This is an optimization exercise on Yosys and OpenROAD, whose aim is a short achievable clock period and few clock cycles, not a production implementation. In this exercise RTL edits were held to simulation tests only and were not proved equivalent to the original. Some runs may be left out. An edit can pass the tests and still lose a function that they never use. Power figures rest on the tool's default switching activity, not on a simulated workload.

==> flow/run.sh <==
#!/bin/bash
# synth_recipe.tcl (not shown) runs the flow's synth.tcl, then flattens the netlist and writes it again
# the make line also repeats each setting of config.mk as NAME=value (left out here)
make -C /OpenROAD-flow-scripts/flow DESIGN_CONFIG=/design/flow/config.mk WORK_HOME=/design/flow/orfs CLKGATE_MAP_FILE= SYNTH_SCRIPT=/design/flow/synth_recipe.tcl finish
==> flow/constraint.sdc <==
create_clock -name core_clock -period 12.0 [get_ports {clk}]
set_input_delay 2.4000 -clock core_clock [delete_from_list [all_inputs] [get_ports {clk}]]
set_output_delay 2.4000 -clock core_clock [all_outputs]
set_load 0.01 [all_outputs]
==> flow/config.mk <==
export PLATFORM = sky130hd
export DESIGN_NAME = cpu
export DESIGN_NICKNAME = cpu
export VERILOG_FILES = /design/flow/design.v
export SDC_FILE = /design/flow/constraint.sdc
export NUM_CORES = 4
export LEC_CHECK = 0
export CAP_MARGIN = 20
export CORE_MARGIN = 2
export CORE_UTILIZATION = 40
export SETUP_SLACK_MARGIN = 1
export SLEW_MARGIN = 20
==> flow/design.v <==
module cpu (
    input clk,               
    input reset,             
    output reg [31:0] iaddr,     
    input [31:0] idata,      
    output reg [31:0] daddr,     
    input [31:0] drdata,     
    output reg [31:0] dwdata,    
    output reg [3:0] dwe         
);
    reg [31:0] drdata_f;         
    wire [4:0] rs1, rs2, rd;     
    wire [31:0] rv1, rv2, r_rv2, rv2_imm, rvout, rwdata, PCplus4, Br_Adder;  
    wire [5:0] ALUop;                
    reg Br_Ok;                       
    wire RegWrite, ALUSrc;           
    wire [1:0] PCSrc, ToReg;         
    parameter [6:0] LUI = 7'b0110111,
                    AUIPC = 7'b0010111,
                    JAL = 7'b1101111,
                    JALR = 7'b1100111,
                    BRANCH = 7'b1100011,
                    LOAD = 7'b0000011,
                    STORE = 7'b0100011,
                    OPIMM = 7'b0010011,
                    OP = 7'b0110011;
    alu32 u4(
        .op(ALUop),
        .rv1(rv1),
        .rv2(rv2),
        .rvout(rvout)
    );
    regfile u5(
        .reset(reset),
        .clk(clk),
        .rs1(rs1),
        .rs2(rs2),
        .rd(rd),
        .we(RegWrite),
        .wdata(rwdata),
        .rv1(rv1),
        .rv2(r_rv2)
    );
    decoder u6(
        .instr(idata),
        .Br_Ok(Br_Ok),
        .RegWrite(RegWrite),
        .ALUSrc(ALUSrc),
        .PCSrc(PCSrc),
        .ToReg(ToReg),
        .rv2_imm(rv2_imm),
        .ALUop(ALUop),
        .rs1(rs1),
        .rs2(rs2),
        .rd(rd)
    );
    always @(posedge clk) begin
        if (reset) begin
            iaddr <= 0;
        end else begin 
            case (PCSrc)                                        
                2'b10 : iaddr <= rvout;                          
                2'b01 : iaddr <= Br_Adder;                       
                default : iaddr <= PCplus4;                      
            endcase
        end
    end
    assign PCplus4 = iaddr + 4;                                  
    assign Br_Adder = iaddr + rv2_imm;                           
    assign rv2 = (ALUSrc) ? rv2_imm : r_rv2;                     
    assign rwdata = (ToReg == 2'b01) ? drdata_f :                
                    (ToReg == 2'b10) ? PCplus4 :                 
                    (ToReg == 2'b11) ? Br_Adder : rvout;         
    always @(*) begin                                
        case (idata[6:0])
            STORE : begin                                                           
                daddr = rvout;                                                      
                drdata_f = drdata;                                                  
                Br_Ok = 0;                                                          
                if(idata[14:12] == 3'b010 && rvout[1:0] == 2'b00) begin              
                    dwe = 4'b1111;
                    dwdata = r_rv2;
                end
                else if(idata[14:12] == 3'b001 && rvout[1:0] == 2'b00) begin         
                    dwe = 4'b0011;
                    dwdata = r_rv2;
                end
                else if(idata[14:12] == 3'b001 && rvout[1:0] == 2'b10) begin         
                    dwe = 4'b1100;
                    dwdata = { r_rv2[15:0],{16{1'b0}} };
                end
                else if(idata[14:12] == 3'b000 && rvout[1:0] == 2'b00) begin         
                    dwe = 4'b0001;
                    dwdata = r_rv2;
                end
                else if(idata[14:12] == 3'b000 && rvout[1:0] == 2'b01) begin         
                    dwe = 4'b0010;
                    dwdata = { {16{1'b0}}, r_rv2[7:0], {8{1'b0}} };
                end
                else if(idata[14:12] == 3'b000 && rvout[1:0] == 2'b10) begin         
                    dwe = 4'b0100;
                    dwdata = { {8{1'b0}}, r_rv2[7:0], {16{1'b0}} };
                end
                else if(idata[14:12] == 3'b000 && rvout[1:0] == 2'b11) begin         
                    dwe = 4'b1000;
                    dwdata = { r_rv2[7:0], {24{1'b0}} };
                end
                else begin
                    dwe = 4'b0000;
                    dwdata = r_rv2;
                end
            end
            LOAD : begin                                                            
                dwe = 4'b0000;                                                      
                daddr = rvout;                                                      
                dwdata = r_rv2;                                                     
                Br_Ok = 0;                                                          
                if(idata[14:12] == 3'b001 && rvout[1:0] == 2'b00) begin              
                    drdata_f = { {16{drdata[15]}}, drdata[15:0] };
                end
                else if(idata[14:12] == 3'b001 && rvout[1:0] == 2'b10) begin         
                    drdata_f = { {16{drdata[31]}}, drdata[31:16] }; 
                end
                else if(idata[14:12] == 3'b101 && rvout[1:0] == 2'b00) begin         
                    drdata_f = { {16{1'b0}}, drdata[15:0] };
                end 
                else if(idata[14:12] == 3'b101 && rvout[1:0] == 2'b10) begin         
                    drdata_f = { {16{1'b0}}, drdata[31:16] }; 
                end
                else if(idata[14:12] == 3'b000 && rvout[1:0] == 2'b00) begin         
                    drdata_f = { {24{drdata[7]}}, drdata[7:0] };
                end
                else if(idata[14:12] == 3'b000 && rvout[1:0] == 2'b01) begin         
                    drdata_f = { {24{drdata[15]}}, drdata[15:8] };
                end
                else if(idata[14:12] == 3'b000 && rvout[1:0] == 2'b10) begin         
                    drdata_f = { {24{drdata[23]}}, drdata[23:16] };
                end
                else if(idata[14:12] == 3'b000 && rvout[1:0] == 2'b11) begin         
                    drdata_f = { {24{drdata[31]}}, drdata[31:24] };
                end
                else if(idata[14:12] == 3'b100 && rvout[1:0] == 2'b00) begin         
                    drdata_f = { {24{1'b0}}, drdata[7:0] };
                end
                else if(idata[14:12] == 3'b100 && rvout[1:0] == 2'b01) begin         
                    drdata_f = { {24{1'b0}}, drdata[15:8] };
                end
                else if(idata[14:12] == 3'b100 && rvout[1:0] == 2'b10) begin         
                    drdata_f = { {24{1'b0}}, drdata[23:16] };
                end
                else if(idata[14:12] == 3'b100 && rvout[1:0] == 2'b11) begin         
                    drdata_f = { {24{1'b0}}, drdata[31:24] };
                end
                else begin                                                           
                    drdata_f = drdata;
                end
            end
            BRANCH : begin
                dwe = 4'b0000;
                daddr = {32{1'b0}};
                dwdata = r_rv2;
                drdata_f = drdata;
                case (idata[14:12])                                                  
                    3'b001, 3'b100, 3'b110 : Br_Ok = rvout != 0;                    
                    3'b000, 3'b101, 3'b111 : Br_Ok = rvout == 0;                    
                    default : Br_Ok = 1;
                endcase
            end
            default : begin
                dwe = 4'b0000;
                daddr = {32{1'b0}};
                dwdata = r_rv2;
                drdata_f = drdata;
                Br_Ok = 0;
            end
        endcase
    end
endmodule
module decoder(
    input  [31:0] instr,         
    input  Br_Ok,                
    output RegWrite,             
    output ALUSrc,               
    output [1:0] PCSrc,          
    output [1:0] ToReg,          
    output [31:0] rv2_imm,       
    output [5:0] ALUop,          
    output [4:0] rs1,            
    output [4:0] rs2,            
    output [4:0] rd              
);
    parameter [6:0] LUI = 7'b0110111,
                    AUIPC = 7'b0010111,
                    JAL = 7'b1101111,
                    JALR = 7'b1100111,
                    BRANCH = 7'b1100011,
                    LOAD = 7'b0000011,
                    STORE = 7'b0100011,
                    OPIMM = 7'b0010011,
                    OP = 7'b0110011;
    assign ALUop = (instr[6:0] == OP || instr[6:0] == OPIMM) ? {instr[30],instr[14:12],instr[5:4]} :    
                   (instr[6:0] == BRANCH && instr[14] == 0) ? 6'b100011 :                               
                   (instr[6:0] == BRANCH && instr[14] == instr[13]) ? 6'b001111 :                       
                   (instr[6:0] == BRANCH && instr[14] == 1) ? 6'b001011 : 6'b000001;                    
    assign rs1 = (instr[6:0] == LUI) ? 5'b00000 : instr[19:15];                                        
    assign rs2 = instr[24:20];                                                                                      
    assign rd =  instr[11:7];                                                                           
    assign RegWrite = (instr[6:0] != BRANCH) && (instr[6:0] != STORE);                                
    assign ALUSrc = (instr[6:0] != BRANCH && instr[6:0] != OP);                                       
    assign PCSrc = (instr[6:0] == JALR) ? 2'b10 :                                                     
                   (instr[6:0] == JAL || (instr[6:0] == BRANCH && Br_Ok)) ? 2'b01 : 2'b00;            
    assign ToReg = (instr[6:0] == LOAD) ? 2'b01 :                                                  
                      (instr[6:0] == JAL || instr[6:0] == JALR) ? 2'b10 :                             
                      (instr[6:0] == AUIPC) ? 2'b11 : 2'b00;                                          
    assign rv2_imm = (instr[6:0] == LUI || instr[6:0] == AUIPC) ? { instr[31:12], {12{1'b0}} } :                                     
                     (instr[6:0] == JAL) ? { {11{instr[31]}}, instr[31], instr[19:12], instr[20], instr[30:21], 1'b0 } :             
                     (instr[6:0] == BRANCH) ? { {19{instr[31]}}, instr[31], instr[7], instr[30:25], instr[11:8], 1'b0 } :            
                     (instr[6:0] == STORE) ? { {20{instr[31]}}, instr[31:25], instr[11:7] } : { {20{instr[31]}}, instr[31:20] };     
endmodule
module alu32(
    input [5:0] op,       
    input [31:0] rv1,     
    input [31:0] rv2,     
    output [31:0] rvout   
);
    reg signed [31:0] rout;  
    assign rvout = rout;     
    always @(rv1 or rv2 or op) begin                 
        case (op)                                    
            6'b000001, 6'b100001, 6'b000011 : begin  
                rout = rv1 + rv2;
            end
            6'b001001, 6'b101001, 6'b001011 : begin  
                rout = $signed(rv1) < $signed(rv2);
            end
            6'b001101, 6'b101101, 6'b001111 : begin  
                rout = $unsigned(rv1) < $unsigned(rv2);
            end
            6'b010001, 6'b110001, 6'b010011 : begin  
                rout = rv1 ^ rv2;
            end
            6'b011001, 6'b111001, 6'b011011 : begin  
                rout = rv1 | rv2;
            end
            6'b011101, 6'b111101, 6'b011111 : begin  
                rout = rv1 & rv2;
            end
            6'b000101, 6'b000111 : begin             
                rout = rv1 << rv2[4:0];              
            end
            6'b010101, 6'b010111 : begin             
                rout = rv1 >> rv2[4:0];              
            end
            6'b110101, 6'b110111 : begin             
                rout = $signed(rv1) >>> rv2[4:0];             
            end
            6'b100011 : begin                        
                rout = rv1 - rv2;
            end
            default : begin                          
                rout = {32{1'b0}};
            end
        endcase
    end
endmodule
module regfile(
    input [4:0] rs1,      
    input [4:0] rs2,      
    input [4:0] rd,       
    input we,             
    input [31:0] wdata,   
    output [31:0] rv1,    
    output [31:0] rv2,    
    input clk,            
    input reset           
);
    reg [31:0] reg_arr [0:31];  
    assign rv1 = (rs1 == 5'd0) ? {32{1'b0}} : reg_arr[rs1];
    assign rv2 = (rs2 == 5'd0) ? {32{1'b0}} : reg_arr[rs2];
    always @(posedge clk) begin
        if(!reset && we && rd)  
            reg_arr[rd] <= wdata;
    end
endmodule
Run 1, track usage over the die:
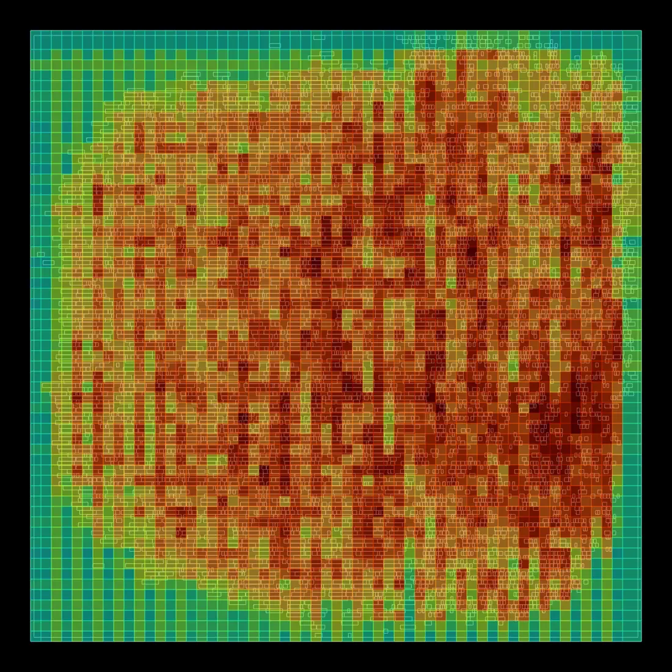
All-Layer GR Usage: 0.358
global route hottest layer: met2
post-route core utilization: 0.494
met2 Use GR: 0.553
GR Util met1: 0.453

Run 1, clock wires, drivers and flops:
The bar under the picture is 100 µm long.
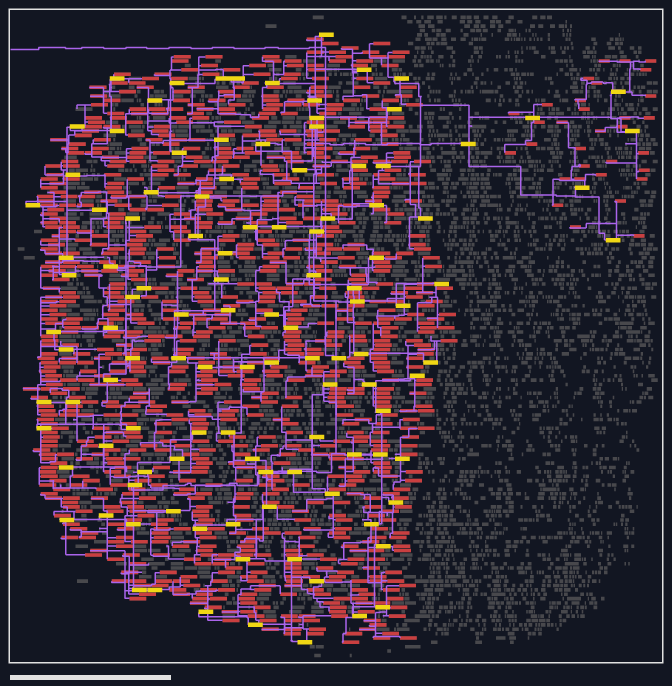
legend:
  flip-flops:
    colour: red
    count: 1056
  clock-net drivers:
    colour: yellow
    count: 114
  clock wires:
    colour: purple
    length: 13500 µm
routed clock nets: 115
clock latency on the worst-skew pair: 0.78 ns
clock network power: 3.71 mW

Run 1, pin placement:
The bar under the picture is 100 µm long. Pins as bars across the die edge, other pins in grey.
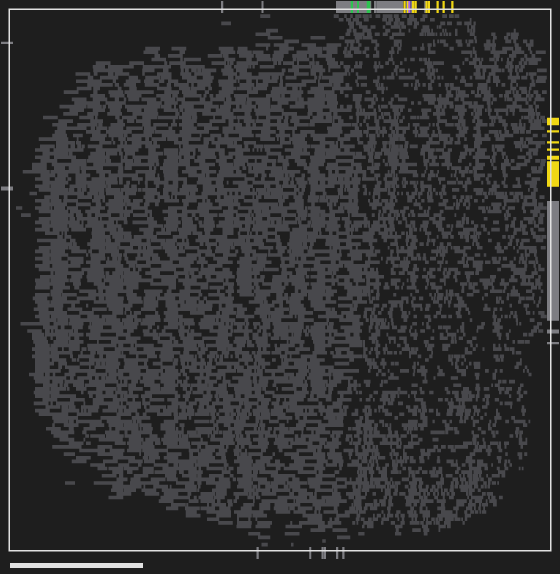
legend:
  reset:
    colour: purple
    pins: 1
    direction: input
    edge: top
  dwe:
    colour: green
    pins: 4
    direction: output
    edge: top
  iaddr:
    colour: yellow
    pins: 32
    direction: output
    edge: 23 right, 9 top

==> results.yml, run 1 <==
outcome:
  status: "timing/DRC/antenna clean"
sta:
  clock_skew_ns: 0.0824
  slew_headroom: 0.272
  period_needed_ns: 11.09
  worst_pin_slew_ns: 1.09
  finalHoldViolations: 0
  grt_setup_unrepaired: "yes"
cells_and_area:
  final_area_mm2: 0.0792
  drive_gt1_frac: 0.278
  seqCellArea_mm2: 0.0314
  fillers: 14130
setup_path:
  worstPathMaxFanout: 8
  crit_path_top_delay_cell: "mux4_2"
  worstSetupEndpointType: "output port"
  critical_path_class: "input port to output port"
  startpoint: "idata[20]"
  cp.required_ns: 9.60
  critPathMaxStageDelay_ns: 0.53
  crit_arrival_ns: 8.69
flow_run:
  cap_violations: 0
global_routing:
  antenna_found_initial: 12
  grt_pass1_wl_um: 415000
  grt_pass1_vias: 52881
synthesis:
  yosysMostFrequentCell: "edfxtp_1"
  synth_top_area_frac: 0.476
  avgSynthCellArea_um2: 12.0
  synth.top_cells.by_area: "edfxtp_1, mux4_2, mux2i_1"
  synth-async-reset-ratio: 0
  synth_cell_types: 108
  synthTopCellsByCount: "edfxtp_1, nand2_1, a21oi_1, mux4_2, nor2_1"
  synth_top_cell_by_area: "edfxtp_1"
  seq_area_frac_synth: 0.486
  synth_area_mm2: 0.0646
placed_design:
  post_dp_cell_area_mm2: 0.0728
  place.gp.congestion: 1.05
  port_buffers: 165
  dp_hpwl_um: 204000
routing:
  drt-initial-drc-count: 8584
  drc: 0
  ant_nets: 0
  top_layer_used: "met5"
  wl_um: 305000
clock_network:
  numCtsBuffers: 114
  htreeDepth: 3
  clk_path_buf_depth: 3
power_and_ir_drop:
  p_leak_nw: 28.3
  max-vdd-ir-drop_mv: 0.132
die:
  core_area_mm2: 0.160
  start_util: 0.403
Testbench counts for the RTL of run 1, summed over its fixed seeds: cycles 119,298.
-- run 1: path summary, 6_finish.rpt --
path,cells after the start,slack (ns),to
hold / removal,2,0.65,iaddr[0]
hold reg to reg,2,0.65,iaddr[0]
setup / recovery,29,0.91,dwdata[23]
setup reg to reg,33,3.79,iaddr[18]
-- run 1: area by class of cell --
class | instances | area share
Multi-Input combinational cell | 3802 | 0.407
Sequential cell | 1056 | 0.396
Timing Repair Buffer | 874 | 0.106
Clock buffer | 127 | 0.0366
Tap cell | 2160 | 0.0341
Clock inverter | 89 | 0.0129
Inverter | 135 | 0.00668
Antenna cell | 7 | 0.000221
-- run 1: power by group --
part,leakage [nW],internal (mW),switching [mW]
logic,16.8,1.11,2.21
registers,9.56,4.54,0.0420
clock network,1.91,2.14,1.57
-- run 1: registers in the layout, summed over array words and instances (netlist names) --
signal / cells
u5.reg_arr: 1024
iaddr: 32
-- run 1: layer usage --
| metal | vias to the layer above | global-route usage |
|---|---|---|
| li1 | 22674 | - |
| met1 | 28367 | 0.453 |
| met2 | 4341 | 0.553 |
| met3 | 911 | 0.0866 |
| met4 | 4 | 0.225 |
| met5 | - | 0 |
-- run 1: worst min-delay path: cells and delay by family (launching register included) --
| kind | cells | cell delay [ns] |
|---|---|---|
| flops | 1 | 0.39 |
| compound gates | 2 | 0.20 |
-- run 1: cells by family (layout without fill, tap and decap cells) --
family,count (synthesis),count (layout),synth area share
compound gates,1650,1650,0.173
simple gates,1217,1217,0.0876
flops,1056,1056,0.486
mux,687,687,0.177
buf+inv,574,1225,0.0388
fa+ha+maj,136,136,0.0267
xor+xnor,80,80,0.0109
other cells,1,39,0.0000581
-- run 1: per-stage QoR --
| stage | power, mW | setup WS, ns | TNS (ns) | instances |
|---|---|---|---|---|
| final | 11.6 | 0.906 | 0 | 8250 |
| after global placement | 7.72 | -0.730 | -11.05 | 7908 |
| after detailed placement | 7.73 | -0.718 | -11.94 | 7908 |
| after CTS | 11.4 | 0.739 | 0 | 8160 |
| after global routing | 11.9 | 0.812 | 0 | 8245 |
| after floorplan | 6.17 | 0.998 | 0 | 5432 |
-- run 1: what timing repair did --
action                                  in CTS  in global routing
gates cloned                                 7                 11
endpoints found under the hold margin        0                  0
pin swaps                                   21                 59
hold buffers                                 0                  0
endpoints found under the setup margin      58                 53
setup buffers                               29                 72
gates resized for setup                    143                239
-- run 1: cell usage in the layout (no fill, tap or decap), types with 56 or more instances in the layout --
| cell type | n |
|---|---|
| a211oi_1 | 134 |
| a21o_1 | 103 |
| a21oi_1 | 362 |
| a221oi_1 | 73 |
| a22oi_1 | 97 |
| buf_12 | 63 |
| buf_4 | 582 |
| clkbuf_16 | 124 |
| clkdlybuf4s50_1 | 110 |
| edfxtp_1 | 1024 |
| ha_1 | 123 |
| inv_1 | 119 |
| mux2_2 | 125 |
| mux2i_1 | 196 |
| mux4_2 | 349 |
| nand2_1 | 400 |
| nand3_1 | 119 |
| nor2_1 | 264 |
| nor3_1 | 63 |
| o211ai_1 | 85 |
| o21ai_0 | 220 |
| o22ai_1 | 95 |
| xnor2_1 | 56 |
## Run 2: files that changed since run 1, shown whole
removed: flow/run.sh
==> flow/design.v <==
module cpu (
    input             clk,
    input             reset,
    output     [31:0] iaddr,
    input      [31:0] idata,
    output     [31:0] daddr,
    input      [31:0] drdata,
    output     [31:0] dwdata,
    output     [3:0]  dwe
);
    parameter LATE = 1;              
    parameter DRED = 1;              
    localparam BI = 5;               
    localparam BT = 7;               
    localparam BW = 12;              
    localparam BN = 1 << BI;
    reg         rst_q;               
    reg  [29:0] pc_f;                
    reg         d_v;
    reg  [31:0] d_ir;
    reg  [29:0] d_pc, d_pc4, d_pnpc;
    reg         d_pt, d_hit;
    reg  [1:0]  d_ctr;
    reg         e_v;
    reg  [31:0] e_a, e_b, e_g, e_aimm;    
    reg  [9:0]  e_aluop;
    reg  [29:0] e_tgt, e_pc4, e_pc, e_pnpc;
    reg         e_pt, e_br, e_jal, e_jalr, e_load, e_store, e_rw;
    reg  [2:0]  e_f3;
    reg  [4:0]  e_rd;
    reg         e_hit;
    reg  [1:0]  e_ctr;
    reg         m_v;
    reg  [31:0] m_res;
    reg         m_rw, m_load;
    reg  [4:0]  m_rd;
    reg  [3:0]  m_b0sel, m_sgnsel;
    reg         m_h1l1, m_h1l3, m_upl;
    reg         m_upd, m_taken, m_hit;
    reg  [1:0]  m_ctr;
    reg  [29:0] m_pc, m_tgt;
    reg         m_redir;
    reg  [29:0] m_pc4;
    reg         m_jalr;
    reg  [31:0] daddr_r, dwdata_r;
    reg  [3:0]  dwe_r;
    reg         w_v, w_rw;
    reg  [4:0]  w_rd;
    reg  [31:0] w_res;
    reg  [BN-1:0] btb_v;
    reg  [BT-1:0] btb_tag [0:BN-1];
    reg  [BW-1:0] btb_tgt [0:BN-1];
    reg  [1:0]    btb_ctr [0:BN-1];
    assign iaddr  = {pc_f, 2'b00};
    assign daddr  = daddr_r;
    assign dwdata = dwdata_r;
    assign dwe    = dwe_r;
    wire        stall;
    wire [31:0] e_y;                 
    wire [31:0] m_wb;                
    wire        redirect;            
    wire [29:0] rpc;
    wire        d_redir;             
    reg  [31:0] d_timm;              
    wire [31:0] d_tgt;               
    reg         d_back;              
    always @(posedge clk) rst_q <= reset;
    wire [BI-1:0] f_idx  = pc_f[BI-1:0];
    wire          f_hit  = btb_v[f_idx] && btb_tag[f_idx] == pc_f[BI+BT-1:BI];
    wire [1:0]    f_ctr  = btb_ctr[f_idx];
    wire          f_pt   = f_hit && f_ctr[1];
    wire [29:0]   f_pc4  = pc_f + 30'd1;
    wire [29:0]   f_pnpc = f_pt ? {pc_f[29:BW], btb_tgt[f_idx]} : f_pc4;
    always @(posedge clk) begin
        if (reset)         pc_f <= 30'd0;
        else if (redirect) pc_f <= rpc;
        else if (d_redir)  pc_f <= d_tgt[31:2];
        else if (!stall)   pc_f <= f_pnpc;
    end
    wire          f_isjal = idata[6:0] == 7'b1101111;
    wire          f_isbr  = idata[6:0] == 7'b1100011;
    wire [31:0]   f_timm  = f_isjal ? {{11{idata[31]}}, idata[31], idata[19:12], idata[20], idata[30:21], 1'b0} :
                            f_isbr  ? {{19{idata[31]}}, idata[31], idata[7], idata[30:25], idata[11:8], 1'b0} :
                                      {idata[31:12], 12'd0};
    always @(posedge clk) begin
        if (reset || redirect || d_redir) d_v <= 1'b0;
        else if (!stall)                  d_v <= 1'b1;
        if (!stall) begin
            d_ir   <= idata;
            d_pc   <= pc_f;
            d_pc4  <= f_pc4;
            d_pnpc <= f_pnpc;
            d_pt   <= f_pt;
            d_hit  <= f_hit;
            d_ctr  <= f_ctr;
            d_timm <= f_timm;
            d_back <= f_isjal || (f_isbr && idata[31]);
        end
    end
    wire        is_lui, is_auipc, is_jal, is_jalr, is_br, is_load, is_store, is_opimm, is_op;
    wire        uses_rs1, uses_rs2, d_rw;
    wire [9:0]  d_aluop;
    wire [31:0] imm_i, imm_s, imm_b, imm_u, imm_j;
    decoder dec (
        .instr(d_ir),
        .is_lui(is_lui), .is_auipc(is_auipc), .is_jal(is_jal), .is_jalr(is_jalr),
        .is_br(is_br), .is_load(is_load), .is_store(is_store),
        .is_opimm(is_opimm), .is_op(is_op),
        .uses_rs1(uses_rs1), .uses_rs2(uses_rs2), .regwrite(d_rw),
        .aluop(d_aluop),
        .imm_i(imm_i), .imm_s(imm_s), .imm_b(imm_b), .imm_u(imm_u), .imm_j(imm_j)
    );
    wire [4:0] d_rs1 = d_ir[19:15];
    wire [4:0] d_rs2 = d_ir[24:20];
    wire [4:0] d_rd  = d_ir[11:7];
    wire        w_we = w_v && w_rw;
    wire [31:0] rf1, rf2;
    regfile rf (
        .clk(clk), .rs1(d_rs1), .rs2(d_rs2), .rd(w_rd), .we(w_we), .wdata(w_res),
        .rv1(rf1), .rv2(rf2)
    );
    wire [31:0] d_rv1 = (w_we && w_rd == d_rs1 && d_rs1 != 5'd0) ? w_res : rf1;
    wire [31:0] d_rv2 = (w_we && w_rd == d_rs2 && d_rs2 != 5'd0) ? w_res : rf2;
    wire d_fa_m = e_v && e_rw && e_rd != 5'd0 && e_rd == d_rs1;
    wire d_fa_w = m_v && m_rw && m_rd != 5'd0 && m_rd == d_rs1;
    wire d_fb_m = e_v && e_rw && e_rd != 5'd0 && e_rd == d_rs2;
    wire d_fb_w = m_v && m_rw && m_rd != 5'd0 && m_rd == d_rs2;
    wire [31:0] d_v1 = d_fa_m ? e_y : d_fa_w ? m_wb : d_rv1;
    wire [31:0] d_v2 = d_fb_m ? e_y : d_fb_w ? m_wb : d_rv2;
    assign stall = d_v && e_v && e_load && e_rd != 5'd0 &&
                   ((uses_rs1 && d_rs1 == e_rd) || (uses_rs2 && d_rs2 == e_rd));
    assign d_tgt   = {d_pc, 2'b00} + d_timm;
    assign d_redir = (DRED != 0) && d_v && !d_pt && !stall && d_back;
    wire        d_bsrc_reg = is_op | is_br | is_store;
    wire        d_zero_a = is_lui | is_auipc | is_jal | is_jalr;
    wire [31:0] d_bconst = is_opimm ? imm_i :
                           is_lui   ? imm_u :
                           is_auipc ? d_tgt : {d_pc4, 2'b00};
    always @(posedge clk) begin
        if (rst_q || redirect || stall) e_v <= 1'b0;
        else                            e_v <= d_v;
        e_a      <= d_zero_a ? 32'd0 : d_v1;
        e_g      <= d_v1;
        e_b      <= d_bsrc_reg ? d_v2 : d_bconst;
        e_aimm   <= is_store ? imm_s : imm_i;
        e_aluop  <= d_aluop;
        e_tgt    <= d_tgt[31:2];
        e_pc4    <= d_pc4;
        e_pc     <= d_pc;
        e_pnpc   <= d_redir ? d_tgt[31:2] : d_pnpc;
        e_pt     <= d_pt | d_redir;
        e_br     <= is_br;
        e_jal    <= is_jal;
        e_jalr   <= is_jalr;
        e_load   <= is_load;
        e_store  <= is_store;
        e_rw     <= d_rw;
        e_f3     <= d_ir[14:12];
        e_rd     <= d_rd;
        e_hit    <= d_hit;
        e_ctr    <= d_ctr;
    end
    wire [31:0] A = e_a;
    wire [31:0] B = e_b;
    wire [31:0] G = e_g;
    wire eq  = A == B;
    wire lt  = $signed(A) < $signed(B);
    wire ltu = A < B;
    alu32 alu (.op(e_aluop), .a(A), .b(B), .lt(lt), .ltu(ltu), .y(e_y));
    wire [31:0] e_agen = G + e_aimm;
    wire e_cond  = e_f3[2] ? ((e_f3[1] ? ltu : lt) ^ e_f3[0]) : (eq ^ e_f3[0]);
    wire e_taken = e_jal || (e_br && e_cond);
    wire e_tok   = e_pt && e_pnpc == e_tgt;
    wire e_mis   = e_v && (e_jalr || (e_taken ? !e_tok : e_pt));
    wire [29:0] e_rpc = e_jalr ? e_agen[31:2] : e_taken ? e_tgt : e_pc4;
    wire e_kill = (LATE != 0) && m_redir;
    assign redirect = (LATE != 0) ? m_redir : e_mis;
    wire [29:0] m_rpc = m_jalr ? daddr_r[31:2] : m_taken ? m_tgt : m_pc4;
    assign rpc      = (LATE != 0) ? m_rpc   : e_rpc;
    wire [1:0] ea = e_agen[1:0];
    wire lb = e_f3[1:0] == 2'b00;
    wire lh = e_f3[1:0] == 2'b01 && !ea[0];
    wire lw = !lb && !lh;
    wire [1:0] l0lane = lw ? 2'd0 : lh ? {ea[1], 1'b0} : ea;
    wire [1:0] sglane = lh ? {ea[1], 1'b1} : ea;
    always @(posedge clk) begin
        if (rst_q) m_v <= 1'b0;
        else       m_v <= e_v && !e_kill;
        if (rst_q) m_redir <= 1'b0;
        else       m_redir <= e_mis && !e_kill;
        m_pc4    <= e_pc4;
        m_jalr   <= e_jalr;
        m_res    <= e_y;
        m_rw     <= e_rw;
        m_rd     <= e_rd;
        m_load   <= e_load;
        m_b0sel  <= 4'b0001 << l0lane;
        m_sgnsel <= (!e_f3[2] && (lh || lb)) ? (4'b0001 << sglane) : 4'b0000;
        m_h1l1   <= lw || (lh && !ea[1]);
        m_h1l3   <= lh && ea[1];
        m_upl    <= lw;
        m_upd    <= e_br || e_jal;
        m_taken  <= e_taken;
        m_hit    <= e_hit;
        m_ctr    <= e_ctr;
        m_pc     <= e_pc;
        m_tgt    <= e_tgt;
        daddr_r  <= e_agen;
        dwdata_r <= (e_f3[1:0] == 2'b00) ? {4{B[7:0]}} :
                    (e_f3[1:0] == 2'b01) ? {2{B[15:0]}} : B;
        if (rst_q || !(e_v && e_store) || e_kill) dwe_r <= 4'b0000;
        else if (e_f3 == 3'b000)                  dwe_r <= 4'b0001 << ea;
        else if (e_f3 == 3'b001 && !ea[0])        dwe_r <= ea[1] ? 4'b1100 : 4'b0011;
        else if (e_f3 == 3'b010 && ea == 2'b00)   dwe_r <= 4'b1111;
        else                                      dwe_r <= 4'b0000;
    end
    wire [7:0] ob0 = ({8{m_b0sel[0]}} & drdata[7:0])   | ({8{m_b0sel[1]}} & drdata[15:8]) |
                     ({8{m_b0sel[2]}} & drdata[23:16]) | ({8{m_b0sel[3]}} & drdata[31:24]);
    wire       sgn = |(m_sgnsel & {drdata[31], drdata[23], drdata[15], drdata[7]});
    wire [7:0] ob1 = m_h1l1 ? drdata[15:8] : m_h1l3 ? drdata[31:24] : {8{sgn}};
    wire [15:0] ohi = m_upl ? drdata[31:16] : {16{sgn}};
    wire [31:0] m_ld = {ohi, ob1, ob0};
    assign m_wb = m_load ? m_ld : m_res;
    always @(posedge clk) begin
        if (rst_q) w_v <= 1'b0;
        else       w_v <= m_v;
        w_rw  <= m_rw;
        w_rd  <= m_rd;
        w_res <= m_wb;
    end
    wire [BI-1:0] u_idx = m_pc[BI-1:0];
    always @(posedge clk) begin
        if (rst_q) btb_v <= {BN{1'b0}};
        else if (m_v && m_upd && m_taken) btb_v[u_idx] <= 1'b1;
        if (m_v && m_upd) begin
            if (m_taken) begin
                btb_tag[u_idx] <= m_pc[BI+BT-1:BI];
                btb_tgt[u_idx] <= m_tgt[BW-1:0];
                btb_ctr[u_idx] <= !m_hit ? 2'b10 : (m_ctr == 2'b11) ? 2'b11 : m_ctr + 2'd1;
            end else if (m_hit) begin
                btb_ctr[u_idx] <= (m_ctr == 2'b00) ? 2'b00 : m_ctr - 2'd1;
            end
        end
    end
endmodule
module decoder(
    input  [31:0] instr,
    output        is_lui, is_auipc, is_jal, is_jalr, is_br, is_load, is_store,
    output        is_opimm, is_op,
    output        uses_rs1, uses_rs2,
    output        regwrite,
    output [9:0]  aluop,        
    output [31:0] imm_i, imm_s, imm_b, imm_u, imm_j
);
    wire [6:0] opc = instr[6:0];
    wire [2:0] f3  = instr[14:12];
    assign is_lui   = opc == 7'b0110111;
    assign is_auipc = opc == 7'b0010111;
    assign is_jal   = opc == 7'b1101111;
    assign is_jalr  = opc == 7'b1100111;
    assign is_br    = opc == 7'b1100011;
    assign is_load  = opc == 7'b0000011;
    assign is_store = opc == 7'b0100011;
    assign is_opimm = opc == 7'b0010011;
    assign is_op    = opc == 7'b0110011;
    assign uses_rs1 = is_jalr | is_br | is_load | is_store | is_opimm | is_op;
    assign uses_rs2 = is_br | is_store | is_op;
    assign regwrite = is_lui | is_auipc | is_jal | is_jalr | is_load | is_opimm | is_op;
    wire alu  = is_op | is_opimm;
    wire i30  = instr[30];
    assign aluop[0] = ~alu | (f3 == 3'b000 & ~(is_op & i30));
    assign aluop[1] = alu & f3 == 3'b000 & is_op & i30;
    assign aluop[2] = alu & f3 == 3'b001;
    assign aluop[3] = alu & f3 == 3'b010;
    assign aluop[4] = alu & f3 == 3'b011;
    assign aluop[5] = alu & f3 == 3'b100;
    assign aluop[6] = alu & f3 == 3'b101 & ~i30;
    assign aluop[7] = alu & f3 == 3'b101 & i30;
    assign aluop[8] = alu & f3 == 3'b110;
    assign aluop[9] = alu & f3 == 3'b111;
    assign imm_i = {{20{instr[31]}}, instr[31:20]};
    assign imm_s = {{20{instr[31]}}, instr[31:25], instr[11:7]};
    assign imm_b = {{19{instr[31]}}, instr[31], instr[7], instr[30:25], instr[11:8], 1'b0};
    assign imm_u = {instr[31:12], 12'd0};
    assign imm_j = {{11{instr[31]}}, instr[31], instr[19:12], instr[20], instr[30:21], 1'b0};
endmodule
module alu32(
    input  [9:0]  op,
    input  [31:0] a,
    input  [31:0] b,
    input         lt,       
    input         ltu,      
    output [31:0] y
);
    wire        sub = op[1];
    wire [31:0] sum = a + (sub ? ~b : b) + {31'd0, sub};
    wire [4:0]  sh  = b[4:0];
    wire [31:0] sl  = a << sh;
    wire [31:0] sr  = a >> sh;
    wire [31:0] sra = $signed(a) >>> sh;
    assign y = ({32{op[0] | op[1]}} & sum)
             | ({32{op[2]}} & sl)
             | ({32{op[3]}} & {31'd0, lt})
             | ({32{op[4]}} & {31'd0, ltu})
             | ({32{op[5]}} & (a ^ b))
             | ({32{op[6]}} & sr)
             | ({32{op[7]}} & sra)
             | ({32{op[8]}} & (a | b))
             | ({32{op[9]}} & (a & b));
endmodule
module regfile(
    input         clk,
    input  [4:0]  rs1,
    input  [4:0]  rs2,
    input  [4:0]  rd,
    input         we,
    input  [31:0] wdata,
    output [31:0] rv1,
    output [31:0] rv2
);
    reg [31:0] reg_arr [1:31];
    assign rv1 = (rs1 == 5'd0) ? 32'd0 : reg_arr[rs1];
    assign rv2 = (rs2 == 5'd0) ? 32'd0 : reg_arr[rs2];
    always @(posedge clk)
        if (we && rd != 5'd0)
            reg_arr[rd] <= wdata;
endmodule
==> flow/flow/run.sh <==
#!/bin/bash
set -uo pipefail
cd "$(dirname "$0")/.."
EXTRA=$(cat flow/extra_vars.txt)
bash standard.sh $EXTRA finish > flow_make.log 2>&1
status=$?
echo "standard.sh exit $status" >> flow_make.log
exit $status
==> flow/flow/extra_vars.txt <==
SETUP_SLACK_MARGIN=9
==> flow/standard.sh <==
#!/bin/bash
# synth_recipe.tcl (not shown) runs the flow's synth.tcl, then flattens the netlist and writes it again
# the make line also repeats each setting of config.mk as NAME=value (left out here)
make -C /OpenROAD-flow-scripts/flow DESIGN_CONFIG=/design/flow/config.mk WORK_HOME=/design/flow/orfs CLKGATE_MAP_FILE= SYNTH_SCRIPT=/design/flow/synth_recipe.tcl "${@:-finish}"
==> flow/config.mk <==
export PLATFORM = sky130hd
export DESIGN_NAME = cpu
export DESIGN_NICKNAME = cpu
export VERILOG_FILES = /design/flow/design.v
export SDC_FILE = /design/flow/constraint.sdc
export NUM_CORES = 4
export LEC_CHECK = 0
export CAP_MARGIN = 20
export CORE_MARGIN = 2
export CORE_UTILIZATION = 55
export SETUP_SLACK_MARGIN = 5
export SLEW_MARGIN = 20
Run 2, metal 2:
Cells faint in the background.
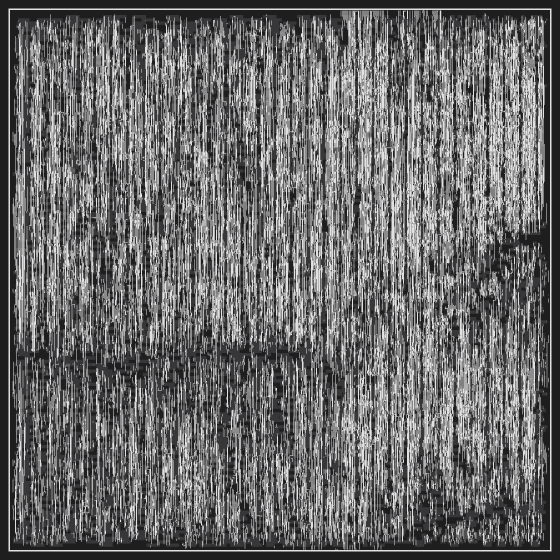
wire length on this layer: 171 mm
longest straight run: 155 µm
drt total wl: 378000 µm
Via Count: 72294
met2 Use GR: 0.561

Run 2, layout detail:
The bar under the picture is 20 µm long. Window x 87 to 137, y 87 to 137 µm. Cells in grey, sequential cells in the stronger grey; small squares are vias.
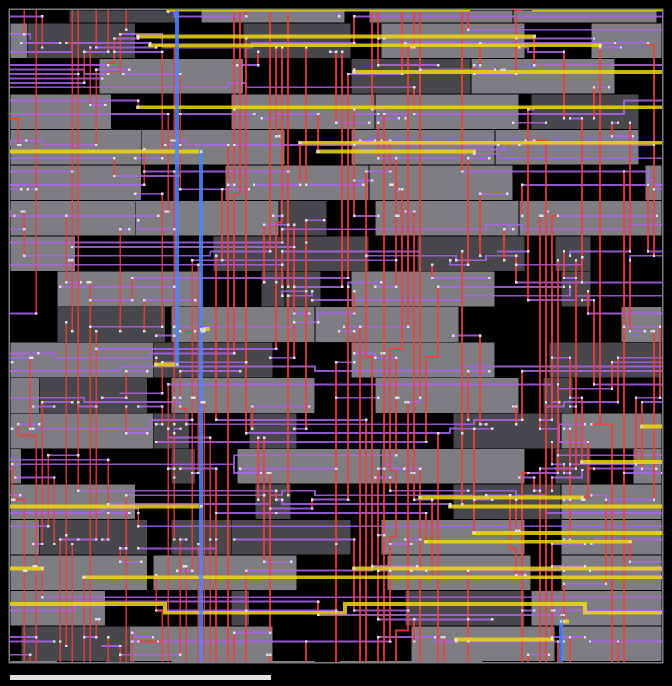
legend:
  M1:
    colour: purple
  M2:
    colour: red
  M4:
    colour: blue
  M3:
    colour: yellow
most frequent: edfxtp_1 (42), mux4_2 (10), clkbuf_16 (4)
sequential cells in the window: 42
netlist names of flops here include: btb_tag (40), btb_tgt (2)
cells with their middle in the window: 71

Run 2, top view of the die:
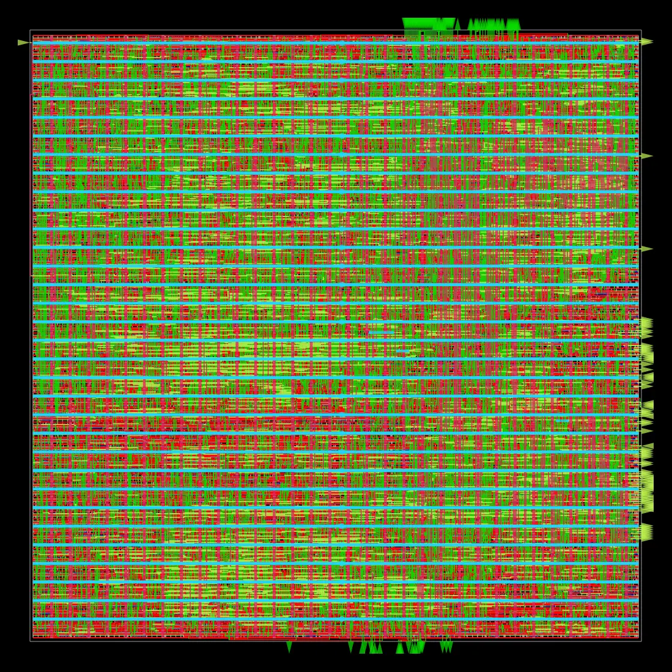
die width: 447 µm
IO Pins: 166

Run 2, track usage over the die:
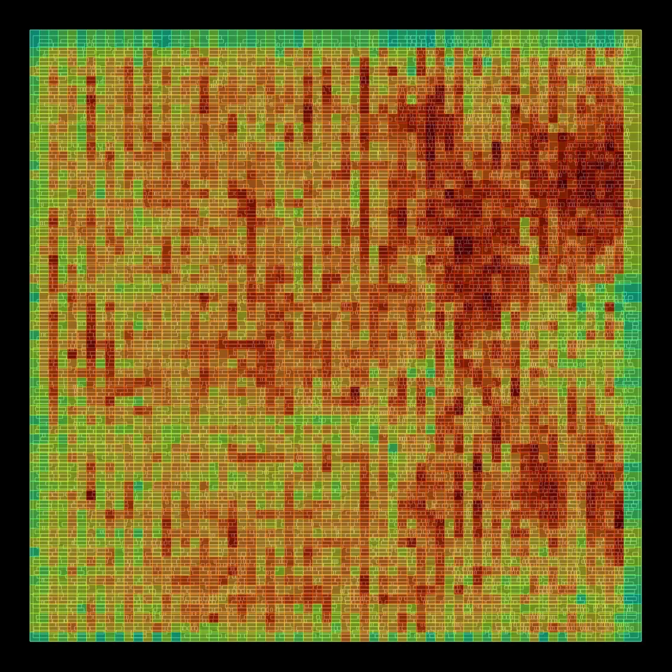
post-route core utilization: 0.675
wire length per cell: 35.7 µm

==> run 2 against run 1 <==
Against the previous run: critical path depth fell by 27; total power is 72% higher; setup slack gained 7.2 ns; clock power rose by 110%; design area up 66%; combinational power down 17%; critical endpoint is now iaddr[11]; clock-buffer cell count up 184; global-route usage is 1.5 points higher; synthesized cell count increased by 32%; die area grew 22%; clock skew is 0.034 ns lower; final cell count up 28%.
==> results.yml, run 2 <==
outcome:
  status: "timing/DRC/antenna clean"
synthesis:
  synth_top_cell_by_area: "edfxtp_1"
  synth_area_mm2: 0.108
  synth-async-reset-ratio: 0
  synthTopCellsByCount: "edfxtp_1, mux4_2, dfxtp_1, nor2_1, nand2_1"
  synth_top_area_frac: 0.505
  ys_ff_latch: 2376
  synth_ff_type: "edfxtp_1"
  synth_cell_types: 89
  synthCells: 7135
  synth_edf_count: 1821
  yosys_warnings: 2
  avgSynthCellArea_um2: 15.2
  seq_area_frac_synth: 0.608
  yosysMostFrequentCell: "edfxtp_1"
  synth.top_cells.by_area: "edfxtp_1, mux4_2, dfxtp_1"
sta:
  grt_setup_unrepaired: "yes"
  slew_headroom: 0.228
  slew_violations: 0
  setup_viol: 0
  worst_pin_slew_ns: 1.16
  fin_setup_tns_ns: 0
  clock.fmax_mhz: 259
  finalHoldViolations: 0
  period_needed_ns: 3.86
  clock_skew_ns: 0.0488
  whs_ns: 0.326
  fin_crit_sh: 0.321
setup_path:
  critPathMaxStageDelay_ns: 0.32
  critical_path_class: "flip-flop to output port"
  r2r_end: "pc_f[8]"
  crit_path_top_delay_cell: "dfxtp_2"
  r2r_slack_ns: 8.17
  crit_arrival_ns: 1.46
  path_delay_family: "flip-flops"
  start_kind: "flip-flop"
  path_buf_inv: 2
  worstRegToRegCells: 15
  cp.required_ns: 9.60
  crit_path_cell_trace: "buf_8, buf_6"
  worstSetupEndpointType: "output port"
  startpoint: "pc_f[9]"
  worstPathMaxFanout: 2
die:
  start_util: 0.554
  core_area_mm2: 0.195
  die_area_mm2: 0.200
  rows: 162
global_routing:
  grt_pass1_vias: 69245
  grt_usage: 0.374
  gr-total-overflow: 0
  antenna_found_initial: 14
  grt_max_degree: 62
  grt_pass1_wl_um: 523000
clock_network:
  cts_sinks: 2376
  cts_tree: "yes"
  clk_path_buf_depth: 3
  clockRootBuffer: "clkbuf_16"
  clkLatencyLatePin_ns: 0.89
  htreeDepth: 4
  numCtsBuffers: 238
  clk_pin_slew_worst_paths_ns: 0.06
routing:
  drc: 0
  ant_nets: 0
  viasPerCell: 6.83
  drt-initial-drc-count: 10198
  drt_first_pass_iters: 6
hold_path:
  hp-start: "e_ctr[0]"
  hold-path-endpoint: "m_ctr[0]"
  holdPathStages: 0
  hold_class: "flip-flop to flip-flop"
flow_run:
  cap_violations: 0
cells_and_area:
  largest_reg_flops: 992
  drive_gt1_frac: 0.349
  layout_common_cells: "edfxtp_1, mux4_2, buf_4"
  seqCellArea_mm2: 0.0662
  fillers: 13535
  multiInputGateArea_mm2: 0.0438
  regMostFlops: "rf.reg_arr"
  area_growth_pct: 21.8
  nets: 8009
  mostFrequentLayoutCell: "edfxtp_1"
  reg_top3: "rf.reg_arr (992), btb_tgt (384), btb_tag (224)"
placed_design:
  dp_hpwl_um: 222000
  port_buffers: 163
  place.gp.congestion: 0.971
power_and_ir_drop:
  switchingPower_mw: 5.17
  share_seq_of_total_power: 0.482
  p_int_mw: 14.8
  max-vdd-ir-drop_mv: 0.179
  p_leak_nw: 46.3
  p_clk_frac: 0.381
  switching_share: 0.258
  powerDensity_mw_per_mm2: 152
  combPwrFrac: 0.137
Testbench counts for the RTL of run 2, summed over its fixed seeds: cycles 126,231.
run 2: stage by stage:
step                area (µm²)  std cells  worst slack, ns   util  total power, mW
finish                  132000      10585             8.14  0.675             20.0
global route            132000      10579             8.09  0.675             20.5
CTS                     129000      10471             8.09  0.663             19.8
detailed placement      114000       9638             6.66  0.582             11.8
global placement        114000       9638             6.69  0.582             11.8
floorplan               109000       7136             7.98      -             10.9
run 2: timing repair:
| action | 4_1_cts | 5_1_grt |
|---|---|---|
| pin swaps | 183 | 151 |
| hold buffers | 0 | 0 |
| buffers inserted | 326 | 99 |
| cloned | 59 | 7 |
| setup endpoints to repair | 822 | 445 |
| gates resized for setup | 1369 | 296 |
run 2: logic make-up after synthesis:
family                     count (synthesis)  share of synthesized area
buffers and inverters                    630                     0.0235
xor gates and xnor gates                 220                     0.0178
DFF                                     2376                      0.608
muxes                                   1100                      0.194
and+or+nand+nor                         1379                     0.0583
other                                      1                  0.0000347
adders and majority gates                198                     0.0231
AOI/OAI and AO/OA                       1231                     0.0749
run 2: cell type report:
cell class / instances / share of cell area
multi-input combinational: 4132 / 0.332
sequential: 2376 / 0.503
timing repair inverter: 4 / 0.000465
clock inverter: 137 / 0.0114
timing repair buffer: 836 / 0.0744
inverter: 158 / 0.00487
antenna: 7 / 0.000133
clock buffer: 311 / 0.0490
tap: 2624 / 0.0249
run 2: per-layer routing:
layer | GRT usage | vias up | part of all wire
met1 | 0.525 | 37603 | 0.39
met4 | 0.179 | 6 | 0.056
met2 | 0.561 | 4310 | 0.45
li1 | - | 29473 | -
met5 | 0 | - | 0.000082
met3 | 0.0786 | 902 | 0.10
run 2: worst max-delay path by stage:
stage / slack (ns) / end / depth (start not counted)
floorplan: 7.98 / e_a[18] / 9
global placement: 6.69 / pc_f[8] / 12
detailed placement: 6.66 / pc_f[8] / 13
CTS: 8.09 / iaddr[11] / 2
global route: 8.09 / pc_f[8] / 14
finish: 8.14 / iaddr[11] / 2
run 2: power by group through the flow:
stage | combinational (mW) | sequential [mW] | clock, mW
3_5_place_dp | 2.03 | 9.81 | 0
6_report | 2.75 | 9.64 | 7.62
2_1_floorplan | 1.25 | 9.64 | 0
5_1_grt | 2.87 | 9.64 | 8.01
4_1_cts | 2.56 | 9.61 | 7.68
3_3_place_gp | 2.02 | 9.80 | 0
--- run 3 (diff from run 2) ---
--- a/flow/design.v
+++ b/flow/design.v
@@ -10,3 +10,3 @@
 );
-    parameter LATE = 1;              
+    parameter LATE = 0;              
     parameter DRED = 1;              
Run 3, metal 2:
Cells faint in the background.
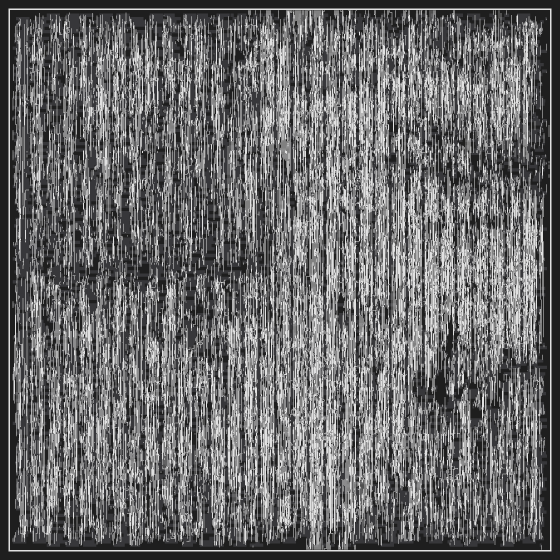
nets with wire on the layer: 7127
wire length on this layer: 171 mm
Via Count: 73036
met2 Use GR: 0.562
drt total wl: 391000 µm

Run 3, pin placement:
The bar under the picture is 100 µm long. Pins as bars across the die edge, other pins in grey.
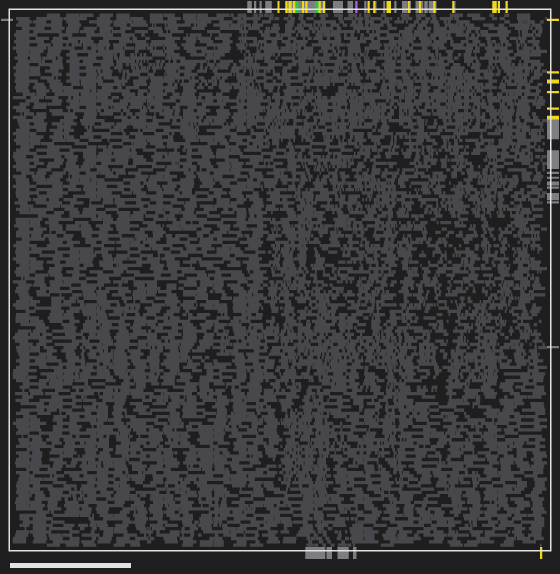
legend:
  iaddr:
    colour: yellow
    pins: 32
    direction: output
    edge: 23 top, 8 right, 1 bottom
  dwe:
    colour: green
    pins: 4
    direction: output
    edge: top
  reset:
    colour: purple
    pins: 1
    direction: input
    edge: top
all pins by edge: 90 top, 42 right, 33 bottom, 1 left

Run 3, top view of the die:
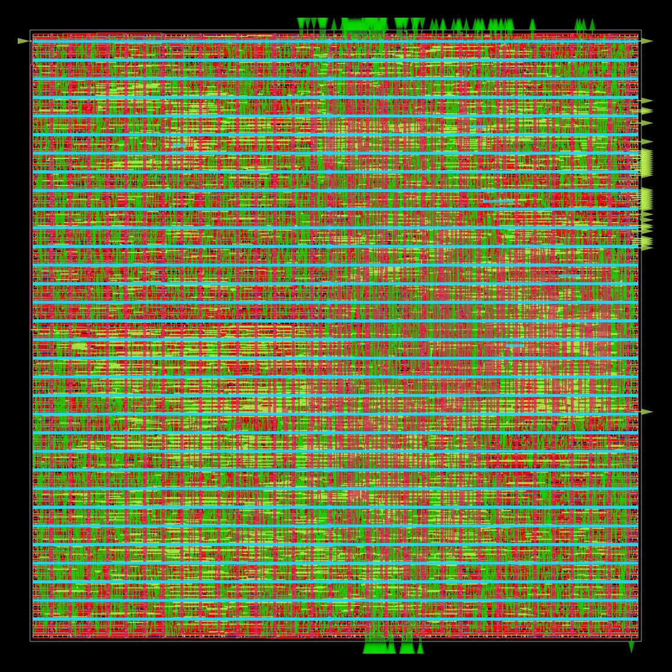
Final Instance Area: 0.132 mm²
die width: 446 µm
post-route core utilization: 0.681

Run 3, clock wires, drivers and flops:
The bar under the picture is 100 µm long.
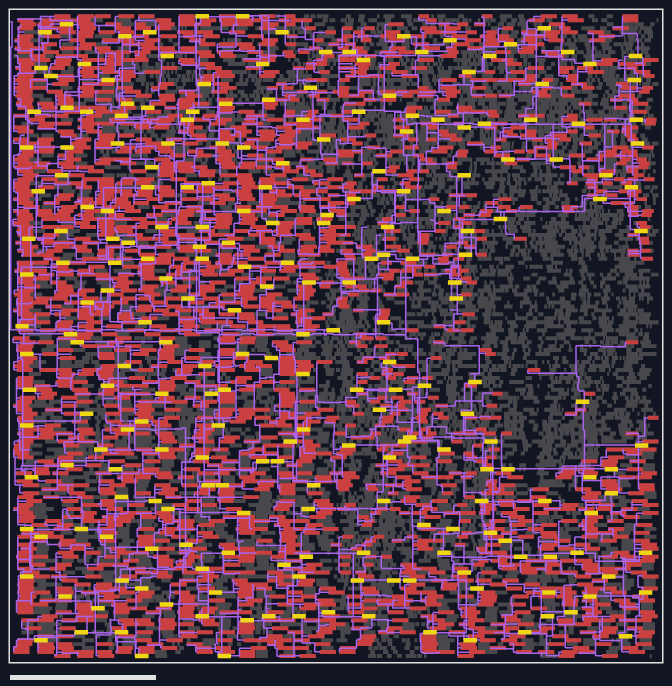
legend:
  clock wires:
    colour: purple
    length: 27.1 mm
  flip-flops:
    colour: red
    count: 2326
  clock-net drivers:
    colour: yellow
    count: 236
routed clock nets: 237
flops lie: widely spread

==> run 3 against run 2 <==
Against the previous run: synthesized cell count is 0.36% lower; highest routed layer unchanged; largest power group unchanged; critical path depth is 15 higher; hold slack worse by 0.0042 ns; largest cell class unchanged; still clean.
==> results.yml, run 3 <==
outcome:
  status: "timing/DRC/antenna clean"
placed_design:
  pre_cts_ws_ns: 6.37
  place.gp.congestion: 1.02
  port_buffers: 163
  post_dp_cell_area_mm2: 0.113
sta:
  slew_headroom: 0.132
  clock.fmax_mhz: 254
  fin_crit_sh: 0.328
  whs_ns: 0.322
  period_needed_ns: 3.94
  fin_setup_tns_ns: 0
  grt_setup_unrepaired: "yes"
  finalHoldViolations: 0
  worst_pin_slew_ns: 1.29
clock_network:
  htreeDepth: 4
  clk_path_buf_depth: 3
  clkLatencyLatePin_ns: 0.90
  numCtsBuffers: 236
die:
  core_area_mm2: 0.195
  start_util: 0.553
  die_area_mm2: 0.199
  num_io_pins: 166
  rows: 162
synthesis:
  synth_top_cell_by_area: "edfxtp_1"
  yosysMostFrequentCell: "edfxtp_1"
  yosys_warnings: 2
  synth_ff_type: "edfxtp_1"
  synth-async-reset-ratio: 0
  synth_cell_types: 94
cells_and_area:
  regMostFlops: "rf.reg_arr"
  reg_top3: "rf.reg_arr (992), btb_tgt (384), btb_tag (224)"
  drive_gt1_frac: 0.371
  nets: 8008
  layout_common_cells: "edfxtp_1, mux4_2, nor2_1"
setup_path:
  r2r_end: "pc_f[8]"
  worstRegToRegCells: 17
  crit_end: "pc_f[8]"
  start_kind: "flip-flop"
  crit_path_top_delay_cell: "or3b_4"
  critPathMaxStageDelay_ns: 0.41
  worstPathMaxFanout: 5
  worstSetupEndpointType: "flip-flop"
  cp.required_ns: 12.75
global_routing:
  grt_pass1_wl_um: 539000
  gr-total-overflow: 0
  antenna_found_initial: 14
routing:
  wl_per_cell_um: 37.2
  drt_first_pass_iters: 6
flow_run:
  cap_violations: 0
hold_path:
  hold_class: "flip-flop to flip-flop"
Testbench counts for the RTL of run 3, summed over its fixed seeds: cycles 124,474.
-- run 3: changes by cell type in the layout (fill, tap and decap cells not counted), sizes merged, moves of 17 or more --
cell and change:
a21oi -18, mux2 +17, o32ai +27, buf +37
clkinv +28, dfxtp -50
-- run 3: cell type report --
cell class	instances	area, µm²	share of cell area
repair buffers	872	10300	0.0779
well taps	2542	3180	0.0240
clock inverters	145	1340	0.0101
multi-input cells	4151	45400	0.343
flip-flops and latches	2326	65200	0.492
repair inverters	2	25.0	0.000189
inverters	156	658	0.00497
diodes	5	12.5	0.0000945
clock buffers	293	6290	0.0475
-- run 3: repair_timing --
action	in CTS	in global routing
pin swaps	185	174
gates resized for setup	1560	330
setup endpoints to repair	605	451
hold buffers	0	0
cloned	59	10
setup buffers	357	109
-- run 3: cells by family after synthesis --
logic type      Yosys count  share of synthesized area
buf+inv                 636                     0.0243
compound gates         1212                     0.0750
other cells               1                  0.0000348
simple gates           1388                     0.0586
fa+ha+maj               198                     0.0232
flops                  2326                      0.602
xor+xnor                224                     0.0182
mux                    1124                      0.199
-- run 3: worst min-delay path by stage --
stage                     startpoint  slack (ns)        to
after floorplan             e_ctr[0]        0.31  m_ctr[0]
after global placement      e_ctr[1]        0.31  m_ctr[1]
after detailed placement     e_pc[0]        0.31   m_pc[0]
after CTS                    e_pc[4]        0.33   m_pc[4]
after global routing        e_ctr[0]        0.34  m_ctr[0]
final                        e_pc[4]        0.32   m_pc[4]
-- run 3: power breakdown --
part / internal, mW / switching (mW) / total, mW
clock network: 4.10 / 3.21 / 7.31
registers: 9.04 / 0.437 / 9.48
logic: 1.23 / 1.57 / 2.81
total: 14.4 / 5.22 / 19.6
-- run 3: routing by layer --
| metal | part of all wire | vias to the layer above | global-route usage |
|---|---|---|---|
| met3 | 0.11 | 1108 | 0.0906 |
| met1 | 0.38 | 37717 | 0.539 |
| li1 | - | 29439 | - |
| met5 | 0.00016 | - | 0 |
| met2 | 0.44 | 4762 | 0.562 |
| met4 | 0.071 | 10 | 0.230 |
-- run 3: per-stage QoR --
step	instances	power, mW
3_3_place_gp	9511	11.7
2_1_floorplan	7110	10.7
6_report	10492	19.6
5_1_grt	10488	20.1
4_1_cts	10367	19.4
3_5_place_dp	9513	11.7
--- run 4 (diff from run 3) ---
--- a/flow/config.mk
+++ b/flow/config.mk
@@ -9,3 +9,5 @@
 export CORE_MARGIN = 2
-export CORE_UTILIZATION = 55
+export CORE_UTILIZATION = 60
+export CTS_CLUSTER_DIAMETER = 120
+export CTS_CLUSTER_SIZE = 24
 export SETUP_SLACK_MARGIN = 5
Run 4, clock wires, drivers and flops:
The bar under the picture is 100 µm long.
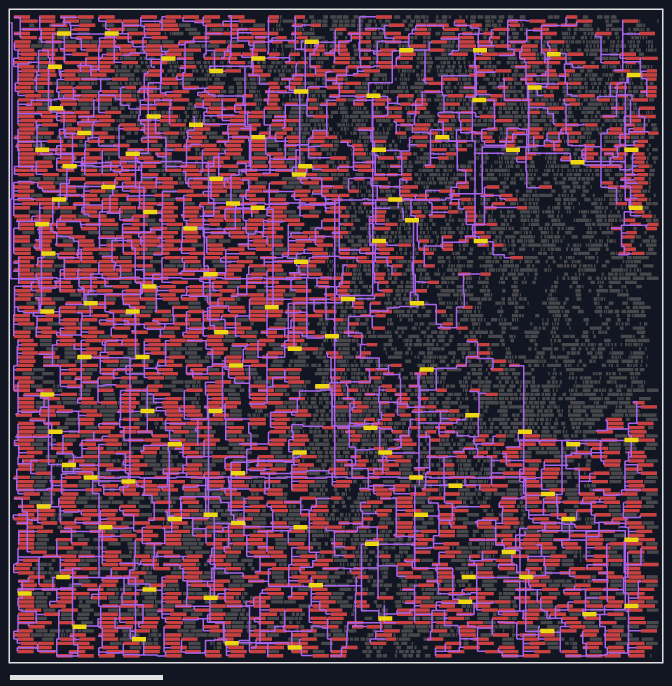
legend:
  flip-flops:
    colour: red
    count: 2326
  clock wires:
    colour: purple
    length: 23.8 mm
  clock-net drivers:
    colour: yellow
    count: 107
flops lie: widely spread
routed clock nets: 108

Run 4, pin placement:
The bar under the picture is 100 µm long. Pins as bars across the die edge, other pins in grey.
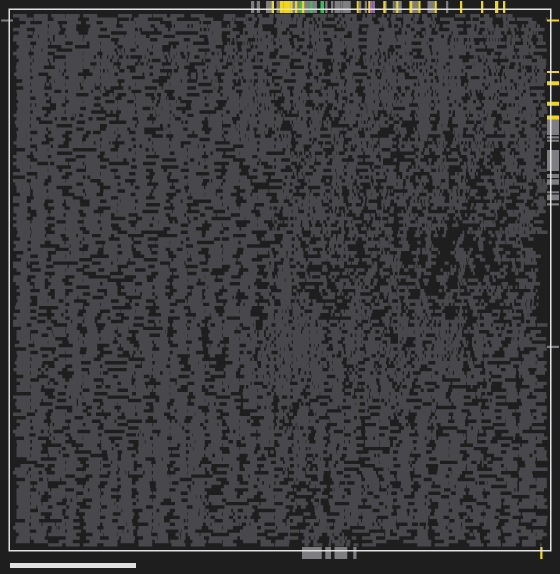
legend:
  iaddr:
    colour: yellow
    pins: 32
    direction: output
    edge: 23 top, 8 right, 1 bottom
  reset:
    colour: purple
    pins: 1
    direction: input
    edge: top
  dwe:
    colour: green
    pins: 4
    direction: output
    edge: top
all pins by edge: 90 top, 42 right, 33 bottom, 1 left
Die H: 428 µm
Port Buffer Count: 163
die width: 428 µm

Run 4, metal 2:
Cells faint in the background.
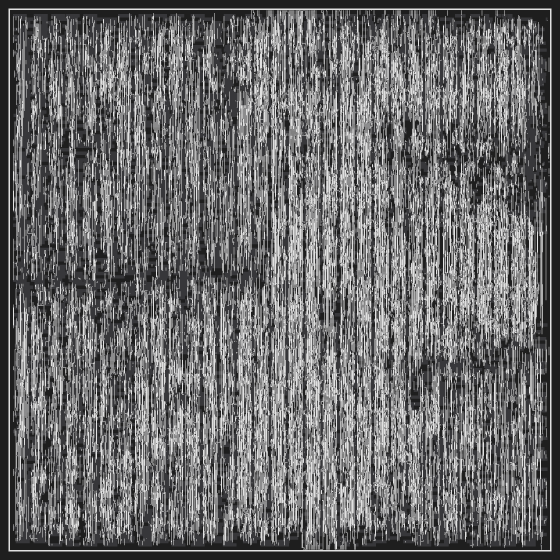
main direction: vertical
share of all routed wire: 44%
wire length on this layer: 166 mm

Run 4, layout detail:
The bar under the picture is 20 µm long. Window x 82 to 132, y 82 to 132 µm. Cells in grey, sequential cells in the stronger grey; small squares are vias.
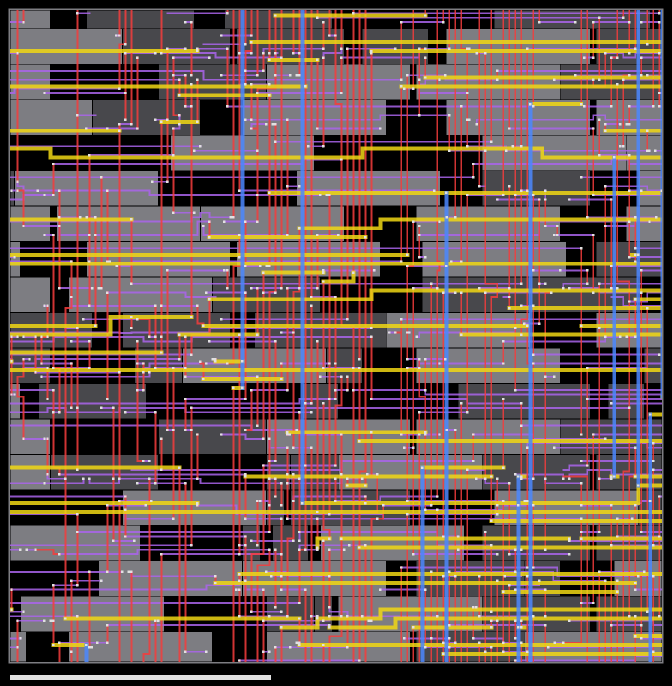
legend:
  M1:
    colour: purple
  M4:
    colour: blue
  M3:
    colour: yellow
  M2:
    colour: red
netlist names of flops here include: rf.reg_arr (35)
most frequent: edfxtp_1 (35), mux4_2 (23)
sequential cells in the window: 35
cells with their middle in the window: 78

==> run 4 against run 3 <==
Against the previous run: global-route usage increased by 2.4 points; first-iteration DRC count increased by 9.0%; clock-buffer cell count decreased by 112; total power decreased by 16%; combinational power decreased by 2%; via count decreased by 0.54%; hold slack improved by 0.016 ns; wire length decreased by 2.7%; utilization increased by 3.0 points; clock skew increased by 0.00077 ns; synthesized area unchanged; maximum frequency increased by 2.1%; critical endpoint is now pc_f[11]; highest routed layer unchanged.
==> results.yml, run 4 <==
global_routing:
  gr-total-overflow: 0
  grt_max_degree: 92
  grt_usage: 0.412
  grt_pass1_vias: 68867
  grt_pass1_wl_um: 525000
synthesis:
  ys_ff_latch: 2326
  synthTopCellsByCount: "edfxtp_1, mux4_2, nor2_1, dfxtp_1, nand2_1"
  synth_compound_area_frac: 0.0750
  synth-async-reset-ratio: 0
  synth_top_family_by_area: "multiplexers"
  seq_area_frac_synth: 0.602
  synth_edf_count: 1821
  synth_area_mm2: 0.108
  yosysMostFrequentCell: "edfxtp_1"
  synth_top_cell_by_area: "edfxtp_1"
  avgSynthCellArea_um2: 15.1
  synthMuxAreaShare: 0.199
  synthXorXnorAreaFrac: 0.0182
  yosys.area_share.simple: 0.0586
  yosys_warnings: 2
  synth.top_cells.by_area: "edfxtp_1, mux4_2, dfxtp_1"
  synthAdderAreaFrac: 0.0232
  synth_cell_types: 94
  synthCells: 7109
  synth_top_area_frac: 0.508
sta:
  period_needed_ns: 3.86
  clock.fmax_mhz: 259
  worst_pin_slew_ns: 1.14
  finalHoldViolations: 0
  setup_viol: 0
  grt_setup_unrepaired: "yes"
  setup_slack_ns: 8.14
  slew_headroom: 0.238
  fin_crit_sh: 0.322
  fin_setup_tns_ns: 0
flow_run:
  cap_violations: 0
setup_path:
  worstSetupEndpointType: "flip-flop"
  cp.required_ns: 12.72
  worstPathMaxFanout: 20
  crit_path_top_delay_cell: "dfxtp_4"
  critPathMaxStageDelay_ns: 0.52
  crit_path_cell_trace: "clkinv_4, ha_1, nand4b_1, a21oi_2, o41ai_2, nand4_1, nand3_1, or3b_4, buf_12, mux2i_4, or2_4, buf_12, o32ai_2"
  crit_arrival_ns: 4.58
  critical_path_class: "flip-flop to flip-flop"
  start_kind: "flip-flop"
cells_and_area:
  reg_top3: "rf.reg_arr (992), btb_tgt (384), btb_tag (224)"
  largest_reg_flops: 992
  drive_gt1_frac: 0.345
  fillers: 11690
  mostFrequentLayoutCell: "edfxtp_1"
  area_growth_pct: 17.9
  regMostFlops: "rf.reg_arr"
  final_cells: 10010
power_and_ir_drop:
  p_int_mw: 12.0
  p_clk_frac: 0.260
  powerDensity_mw_per_mm2: 130
  max-vdd-ir-drop_mv: 0.137
  switchingPower_mw: 4.54
  switching_share: 0.275
  p_leak_nw: 43.8
  combPwrFrac: 0.167
  share_seq_of_total_power: 0.573
placed_design:
  place.gp.congestion: 1.05
  dp_hpwl_um: 222000
  dp_cells: 9321
  pre_cts_ws_ns: 6.76
clock_network:
  cts_hold_buf: 0
  clkLatencyLatePin_ns: 0.85
  cts_sinks: 2326
  cts_tree: "yes"
  clk_pin_slew_worst_paths_ns: 0.11
  clockRootBuffer: "clkbuf_16"
  htreeDepth: 3
  clk_path_buf_depth: 3
die:
  die_area_mm2: 0.183
  start_util: 0.603
  num_io_pins: 166
  core_area_mm2: 0.178
  rows: 155
routing:
  wl_um: 380000
  viasPerCell: 7.26
  route.vias.total: 72643
  drt-initial-drc-count: 11347
  drt_first_pass_iters: 6
  drc: 0
  ant_nets: 0
outcome:
  status: "timing/DRC/antenna clean"
hold_path:
  hold_class: "flip-flop to flip-flop"
[run 4: repair_timing]
item,4_1_cts,5_1_grt
pin swaps,162,148
setup buffers,301,128
endpoints found under the setup margin,733,483
resized for setup,1503,316
cloned,57,8
[run 4: logic make-up (layout without fill, tap and decap cells)]
| logic type | Yosys count | after routing |
|---|---|---|
| AO/OA/AOI/OAI | 1212 | 1212 |
| XOR/XNOR | 224 | 224 |
| adder cells (fa/ha/maj) | 198 | 198 |
| AND/OR/NAND/NOR | 1388 | 1392 |
| multiplexers | 1124 | 1124 |
| flip-flops | 2326 | 2326 |
| buffers and inverters | 636 | 1173 |
| other | 1 | 6 |
[run 4: layout make-up]
type                       instances  area [µm²]  share of cell area
multi-input combinational       4152       45200               0.356
antenna                            4        10.0           0.0000789
inverter                         156         677             0.00534
tap                             2355        2950              0.0232
clock buffer                     181        2970              0.0234
sequential                      2326       65200               0.514
clock inverter                    10         201             0.00159
timing repair buffer             826        9700              0.0765
[run 4: routing by layer]
| metal | GRT usage | share of wire |
|---|---|---|
| met5 | 0 | 0.00021 |
| met4 | 0.243 | 0.074 |
| met3 | 0.105 | 0.13 |
| met2 | 0.594 | 0.44 |
| met1 | 0.572 | 0.36 |
[run 4: metrics by stage]
stage,util,area (µm²),power (mW)
final,0.711,127000,16.5
after global routing,0.711,127000,16.9
after CTS,0.696,124000,16.3
after detailed placement,0.631,113000,11.6
after global placement,0.631,113000,11.6
after floorplan,-,108000,10.7
[run 4: worst max-delay path: cells and delay by family (launching register included)]
family | cells | cell delay (ns)
muxes | 1 | 0.19
adders and majority gates | 1 | 0.39
DFF | 1 | 0.52
AOI/OAI and AO/OA | 3 | 0.75
buffers and inverters | 3 | 0.63
and+or+nand+nor | 5 | 1.28
[run 4: final timing paths]
path              cells past startpoint        to  startpoint  slack [ns]
hold reg to reg                       0     m_hit       e_hit        0.34
hold / removal                        0     m_hit       e_hit        0.34
setup / recovery                     13  pc_f[11]      e_b[4]        8.14
setup reg to reg                     13  pc_f[11]      e_b[4]        8.14
[run 4: power groups by stage]
stage               clock (mW)  combinational [mW]  sequential [mW]
detailed placement           0                2.01             9.64
global placement             0                2.01             9.62
finish                    4.29                2.75             9.46
floorplan                    0                1.27             9.44
global route              4.58                2.84             9.48
CTS                       4.31                2.52             9.43
--- run 5 (diff from run 4) ---
--- a/flow/design.v
+++ b/flow/design.v
@@ -25,2 +25,3 @@
     reg  [31:0] e_a, e_b, e_g, e_aimm;    
+    reg  [31:0] e_ca, e_cb;          
     reg  [9:0]  e_aluop;
@@ -75,5 +76,3 @@
         if (reset)         pc_f <= 30'd0;
-        else if (redirect) pc_f <= rpc;
-        else if (d_redir)  pc_f <= d_tgt[31:2];
-        else if (!stall)   pc_f <= f_pnpc;
+        else               pc_f <= e_taken ? nx_t : nx_n;
     end
@@ -132,2 +131,3 @@
     assign d_tgt   = {d_pc, 2'b00} + d_timm;
+    wire [31:0] d_auipc = {d_pc[29:10] + d_timm[31:12], d_pc[9:0], 2'b00};
     assign d_redir = (DRED != 0) && d_v && !d_pt && !stall && d_back;
@@ -137,3 +137,3 @@
                            is_lui   ? imm_u :
-                           is_auipc ? d_tgt : {d_pc4, 2'b00};
+                           is_auipc ? d_auipc : {d_pc4, 2'b00};
     always @(posedge clk) begin
@@ -143,2 +143,4 @@
         e_g      <= d_v1;
+        e_ca     <= is_br ? d_v1 : 32'd0;
+        e_cb     <= is_br ? d_v2 : 32'd0;
         e_b      <= d_bsrc_reg ? d_v2 : d_bconst;
@@ -170,3 +172,6 @@
     wire [31:0] e_agen = G + e_aimm;
-    wire e_cond  = e_f3[2] ? ((e_f3[1] ? ltu : lt) ^ e_f3[0]) : (eq ^ e_f3[0]);
+    wire c_eq  = e_ca == e_cb;
+    wire c_lt  = $signed(e_ca) < $signed(e_cb);
+    wire c_ltu = e_ca < e_cb;
+    wire e_cond  = e_f3[2] ? ((e_f3[1] ? c_ltu : c_lt) ^ e_f3[0]) : (c_eq ^ e_f3[0]);
     wire e_taken = e_jal || (e_br && e_cond);
@@ -175,2 +180,7 @@
     wire [29:0] e_rpc = e_jalr ? e_agen[31:2] : e_taken ? e_tgt : e_pc4;
+    wire [29:0] nx_nrm = d_redir ? d_tgt[31:2] : stall ? pc_f : f_pnpc;
+    wire        mis_t  = e_v && !e_tok;
+    wire        mis_n  = e_v && (e_jalr || e_pt);
+    wire [29:0] nx_t   = mis_t ? e_tgt : nx_nrm;
+    wire [29:0] nx_n   = !mis_n ? nx_nrm : e_jalr ? e_agen[31:2] : e_pc4;
     wire e_kill = (LATE != 0) && m_redir;
Run 5, top view of the die:
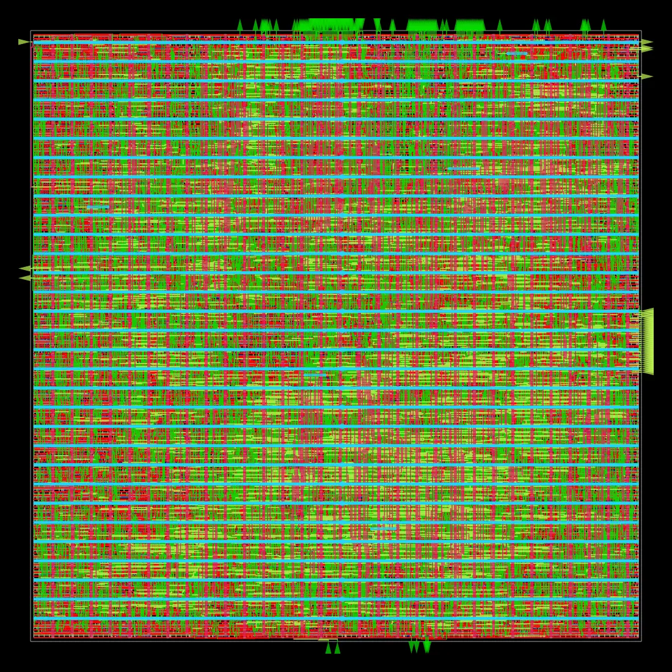
Final Instance Area: 0.129 mm²
post-route core utilization: 0.706
drt total wl: 389000 µm

Run 5, metal 2:
Cells faint in the background.
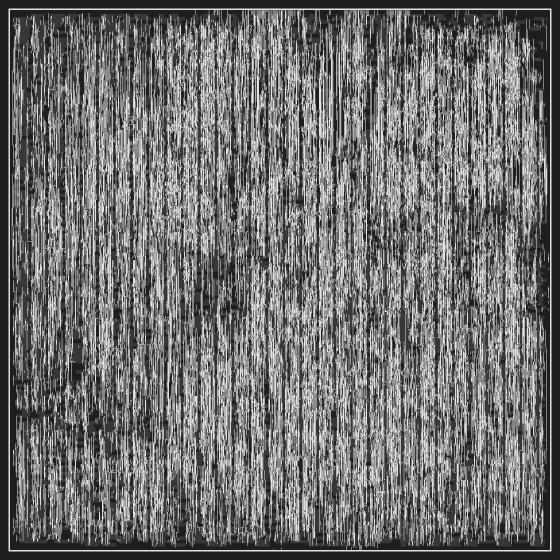
share of all routed wire: 46%
nets with wire on the layer: 7290
wire length on this layer: 178 mm

Run 5, pin placement:
The bar under the picture is 100 µm long. Pins as bars across the die edge, other pins in grey.
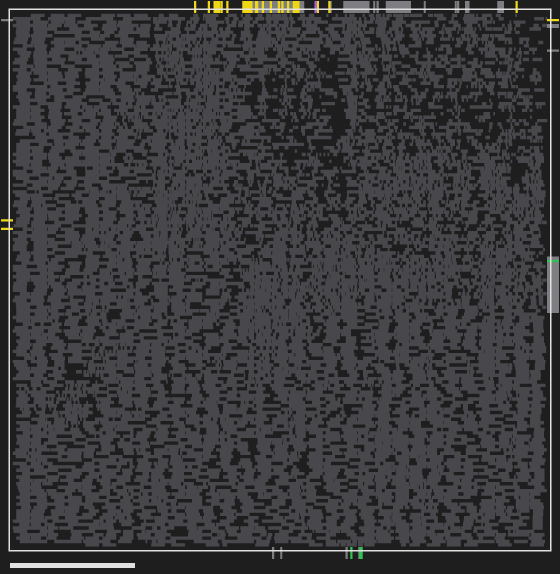
legend:
  iaddr:
    colour: yellow
    pins: 32
    direction: output
    edge: 29 top, 2 left, 1 right
  dwe:
    colour: green
    pins: 4
    direction: output
    edge: 3 bottom, 1 right
  reset:
    colour: purple
    pins: 1
    direction: input
    edge: top
die width: 433 µm
Die H: 433 µm

Run 5, clock wires, drivers and flops:
The bar under the picture is 100 µm long.
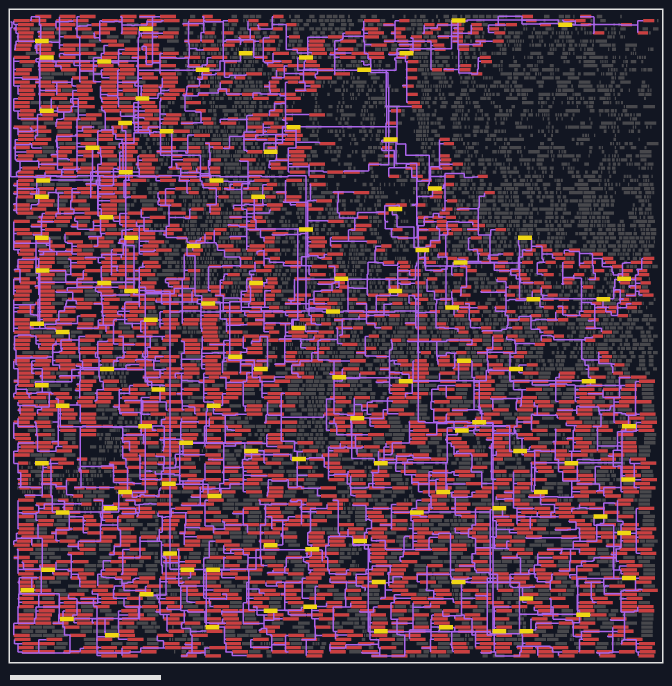
legend:
  flip-flops:
    colour: red
    count: 2384
  clock-net drivers:
    colour: yellow
    count: 109
  clock wires:
    colour: purple
    length: 24.3 mm
flops lie: widely spread

==> run 5 against run 4 <==
Against the previous run: maximum frequency fell by 2.9%; largest cell class unchanged; total power up 2.4%; utilization decreased by 0.47 points; design area is 1.8% higher; synthesized cell count increased by 5.4%; clock power is 1% higher; first-iteration DRC count rose by 3.1%; combinational power grew 3%; flip-flop and latch count up 58; sequential share of layout area is 0.10 points lower; still clean; non-clock buffer count is 4 higher.
==> results.yml, run 5 <==
synthesis:
  synth_area_mm2: 0.110
  avgSynthCellArea_um2: 14.7
  yosys_warnings: 2
  synth.top_cells.by_area: "edfxtp_1, mux4_2, dfxtp_1"
  synth-async-reset-ratio: 0
  synthMuxAreaShare: 0.188
  synth_top_cell_by_area: "edfxtp_1"
  synthXorXnorAreaFrac: 0.0184
  synth_edf_count: 1820
  yosysMostFrequentCell: "edfxtp_1"
  synthAdderAreaFrac: 0.0265
  seq_area_frac_synth: 0.598
  synth_top_area_frac: 0.496
  synthCells: 7494
  synth_cell_types: 95
  ys_ff_latch: 2384
  synth_top_family_by_area: "multiplexers"
  yosys.area_share.simple: 0.0614
  synthTopCellsByCount: "edfxtp_1, mux4_2, dfxtp_1, nor2_1, nand2_1"
  synth_compound_area_frac: 0.0815
  synth_ff_type: "edfxtp_1"
setup_path:
  cp.required_ns: 9.60
  rr_startpoint: "pc_f[0]"
  critical_path_class: "flip-flop to output port"
  crit_arrival_ns: 1.57
  worstSetupEndpointType: "output port"
  r2r_end: "pc_f[0]"
  start_kind: "flip-flop"
  worstRegToRegCells: 14
  r2r_slack_ns: 8.10
  worstPathMaxFanout: 4
clock_network:
  cts_sinks: 2384
  cts_hold_buf: 0
  clk_path_buf_depth: 3
  numCtsBuffers: 109
  cts_tree: "yes"
  clk_pin_slew_worst_paths_ns: 0.10
  clockRootBuffer: "clkbuf_16"
  clkLatencyLatePin_ns: 0.85
  htreeDepth: 3
sta:
  clock_skew_ns: 0.0672
  setup_viol: 0
  grt_setup_unrepaired: "yes"
  clock.fmax_mhz: 252
  fin_setup_tns_ns: 0
  period_needed_ns: 3.97
  finalHoldViolations: 0
  fin_crit_sh: 0.331
  slew_violations: 0
  slew_headroom: 0.184
  worst_pin_slew_ns: 1.22
die:
  rows: 157
  num_io_pins: 166
  start_util: 0.603
  die_area_mm2: 0.187
  core_area_mm2: 0.183
global_routing:
  grt_usage: 0.409
  grt_pass1_vias: 71674
  grt_max_degree: 104
  grt_pass1_wl_um: 537000
  gr-total-overflow: 0
  antenna_found_initial: 15
power_and_ir_drop:
  powerDensity_mw_per_mm2: 131
  p_leak_nw: 44.9
  max-vdd-ir-drop_mv: 0.141
cells_and_area:
  mostFrequentLayoutCell: "edfxtp_1"
  area_growth_pct: 17.2
  reg_top3: "rf.reg_arr (992), btb_tgt (384), btb_tag (224)"
  layout_common_cells: "edfxtp_1, mux4_2, nor2_1"
  regMostFlops: "rf.reg_arr"
  largest_reg_flops: 992
  drive_gt1_frac: 0.325
  nets: 8232
placed_design:
  place.gp.congestion: 0.979
  dp_hpwl_um: 231000
  port_buffers: 163
routing:
  viasPerCell: 7.16
  wl_per_cell_um: 37.1
  ant_nets: 0
  drc: 0
  route.vias.total: 75115
  drt_first_pass_iters: 6
  drt-initial-drc-count: 11694
hold_path:
  holdPathStages: 0
  hp-start: "e_pc[1]"
  hold-path-endpoint: "m_pc[1]"
  hold_class: "flip-flop to flip-flop"
outcome:
  status: "timing/DRC/antenna clean"
flow_run:
  cap_violations: 0
Testbench counts for the RTL of run 5, summed over its fixed seeds: cycles 124,474.
==> run 5: cell types whose count changed after synthesis, sizes merged, moves of 32 or more <==
cell / delta
a21oi: +57
nor2: +39
dfxtp: +59
a21o: +35
ha: +32
inv: +75
==> run 5: worst max-delay path, stage by stage (launching register included) <==
cell and delay, ns:
dfxtp_4 0.47, buf_12 0.15, buf_12 0.12
==> run 5: worst max-delay path by stage <==
stage / startpoint / endpoint / slack, ns / depth (start not counted)
after floorplan: drdata[23] / e_a[8] / 8.07 / 10
after global placement: pc_f[1] / pc_f[6] / 6.54 / 13
after detailed placement: pc_f[1] / pc_f[6] / 6.56 / 13
after CTS: pc_f[0] / iaddr[2] / 8.00 / 1
after global routing: pc_f[0] / iaddr[2] / 8.02 / 2
final: pc_f[0] / iaddr[2] / 8.03 / 2
==> run 5: final cells by class <==
cell class	count	area, µm²
flip-flops and latches	2384	66200
clock buffers	182	3020
inverters	230	897
multi-input cells	4380	45800
repair buffers	830	9970
repair inverters	1	8.76
well taps	2464	3080
fillers	11967	53700
diodes	8	20.0
clock inverters	7	111
==> run 5: logic make-up (layout without fill, tap and decap cells) <==
family	count (synthesis)	count (layout)
compound gates	1357	1357
xor+xnor	232	232
fa+ha+maj	231	231
buf+inv	732	1250
flops	2384	2384
mux	1077	1077
other cells	1	10
simple gates	1480	1481
==> run 5: what timing repair did <==
| item | 4_1_cts | 5_1_grt |
|---|---|---|
| gates cloned | 67 | 11 |
| buffers inserted | 300 | 120 |
| pin swaps | 211 | 185 |
| endpoints found under the setup margin | 798 | 606 |
| gates resized for setup | 1346 | 354 |
==> run 5: metrics by stage <==
stage | area, µm² | power, mW | hold WS, ns | instances | setup WS (ns)
after global routing | 129000 | 17.3 | 0.338 | 10480 | 8.02
after global placement | 115000 | 12.0 | 0.311 | 9789 | 6.54
final | 129000 | 16.9 | 0.323 | 10486 | 8.03
after CTS | 126000 | 16.6 | 0.316 | 10346 | 8.00
after floorplan | 111000 | 11.0 | 0.310 | 7495 | 8.07
after detailed placement | 115000 | 12.0 | 0.312 | 9790 | 6.56
==> run 5: metal layers <==
metal | wire (µm) | track usage | part of all wire
met1 | 139000 | 0.555 | 0.36
met2 | 178000 | 0.625 | 0.46
met3 | 45200 | 0.0818 | 0.12
met4 | 26300 | 0.230 | 0.067
met5 | 77 | 0 | 0.00020
==> run 5: where the power goes <==
part           internal (mW)  switching, mW
Clock                   1.74           2.60
Sequential              9.26          0.455
Combinational           1.22           1.60
--- run 6 (diff from run 5) ---
--- a/flow/config.mk
+++ b/flow/config.mk
@@ -9,5 +9,3 @@
 export CORE_MARGIN = 2
-export CORE_UTILIZATION = 60
-export CTS_CLUSTER_DIAMETER = 120
-export CTS_CLUSTER_SIZE = 24
+export CORE_UTILIZATION = 55
 export SETUP_SLACK_MARGIN = 5
Run 6, metal 2:
Cells faint in the background.
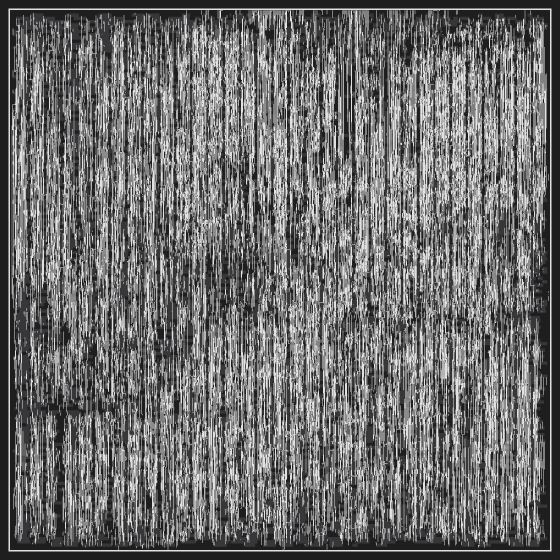
main direction: vertical
longest straight run: 185 µm

Run 6, top view of the die:
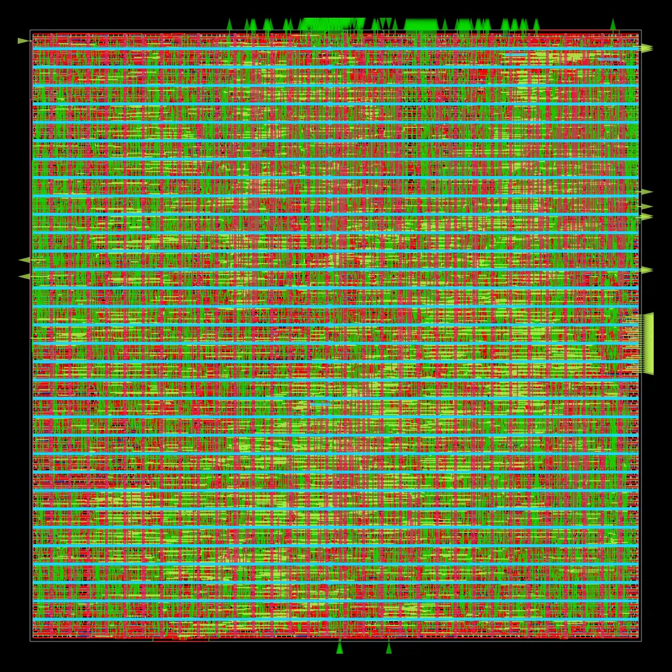
die area: 0.204 mm²
drt total wl: 398000 µm
Final Instance Area: 0.135 mm²
row count: 164

Run 6, clock wires, drivers and flops:
The bar under the picture is 100 µm long.
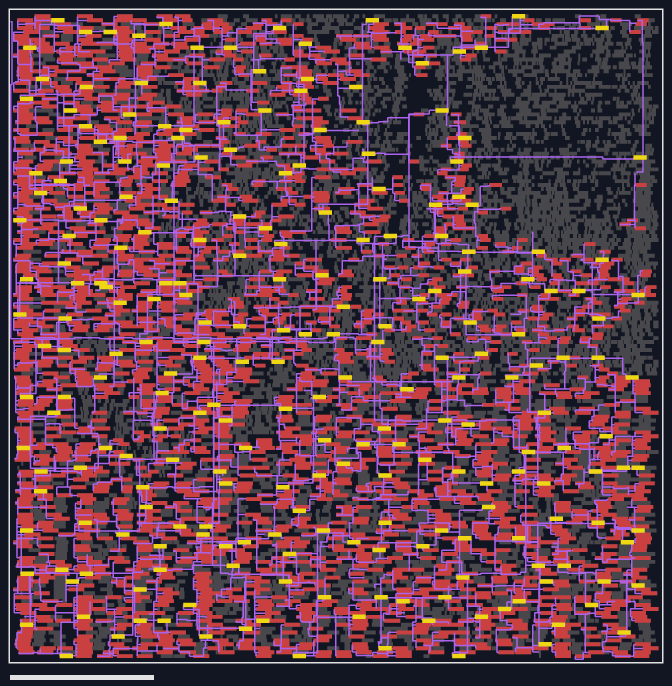
legend:
  clock wires:
    colour: purple
    length: 27.5 mm
  flip-flops:
    colour: red
    count: 2384
  clock-net drivers:
    colour: yellow
    count: 239
routed clock nets: 240
Clock Power Share: 0.374
clock latency on the worst-skew pair: 0.91 ns
clock network power: 7.54 mW

Run 6, layout detail:
The bar under the picture is 20 µm long. Window x 88 to 138, y 88 to 138 µm. Cells in grey, sequential cells in the stronger grey; small squares are vias.
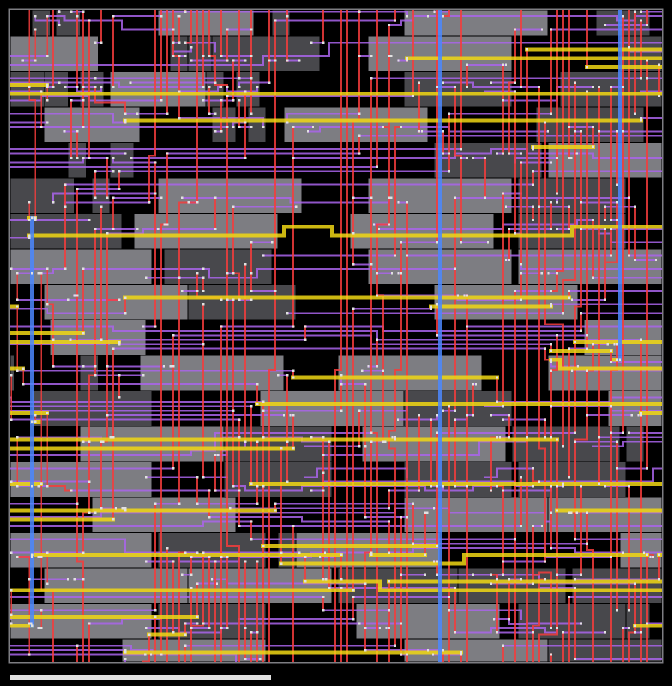
legend:
  M2:
    colour: red
  M1:
    colour: purple
  M3:
    colour: yellow
  M4:
    colour: blue
netlist names of flops here include: rf.reg_arr (32), btb_v (5)
most frequent: edfxtp_1 (32), mux4_2 (20), a21oi_1 (8)
cells with their middle in the window: 83
sequential cells in the window: 37

==> run 6 against run 5 <==
Against the previous run: final cell count up 4.6%; synthesized area did not move; critical path depth stayed put; sequential share of layout area fell by 2.1 points; combinational power up 4%; die area rose by 9.0%; wire length grew 2.2%; critical path type unchanged.
==> results.yml, run 6 <==
placed_design:
  dp_hpwl_um: 237000
  place.gp.congestion: 0.987
  port_buffers: 163
outcome:
  status: "timing/DRC/antenna clean"
synthesis:
  synthAdderAreaFrac: 0.0265
  yosys_warnings: 2
  synth_cell_types: 95
  synth_ff_type: "edfxtp_1"
  synth.top_cells.by_area: "edfxtp_1, mux4_2, dfxtp_1"
  synth_area_mm2: 0.110
  synthTopCellsByCount: "edfxtp_1, mux4_2, dfxtp_1, nor2_1, nand2_1"
  synthCells: 7494
  synthXorXnorAreaFrac: 0.0184
  synth_top_area_frac: 0.496
  yosys.area_share.simple: 0.0614
  avgSynthCellArea_um2: 14.7
  yosysMostFrequentCell: "edfxtp_1"
  synth_edf_count: 1820
  synth_top_cell_by_area: "edfxtp_1"
  synthMuxAreaShare: 0.188
  ys_ff_latch: 2384
  synth_compound_area_frac: 0.0815
  synth_top_family_by_area: "multiplexers"
  synth-async-reset-ratio: 0
routing:
  ant_nets: 0
  drt_first_pass_iters: 6
  wl_per_cell_um: 36.3
  viasPerCell: 6.84
  drc: 0
  route.vias.total: 75087
setup_path:
  r2r_slack_ns: 8.10
  path_buf_inv: 2
  critical_path_class: "flip-flop to output port"
  worstRegToRegCells: 13
  cp.required_ns: 9.60
  crit_path_cell_trace: "buf_16, buf_6"
  start_kind: "flip-flop"
  critPathMaxStageDelay_ns: 0.44
  r2r_end: "pc_f[6]"
  worstSetupEndpointType: "output port"
  path_delay_family: "flip-flops"
  crit_arrival_ns: 1.61
  worstPathMaxFanout: 4
cells_and_area:
  largest_reg_flops: 992
  area_growth_pct: 22.2
  mostFrequentLayoutCell: "edfxtp_1"
  final_util: 0.675
  drive_gt1_frac: 0.345
  fillers: 13830
  reg_top3: "rf.reg_arr (992), btb_tgt (384), btb_tag (224)"
  regMostFlops: "rf.reg_arr"
  nets: 8398
global_routing:
  gr-total-overflow: 0
  grt_usage: 0.385
  antenna_found_initial: 13
  grt_max_degree: 94
  grt_pass1_wl_um: 552000
  grt_pass1_vias: 72805
power_and_ir_drop:
  p_leak_nw: 47.5
  share_seq_of_total_power: 0.480
  powerDensity_mw_per_mm2: 150
  switchingPower_mw: 5.37
  combPwrFrac: 0.146
  p_int_mw: 14.8
  switching_share: 0.266
flow_run:
  cap_violations: 0
hold_path:
  hp-start: "e_ctr[1]"
  holdPathStages: 0
  hold-path-endpoint: "m_ctr[1]"
  hold_class: "flip-flop to flip-flop"
clock_network:
  cts_tree: "yes"
  cts_hold_buf: 0
  cts_sinks: 2384
  clk_pin_slew_worst_paths_ns: 0.06
  clk_path_buf_depth: 3
  clockRootBuffer: "clkbuf_16"
  htreeDepth: 4
  numCtsBuffers: 239
die:
  start_util: 0.553
  fp.dieH_um: 452
  num_io_pins: 166
  die_w_um: 452
sta:
  setup_slack_ns: 7.99
  period_needed_ns: 4.01
  finalHoldViolations: 0
  clock_skew_ns: 0.0479
  fin_setup_tns_ns: 0
  grt_setup_unrepaired: "yes"
  setup_viol: 0
  slew_violations: 0
  slew_headroom: 0.205
  worst_pin_slew_ns: 1.19
  clock.fmax_mhz: 249
## run 6: cell counts after synthesis
Identical to the previous run, type by type.
## run 6: power groups by stage
| stage | clock network, mW | registers [mW] | logic (mW) |
|---|---|---|---|
| 6_report | 7.54 | 9.69 | 2.95 |
| 5_1_grt | 7.90 | 9.71 | 3.06 |
| 4_1_cts | 7.58 | 9.67 | 2.73 |
| 3_5_place_dp | 0 | 9.88 | 2.19 |
| 3_3_place_gp | 0 | 9.87 | 2.19 |
| 2_1_floorplan | 0 | 9.69 | 1.34 |
## run 6: what timing repair did
item,4_1_cts,5_1_grt
pin swaps,186,167
setup endpoints to repair,631,547
gates cloned,59,7
setup buffers,338,119
gates resized for setup,1365,387
## run 6: cell type report
cell class,instances,area (µm²),share of cell area
Sequential cell,2384,66200,0.492
Multi-Input combinational cell,4381,46100,0.342
Timing Repair Buffer,866,10300,0.0762
Clock buffer,300,6480,0.0481
Tap cell,2656,3320,0.0247
Clock inverter,147,1410,0.0104
Inverter,230,898,0.00667
Antenna cell,7,17.5,0.000130
## run 6: metrics by stage
stage	cells	instance area, µm²	power, mW
after floorplan	7495	111000	11.0
after global placement	9993	116000	12.1
after detailed placement	9993	116000	12.1
after CTS	10837	132000	20.0
after global routing	10967	135000	20.7
final	10971	135000	20.2
## run 6: worst max-delay path by stage
stage | startpoint | end | slack [ns] | depth (start not counted)
CTS | pc_f[1] | iaddr[3] | 7.94 | 2
global placement | pc_f[1] | pc_f[7] | 6.19 | 13
detailed placement | pc_f[1] | pc_f[7] | 6.17 | 13
global route | pc_f[1] | iaddr[3] | 7.96 | 2
finish | pc_f[1] | iaddr[3] | 7.99 | 2
floorplan | drdata[23] | e_a[8] | 8.07 | 10
## run 6: worst register-to-register path: cells and delay by family, from the launching register on
family	cells	cell delay, ns
AO/OA/AOI/OAI	6	1.30
XOR/XNOR	1	0.10
buffers and inverters	2	0.29
flip-flops	1	0.44
multiplexers	1	0.49
AND/OR/NAND/NOR	3	1.14
## run 6: kinds of logic (layout without fill, tap and decap cells)
logic type	Yosys count	after routing
DFF	2384	2384
other	1	9
and+or+nand+nor	1480	1481
buffers and inverters	732	1543
adders and majority gates	231	231
AOI/OAI and AO/OA	1357	1358
muxes	1077	1077
xor gates and xnor gates	232	232
## run 6: metal layers
metal	up-vias	share of wire	GRT usage
met5	-	0.00010	0
met4	6	0.065	0.204
met3	952	0.10	0.0686
met2	4614	0.46	0.594
met1	38881	0.37	0.527
li1	30634	-	-
--- run 7 (diff from run 6) ---
--- a/flow/design.v
+++ b/flow/design.v
@@ -69,5 +69,14 @@
     wire [BI-1:0] f_idx  = pc_f[BI-1:0];
-    wire          f_hit  = btb_v[f_idx] && btb_tag[f_idx] == pc_f[BI+BT-1:BI];
+    reg  [BN-1:0] f_sel;
+    reg  [BN-1:0] f_selt;
+    integer       fi;
+    always @(*) begin
+        for (fi = 0; fi < BN; fi = fi + 1) begin
+            f_sel[fi]  = btb_v[fi] && btb_tag[fi] == pc_f[BI+BT-1:BI] && f_idx == fi;
+            f_selt[fi] = f_sel[fi] && btb_ctr[fi][1];
+        end
+    end
+    wire          f_hit  = |f_sel;
     wire [1:0]    f_ctr  = btb_ctr[f_idx];
-    wire          f_pt   = f_hit && f_ctr[1];
+    wire          f_pt   = |f_selt;
     wire [29:0]   f_pc4  = pc_f + 30'd1;
Run 7, pin placement:
The bar under the picture is 100 µm long. Pins as bars across the die edge, other pins in grey.
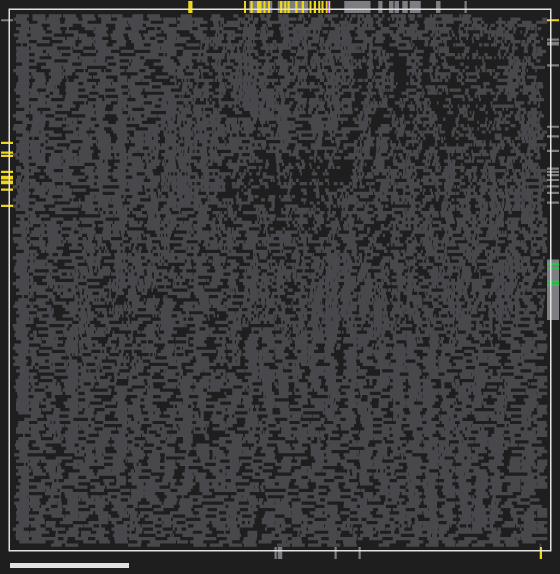
legend:
  iaddr:
    colour: yellow
    pins: 32
    direction: output
    edge: 20 top, 10 left, 1 bottom, 1 right
  dwe:
    colour: green
    pins: 4
    direction: output
    edge: right
  reset:
    colour: purple
    pins: 1
    direction: input
    edge: top
Die H: 455 µm
die width: 455 µm

Run 7, clock wires, drivers and flops:
The bar under the picture is 100 µm long.
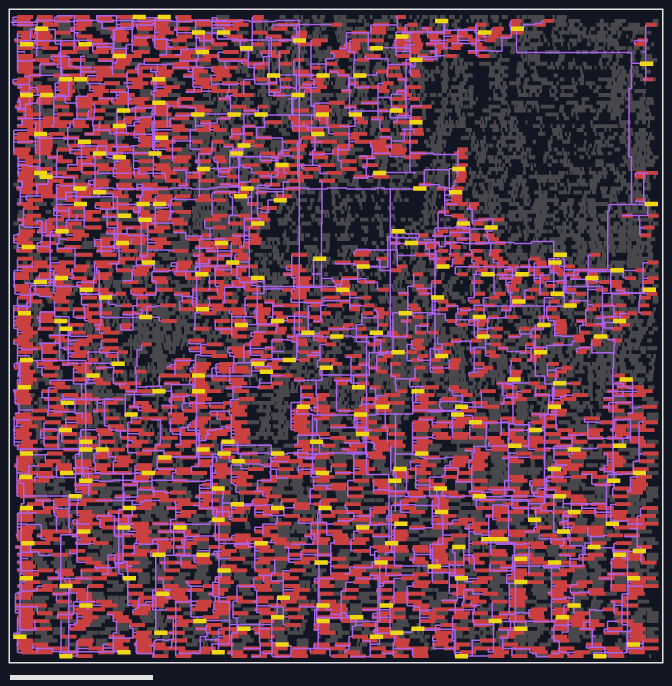
legend:
  clock-net drivers:
    colour: yellow
    count: 239
  clock wires:
    colour: purple
    length: 28.0 mm
  flip-flops:
    colour: red
    count: 2384
routed clock nets: 240

Run 7, track usage over the die:
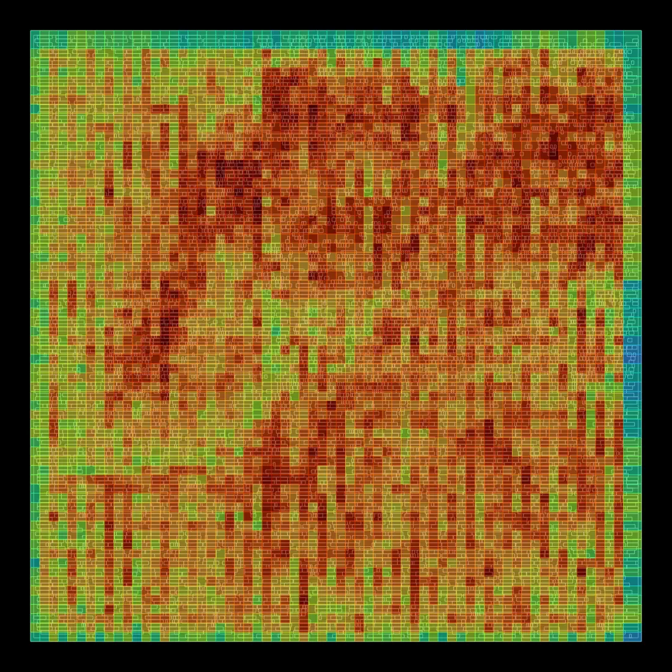
met2 Use GR: 0.592
post-route core utilization: 0.678
All-Layer GR Usage: 0.392
wire length per cell: 36.5 µm

Run 7, top view of the die:
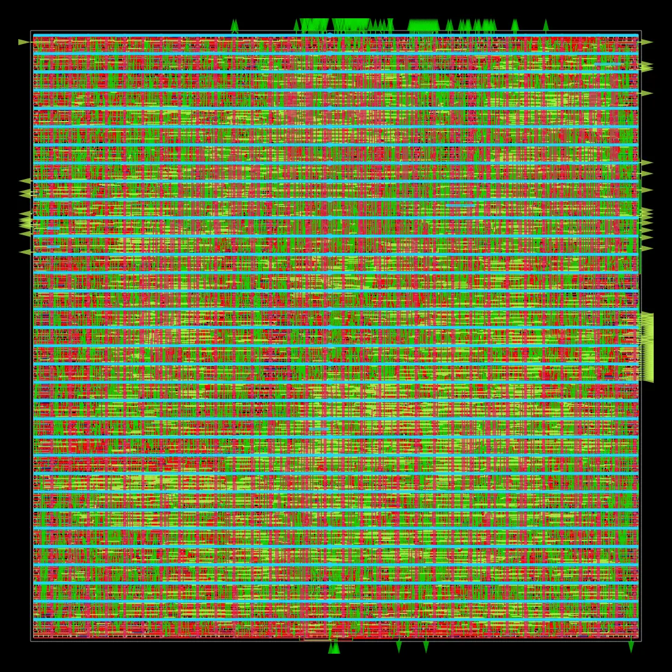
die area: 0.207 mm²
final std cells w/o fill: 11287
drt total wl: 412000 µm
row count: 165
Final Instance Area: 0.137 mm²

==> run 7 against run 6 <==
Against the previous run: setup slack improved by 0.033 ns; non-clock buffer count decreased by 46; utilization increased by 0.23 points; clock power increased by 3%; total power increased by 2.7%; critical path depth unchanged; critical path type unchanged.
==> results.yml, run 7 <==
outcome:
  status: "timing/DRC/antenna clean"
sta:
  worst_pin_slew_ns: 1.22
  fin_setup_tns_ns: 0
  period_needed_ns: 3.98
  finalHoldViolations: 0
  grt_setup_unrepaired: "yes"
  fin_crit_sh: 0.332
power_and_ir_drop:
  p_clk_frac: 0.373
  p_int_mw: 15.0
  max-vdd-ir-drop_mv: 0.172
cells_and_area:
  area_growth_pct: 22.4
  largest_reg_flops: 992
  mostFrequentLayoutCell: "edfxtp_1"
  regMostFlops: "rf.reg_arr"
  nets: 8691
global_routing:
  grt_pass1_wl_um: 569000
  antenna_found_initial: 18
  grt_max_degree: 66
synthesis:
  synth.top_cells.by_area: "edfxtp_1, mux4_2, dfxtp_1"
  synth_cell_types: 92
  synth_ff_type: "edfxtp_1"
  synth_top_area_frac: 0.488
  ys_ff_latch: 2384
  yosysMostFrequentCell: "edfxtp_1"
  synth_edf_count: 1820
  synthCells: 7839
hold_path:
  holdPathStages: 0
  hold_class: "flip-flop to flip-flop"
setup_path:
  rr_startpoint: "pc_f[2]"
  startpoint: "pc_f[2]"
  worstSetupEndpointType: "output port"
  crit_arrival_ns: 1.58
  worstRegToRegCells: 20
placed_design:
  place.gp.congestion: 1.01
clock_network:
  numCtsBuffers: 239
  htreeDepth: 4
  clk_pin_slew_worst_paths_ns: 0.06
routing:
  viasPerCell: 6.87
  drt_first_pass_iters: 6
die:
  core_area_mm2: 0.202
Testbench counts for the RTL of run 7, summed over its fixed seeds: cycles 124,474.
[run 7: metal layers]
layer / vias up / global-route usage / routed length (µm)
met5: - / 0 / 64
met4: 10 / 0.218 / 28200
met3: 1152 / 0.0932 / 46700
met2: 5161 / 0.592 / 185000
met1: 39658 / 0.528 / 152000
li1: 31548 / - / -
[run 7: cell type report]
class / count / area [µm²]
timing repair buffer: 820 / 10100
tap: 2672 / 3340
antenna: 12 / 30.0
sequential: 2384 / 66200
clock inverter: 145 / 1630
multi-input combinational: 4733 / 48300
clock buffer: 309 / 6520
inverter: 212 / 840
fill: 13910 / 65100
[run 7: path summary, 6_finish.rpt]
path                                  to  slack, ns
worst min-delay path             m_pc[6]       0.32
worst max-delay path            iaddr[4]       8.02
worst max register to register   pc_f[1]       8.18
worst min register to register   m_pc[6]       0.32
[run 7: stage by stage]
step | area [µm²] | util | setup WS [ns]
after detailed placement | 117000 | 0.581 | 6.81
after global routing | 137000 | 0.678 | 7.99
final | 137000 | 0.678 | 8.02
after global placement | 117000 | 0.581 | 6.75
after floorplan | 113000 | - | 7.96
after CTS | 134000 | 0.664 | 7.98
[run 7: kinds of logic after synthesis]
group | Yosys count | share of synthesized area
flip-flops | 2384 | 0.589
buffers and inverters | 727 | 0.0267
AO/OA/AOI/OAI | 1310 | 0.0754
AND/OR/NAND/NOR | 1705 | 0.0715
XOR/XNOR | 455 | 0.0356
multiplexers | 1021 | 0.175
other | 1 | 0.0000335
adder cells (fa/ha/maj) | 236 | 0.0266
[run 7: power by group through the flow]
stage          Sequential, mW  Clock [mW]  Combinational (mW)
6_report                 9.78        7.73                3.21
5_1_grt                  9.81        8.11                3.32
4_1_cts                  9.77        7.77                2.97
3_5_place_dp             9.99           0                2.42
3_3_place_gp             9.97           0                2.41
2_1_floorplan            9.75           0                1.51
[run 7: what timing repair did]
item / in CTS / in global routing
setup buffers: 317 / 113
hold buffers: 0 / 0
endpoints found under the setup margin: 587 / 431
gates resized for setup: 1449 / 357
gates cloned: 66 / 4
pin swaps: 151 / 187
[run 7: critical path: stages (launching register included)]
cell and delay (ns):
dfxtp_4 0.43, buf_16 0.13, buf_6 0.10
--- run 8 (diff from run 7) ---
--- a/flow/config.mk
+++ b/flow/config.mk
@@ -9,3 +9,5 @@
 export CORE_MARGIN = 2
-export CORE_UTILIZATION = 55
+export CORE_UTILIZATION = 60
+export CTS_CLUSTER_DIAMETER = 120
+export CTS_CLUSTER_SIZE = 24
 export SETUP_SLACK_MARGIN = 5
Run 8, top view of the die:
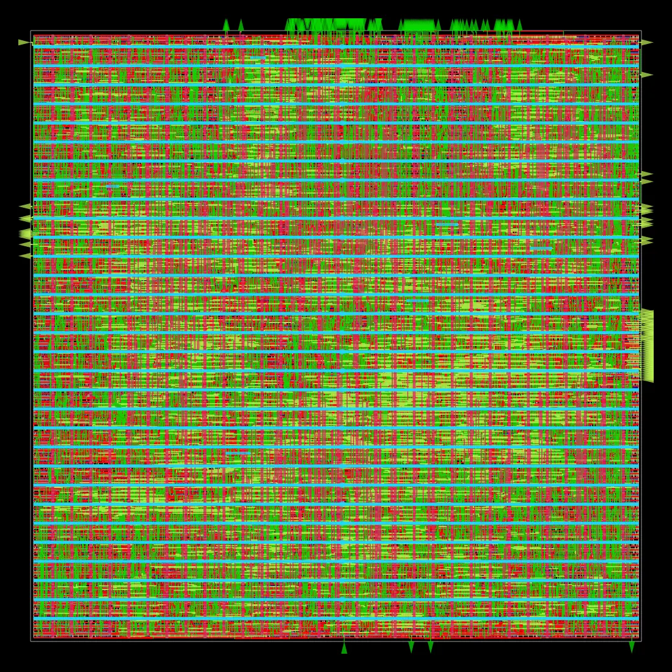
post-route core utilization: 0.711
die width: 436 µm
Final Instance Area: 0.132 mm²
row count: 158

Run 8, track usage over the die:
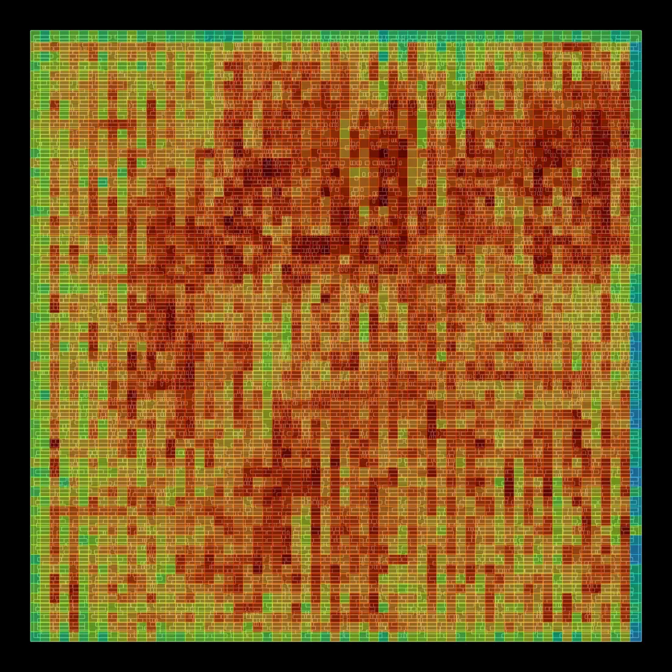
GR Util met1: 0.555
All-Layer GR Usage: 0.411
wire length per cell: 36.6 µm

Run 8, clock wires, drivers and flops:
The bar under the picture is 100 µm long.
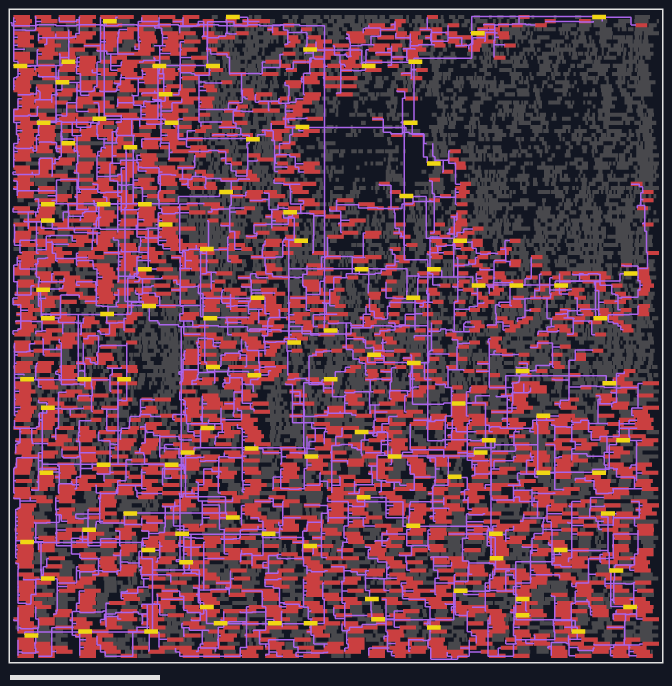
legend:
  flip-flops:
    colour: red
    count: 2384
  clock wires:
    colour: purple
    length: 24.5 mm
  clock-net drivers:
    colour: yellow
    count: 110
routed clock nets: 111

Run 8, layout detail:
The bar under the picture is 20 µm long. Window x 84 to 134, y 84 to 134 µm. Cells in grey, sequential cells in the stronger grey; small squares are vias.
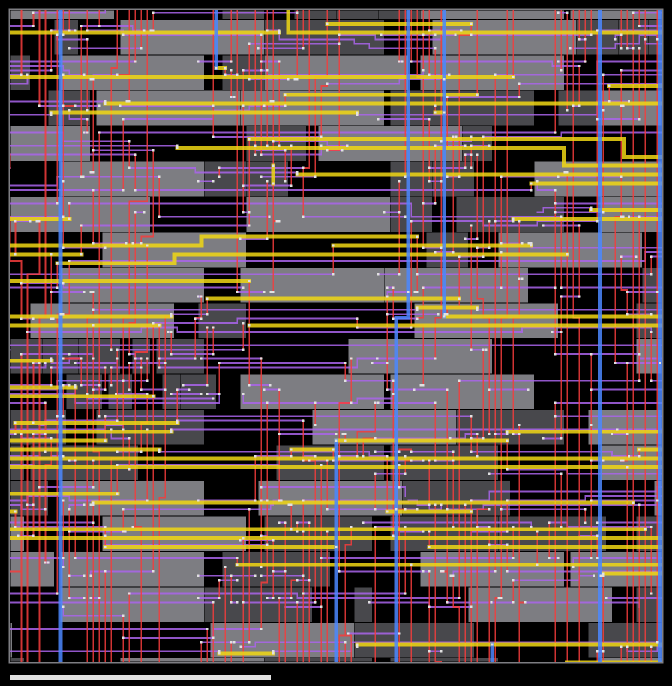
legend:
  M3:
    colour: yellow
  M1:
    colour: purple
  M4:
    colour: blue
  M2:
    colour: red
netlist names of flops here include: rf.reg_arr (21), btb_tag (13)
sequential cells in the window: 34
cells with their middle in the window: 76
most frequent: edfxtp_1 (34), mux4_2 (13), xor2_1 (6)

==> run 8 against run 7 <==
Against the previous run: non-clock buffer count increased by 24; clock power decreased by 43%; utilization grew 3.3 points; synthesized area is the same; design area decreased by 3.7%; combinational power barely moved; setup slack improved by 0.092 ns; via count decreased by 0.24%; synthesized cell count is the same; largest power group unchanged; highest routed layer unchanged.
==> results.yml, run 8 <==
synthesis:
  synth_cell_types: 92
  synth-async-reset-ratio: 0
  yosys.area_share.simple: 0.0715
  ys_ff_latch: 2384
  synth_top_area_frac: 0.488
  synthAdderAreaFrac: 0.0266
  synthMuxAreaShare: 0.175
  synth_area_mm2: 0.112
  synthTopCellsByCount: "edfxtp_1, mux4_2, nor2_1, dfxtp_1, nand2_1"
  synth_top_family_by_area: "multiplexers"
  synth_compound_area_frac: 0.0754
  synthXorXnorAreaFrac: 0.0356
  synthCells: 7839
  avgSynthCellArea_um2: 14.3
  synth.top_cells.by_area: "edfxtp_1, mux4_2, dfxtp_1"
  synth_top_cell_by_area: "edfxtp_1"
  yosys_warnings: 2
  yosysMostFrequentCell: "edfxtp_1"
  synth_edf_count: 1820
  synth_ff_type: "edfxtp_1"
  seq_area_frac_synth: 0.589
routing:
  ant_nets: 0
  drc: 0
  drt_first_pass_iters: 6
  viasPerCell: 7.12
  route.vias.total: 77341
  drt-initial-drc-count: 11768
  wl_met3_um: 47300
  wl_um: 398000
  routed-wl-met2_um: 181000
  top_layer_used: "met5"
  wl_met1_um: 142000
setup_path:
  critPathMaxStageDelay_ns: 0.40
  path_delay_family: "flip-flops"
  start_kind: "flip-flop"
  worstPathMaxFanout: 3
  crit_path_top_delay_cell: "dfxtp_4"
  path_buf_inv: 2
  crit_arrival_ns: 1.49
  worstSetupEndpointType: "output port"
  cp.required_ns: 9.60
  crit_path_cell_trace: "buf_16, buf_6"
  critical_path_class: "flip-flop to output port"
clock_network:
  cts_sinks: 2384
  clk_path_buf_depth: 3
  cts_tree: "yes"
  cts_hold_buf: 0
  numCtsBuffers: 110
  clkLatencyLatePin_ns: 0.85
  htreeDepth: 3
  clockRootBuffer: "clkbuf_16"
  clk_pin_slew_worst_paths_ns: 0.10
cells_and_area:
  reg_top3: "rf.reg_arr (992), btb_tgt (384), btb_tag (224)"
  final_cells: 10864
  largest_reg_flops: 992
  fillers: 12266
  nets: 8587
  drive_gt1_frac: 0.317
  multiInputGateArea_mm2: 0.0484
  layout_common_cells: "edfxtp_1, mux4_2, nor2_1"
  seqCellArea_mm2: 0.0663
  regMostFlops: "rf.reg_arr"
  area_growth_pct: 17.9
  mostFrequentLayoutCell: "edfxtp_1"
sta:
  fin_setup_tns_ns: 0
  period_needed_ns: 3.89
  grt_setup_unrepaired: "yes"
  fin_crit_sh: 0.324
  finalHoldViolations: 0
  clock.fmax_mhz: 257
  setup_slack_ns: 8.11
  clock_skew_ns: 0.0958
  slew_violations: 0
  slew_headroom: 0.204
  worst_pin_slew_ns: 1.19
  setup_viol: 0
  whs_ns: 0.331
flow_run:
  cap_violations: 0
power_and_ir_drop:
  p_leak_nw: 45.7
  powerDensity_mw_per_mm2: 132
  max-vdd-ir-drop_mv: 0.176
  totalPowerFinal_mw: 17.4
global_routing:
  grt_pass1_vias: 73800
  grt_max_degree: 90
  antenna_found_initial: 10
  gr-total-overflow: 0
  grt_pass1_wl_um: 553000
die:
  start_util: 0.603
  die_area_mm2: 0.190
  core_area_mm2: 0.185
  num_io_pins: 166
placed_design:
  dp_cells: 10137
  dp_hpwl_um: 234000
  port_buffers: 163
  post_dp_cell_area_mm2: 0.117
  pre_cts_ws_ns: 6.63
  place.gp.congestion: 0.998
outcome:
  status: "timing/DRC/antenna clean"
hold_path:
  hold_class: "flip-flop to flip-flop"
==> run 8: changes by cell type in the layout (fill, tap and decap cells not counted), sizes merged, moves of 10 or more <==
cell,before,now
clkbuf,321,202
clkinv,100,9
buf,732,758
bufinv,24,0
clkinvlp,13,3
==> run 8: cell type report <==
class | instances | area share
clock inverter | 10 | 0.00135
sequential | 2384 | 0.502
inverter | 212 | 0.00657
tap | 2480 | 0.0235
timing repair inverter | 1 | 0.0000854
timing repair buffer | 844 | 0.0752
antenna | 4 | 0.0000759
multi-input combinational | 4733 | 0.367
clock buffer | 196 | 0.0233
==> run 8: kinds of logic after synthesis <==
family          after synthesis
simple gates               1705
compound gates             1310
buf+inv                     727
other cells                   1
mux                        1021
flops                      2384
xor+xnor                    455
fa+ha+maj                   236
==> run 8: worst register-to-register path: cells and delay by family, from the launching register on <==
| family | cells | cell delay, ns |
|---|---|---|
| compound gates | 3 | 0.75 |
| buf+inv | 9 | 1.21 |
| flops | 1 | 0.37 |
| mux | 2 | 0.40 |
| simple gates | 4 | 0.61 |
| fa+ha+maj | 1 | 0.21 |
==> run 8: path summary, 6_finish.rpt <==
check	startpoint	to	slack, ns	cells after the start
max	pc_f[3]	iaddr[5]	8.11	2
min	e_ctr[0]	m_ctr[0]	0.33	0
max reg2reg	pc_f[1]	pc_f[8]	8.34	19
min reg2reg	e_ctr[0]	m_ctr[0]	0.33	0
==> run 8: repair_timing <==
action / CTS / global route
setup buffers: 339 / 115
pin swaps: 214 / 174
setup endpoints to repair: 559 / 470
cloned: 59 / 4
gates resized for setup: 1557 / 329
endpoints found under the hold margin: 0 / 0
==> run 8: where the power goes <==
group / leakage, nW / switching, mW / internal, mW / total, mW
clock: 1.53 / 2.64 / 1.77 / 4.42
sequential: 21.7 / 0.455 / 9.30 / 9.76
combinational: 22.5 / 1.86 / 1.37 / 3.23
total: 45.7 / 4.96 / 12.4 / 17.4
==> run 8: layer usage <==
metal | track usage | vias up
li1 | - | 31162
met1 | 0.555 | 39399
met2 | 0.627 | 5643
met3 | 0.0868 | 1125
met4 | 0.231 | 12
met5 | 0 | -
--- run 9 (diff from run 8) ---
--- a/flow/design.v
+++ b/flow/design.v
@@ -18,2 +18,3 @@
     reg  [29:0] pc_f;                
+    reg  [29:0] pc_b;                
     reg         d_v;
@@ -68,3 +69,3 @@
     always @(posedge clk) rst_q <= reset;
-    wire [BI-1:0] f_idx  = pc_f[BI-1:0];
+    wire [BI-1:0] f_idx  = pc_b[BI-1:0];
     reg  [BN-1:0] f_sel;
@@ -74,3 +75,3 @@
         for (fi = 0; fi < BN; fi = fi + 1) begin
-            f_sel[fi]  = btb_v[fi] && btb_tag[fi] == pc_f[BI+BT-1:BI] && f_idx == fi;
+            f_sel[fi]  = btb_v[fi] && btb_tag[fi] == pc_b[BI+BT-1:BI] && f_idx == fi;
             f_selt[fi] = f_sel[fi] && btb_ctr[fi][1];
@@ -87,2 +88,3 @@
     end
+    always @(posedge clk) pc_b <= e_taken ? nx_t : nx_n;
     wire          f_isjal = idata[6:0] == 7'b1101111;
Run 9, layout detail:
The bar under the picture is 20 µm long. Window x 84 to 134, y 84 to 134 µm. Cells in grey, sequential cells in the stronger grey; small squares are vias.
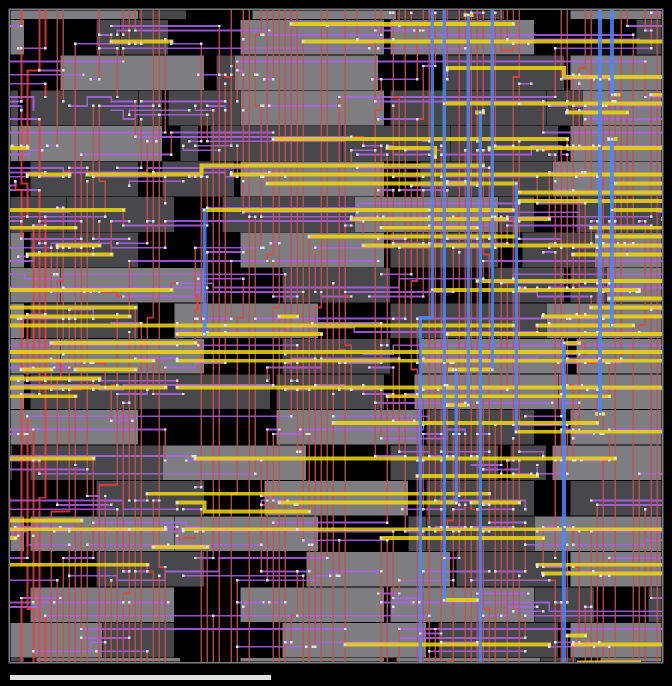
legend:
  M4:
    colour: blue
  M3:
    colour: yellow
  M1:
    colour: purple
  M2:
    colour: red
most frequent: edfxtp_1 (38), mux4_2 (21), buf_16 (6)
cells with their middle in the window: 85
sequential cells in the window: 38
netlist names of flops here include: rf.reg_arr (38)

Run 9, pin placement:
The bar under the picture is 100 µm long. Pins as bars across the die edge, other pins in grey.
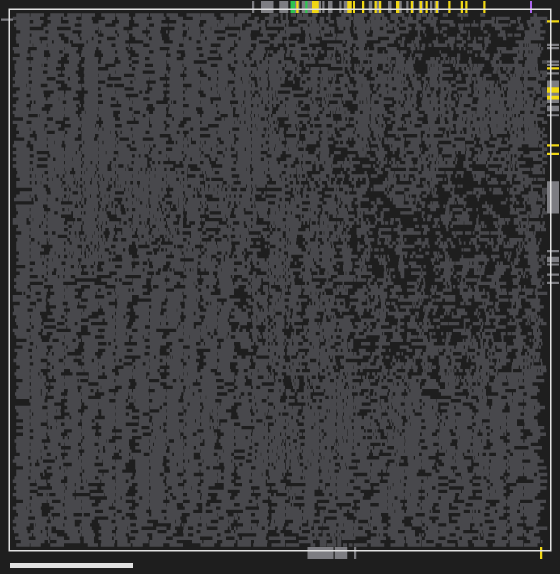
legend:
  iaddr:
    colour: yellow
    pins: 32
    direction: output
    edge: 22 top, 9 right, 1 bottom
  dwe:
    colour: green
    pins: 4
    direction: output
    edge: top
  reset:
    colour: purple
    pins: 1
    direction: input
    edge: top
all pins by edge: 80 top, 52 right, 33 bottom, 1 left
die width: 438 µm
Die H: 438 µm

Run 9, top view of the die:
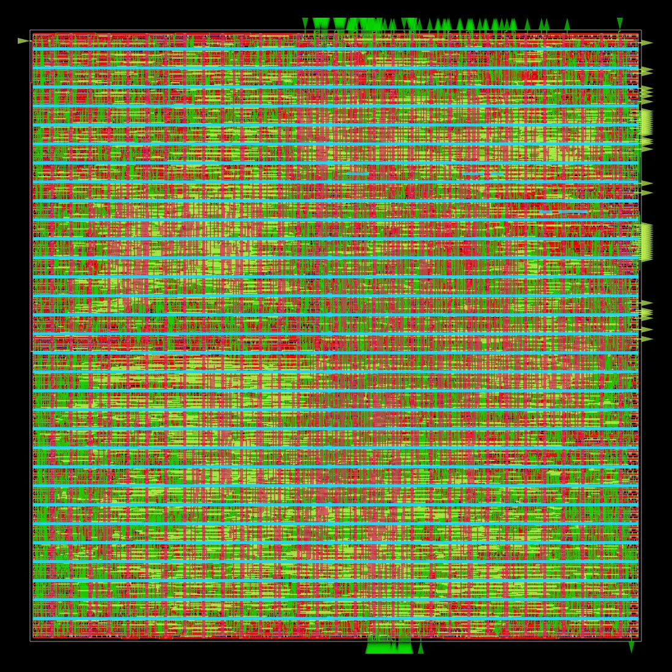
row count: 159
drt total wl: 427000 µm

Run 9, metal 2:
Cells faint in the background.
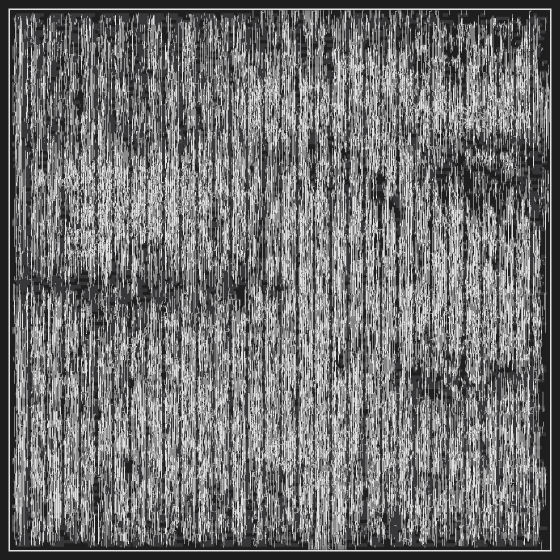
longest straight run: 138 µm
wire length on this layer: 185 mm
share of all routed wire: 43%
nets with wire on the layer: 7949
Via Count: 81250
met2 Use GR: 0.633

==> run 9 against run 8 <==
Against the previous run: synthesized area increased by 0.97%; hold slack better by 0.0059 ns; setup slack improved by 0.11 ns; critical endpoint is now iaddr[12]; critical path depth fell by 1; register-to-register slack worse by 0.08 ns; flip-flop and latch count rose by 12; highest routed layer unchanged; critical path type unchanged; wire length up 7.5%; global-route usage increased by 2.5 points; utilization up 1.7 points; still clean.
==> results.yml, run 9 <==
placed_design:
  dp_hpwl_um: 250000
power_and_ir_drop:
  powerDensity_mw_per_mm2: 136
  powerClk_mw: 4.46
sta:
  finalHoldViolations: 0
  grt_setup_unrepaired: "yes"
  period_needed_ns: 3.78
  slew_violations: 0
setup_path:
  path_delay_family: "flip-flops"
  critPathMaxStageDelay_ns: 0.43
global_routing:
  gr-total-overflow: 0
  grt-busiest-layer: "met2"
clock_network:
  clk_pin_slew_worst_paths_ns: 0.10
  clkLatencyLatePin_ns: 0.85
die:
  start_util: 0.603
routing:
  viasPerCell: 7.27
outcome:
  status: "timing/DRC/antenna clean"
cells_and_area:
  multiInputGateArea_mm2: 0.0501
Testbench counts for the RTL of run 9, summed over its fixed seeds: cycles 124,474.
run 9: changes by cell type after synthesis, sizes merged, moves of 24 or more:
cell,change
xnor2,+34
a211oi,-59
nor2,-25
nor3,+27
mux2,+25
a221oi,+47
mux2i,-56
nand4,+29
xor2,-26
buf,-24
run 9: worst paths after layout:
check                  start  cells past startpoint   endpoint  slack [ns]
setup reg to reg  e_aluop[1]                     13    e_b[25]        8.26
hold reg to reg        e_hit                      0      m_hit        0.34
setup / recovery    pc_f[10]                      1  iaddr[12]        8.22
hold / removal         e_hit                      0      m_hit        0.34
run 9: per-stage QoR:
| step | power, mW | worst slack (ns) | instance area [µm²] | std cells | hold WS (ns) |
|---|---|---|---|---|---|
| 4_1_cts | 18.2 | 8.20 | 133000 | 11001 | 0.335 |
| 3_3_place_gp | 13.0 | 6.48 | 118000 | 10285 | 0.313 |
| 6_report | 18.6 | 8.22 | 137000 | 11172 | 0.337 |
| 5_1_grt | 19.0 | 8.13 | 137000 | 11170 | 0.342 |
| 3_5_place_dp | 13.1 | 6.50 | 118000 | 10285 | 0.313 |
| 2_1_floorplan | 11.8 | 8.29 | 114000 | 7946 | 0.310 |

## Gallery

Metal 2.
Cells faint in the background.
Plate I
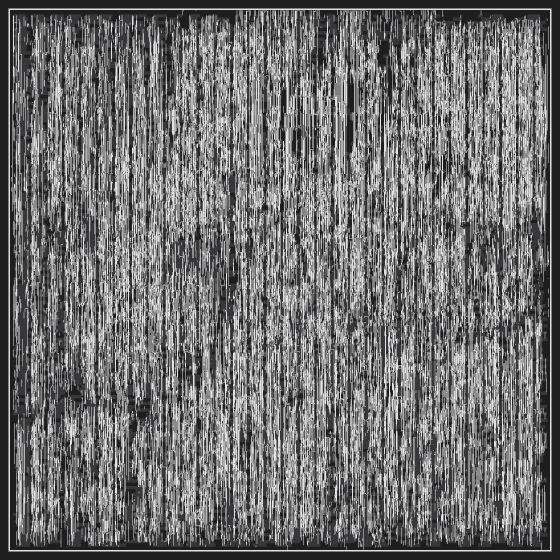
Plate II
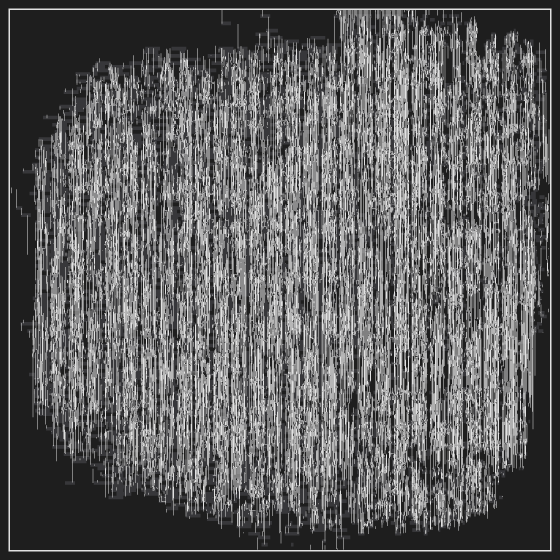
Plate II -> run 1
Plate I -> run 8

Key to Plate I:
nets with wire on the layer: 7547
share of all routed wire: 45%
wire length on this layer: 181 mm
longest straight run: 166 µm
main direction: vertical


## Gallery

Track usage over the die.
(a)
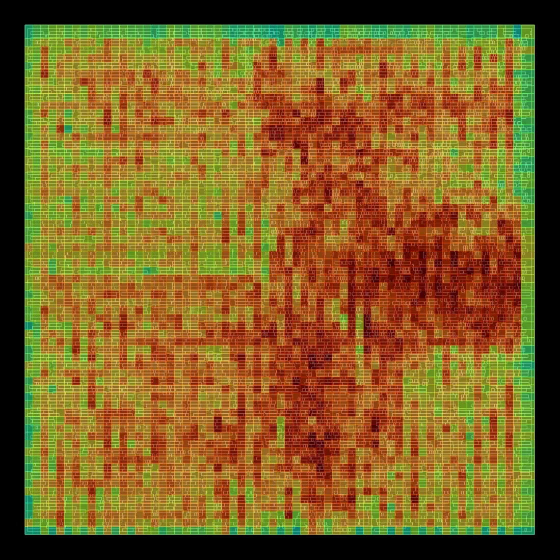
(b)
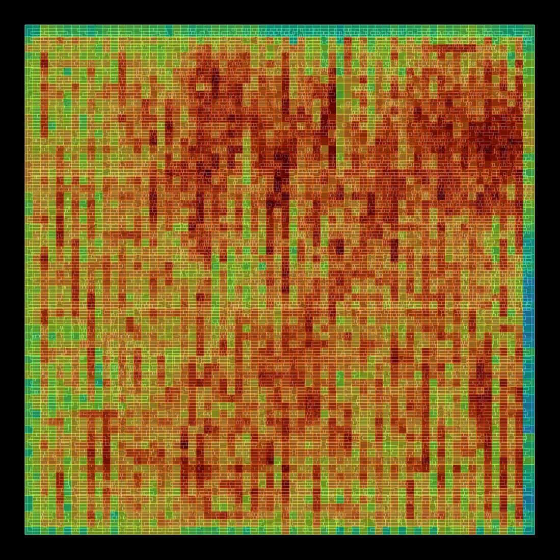
(c)
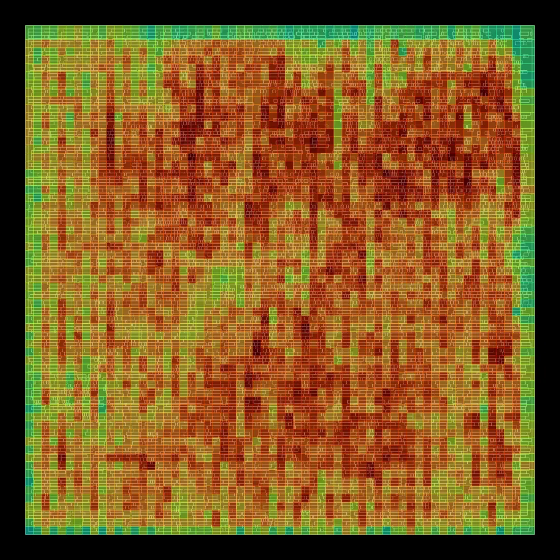
(d)
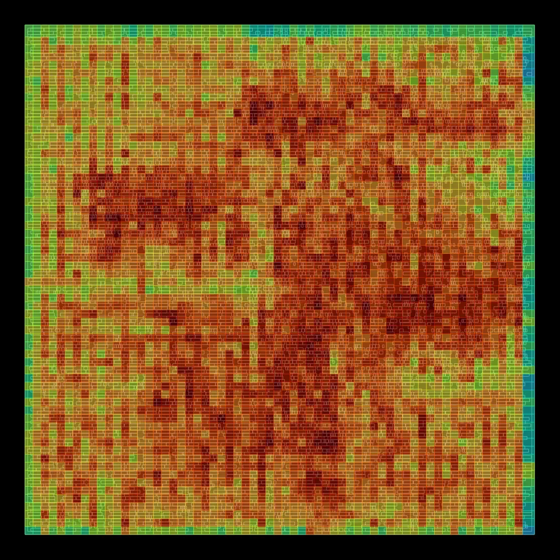
- (a) = run 3
- (c) = run 5
- (b) = run 6
- (d) = run 9

## afterwards: timing with drivers on the ports
Ports are ideal in the flow. The routed layouts listed here were re-timed in OpenROAD. Step 1, drivers: a clkbuf_16 drives clk and a buf_2 each remaining input, both assumed. Step 2 also shifts input and output timing later by t, the mid clock arrival at the registers, as if the neighbouring blocks saw the same clock. a / b / c = no drivers / after step 1 / after step 2; a / b = the first two.
run	t, ns	slack for setup (ns)	worst slew at a driven data input, ns
run 1	0.827	0.906 / 0.642 / 0.642	0.28
run 2	0.957	8.142 / 8.056 / 7.540	0.16
run 3	0.952	8.059 / 8.059 / 7.552	0.08
run 4	0.895	8.141 / 8.141 / 7.625	0.07
run 5	0.906	8.025 / 7.934 / 7.331	0.22
run 6	0.980	7.987 / 7.895 / 7.381	0.18
run 7	0.985	8.020 / 7.922 / 7.376	0.20
run 8	0.894	8.112 / 8.014 / 7.499	0.06
run 9	0.896	8.221 / 8.135 / 7.586	0.07
After both steps setup and hold are still met in every run listed. For run 5, which loses most, drivers alone change the setup slack by -0.091 ns; drivers and shift together by -0.694 ns.
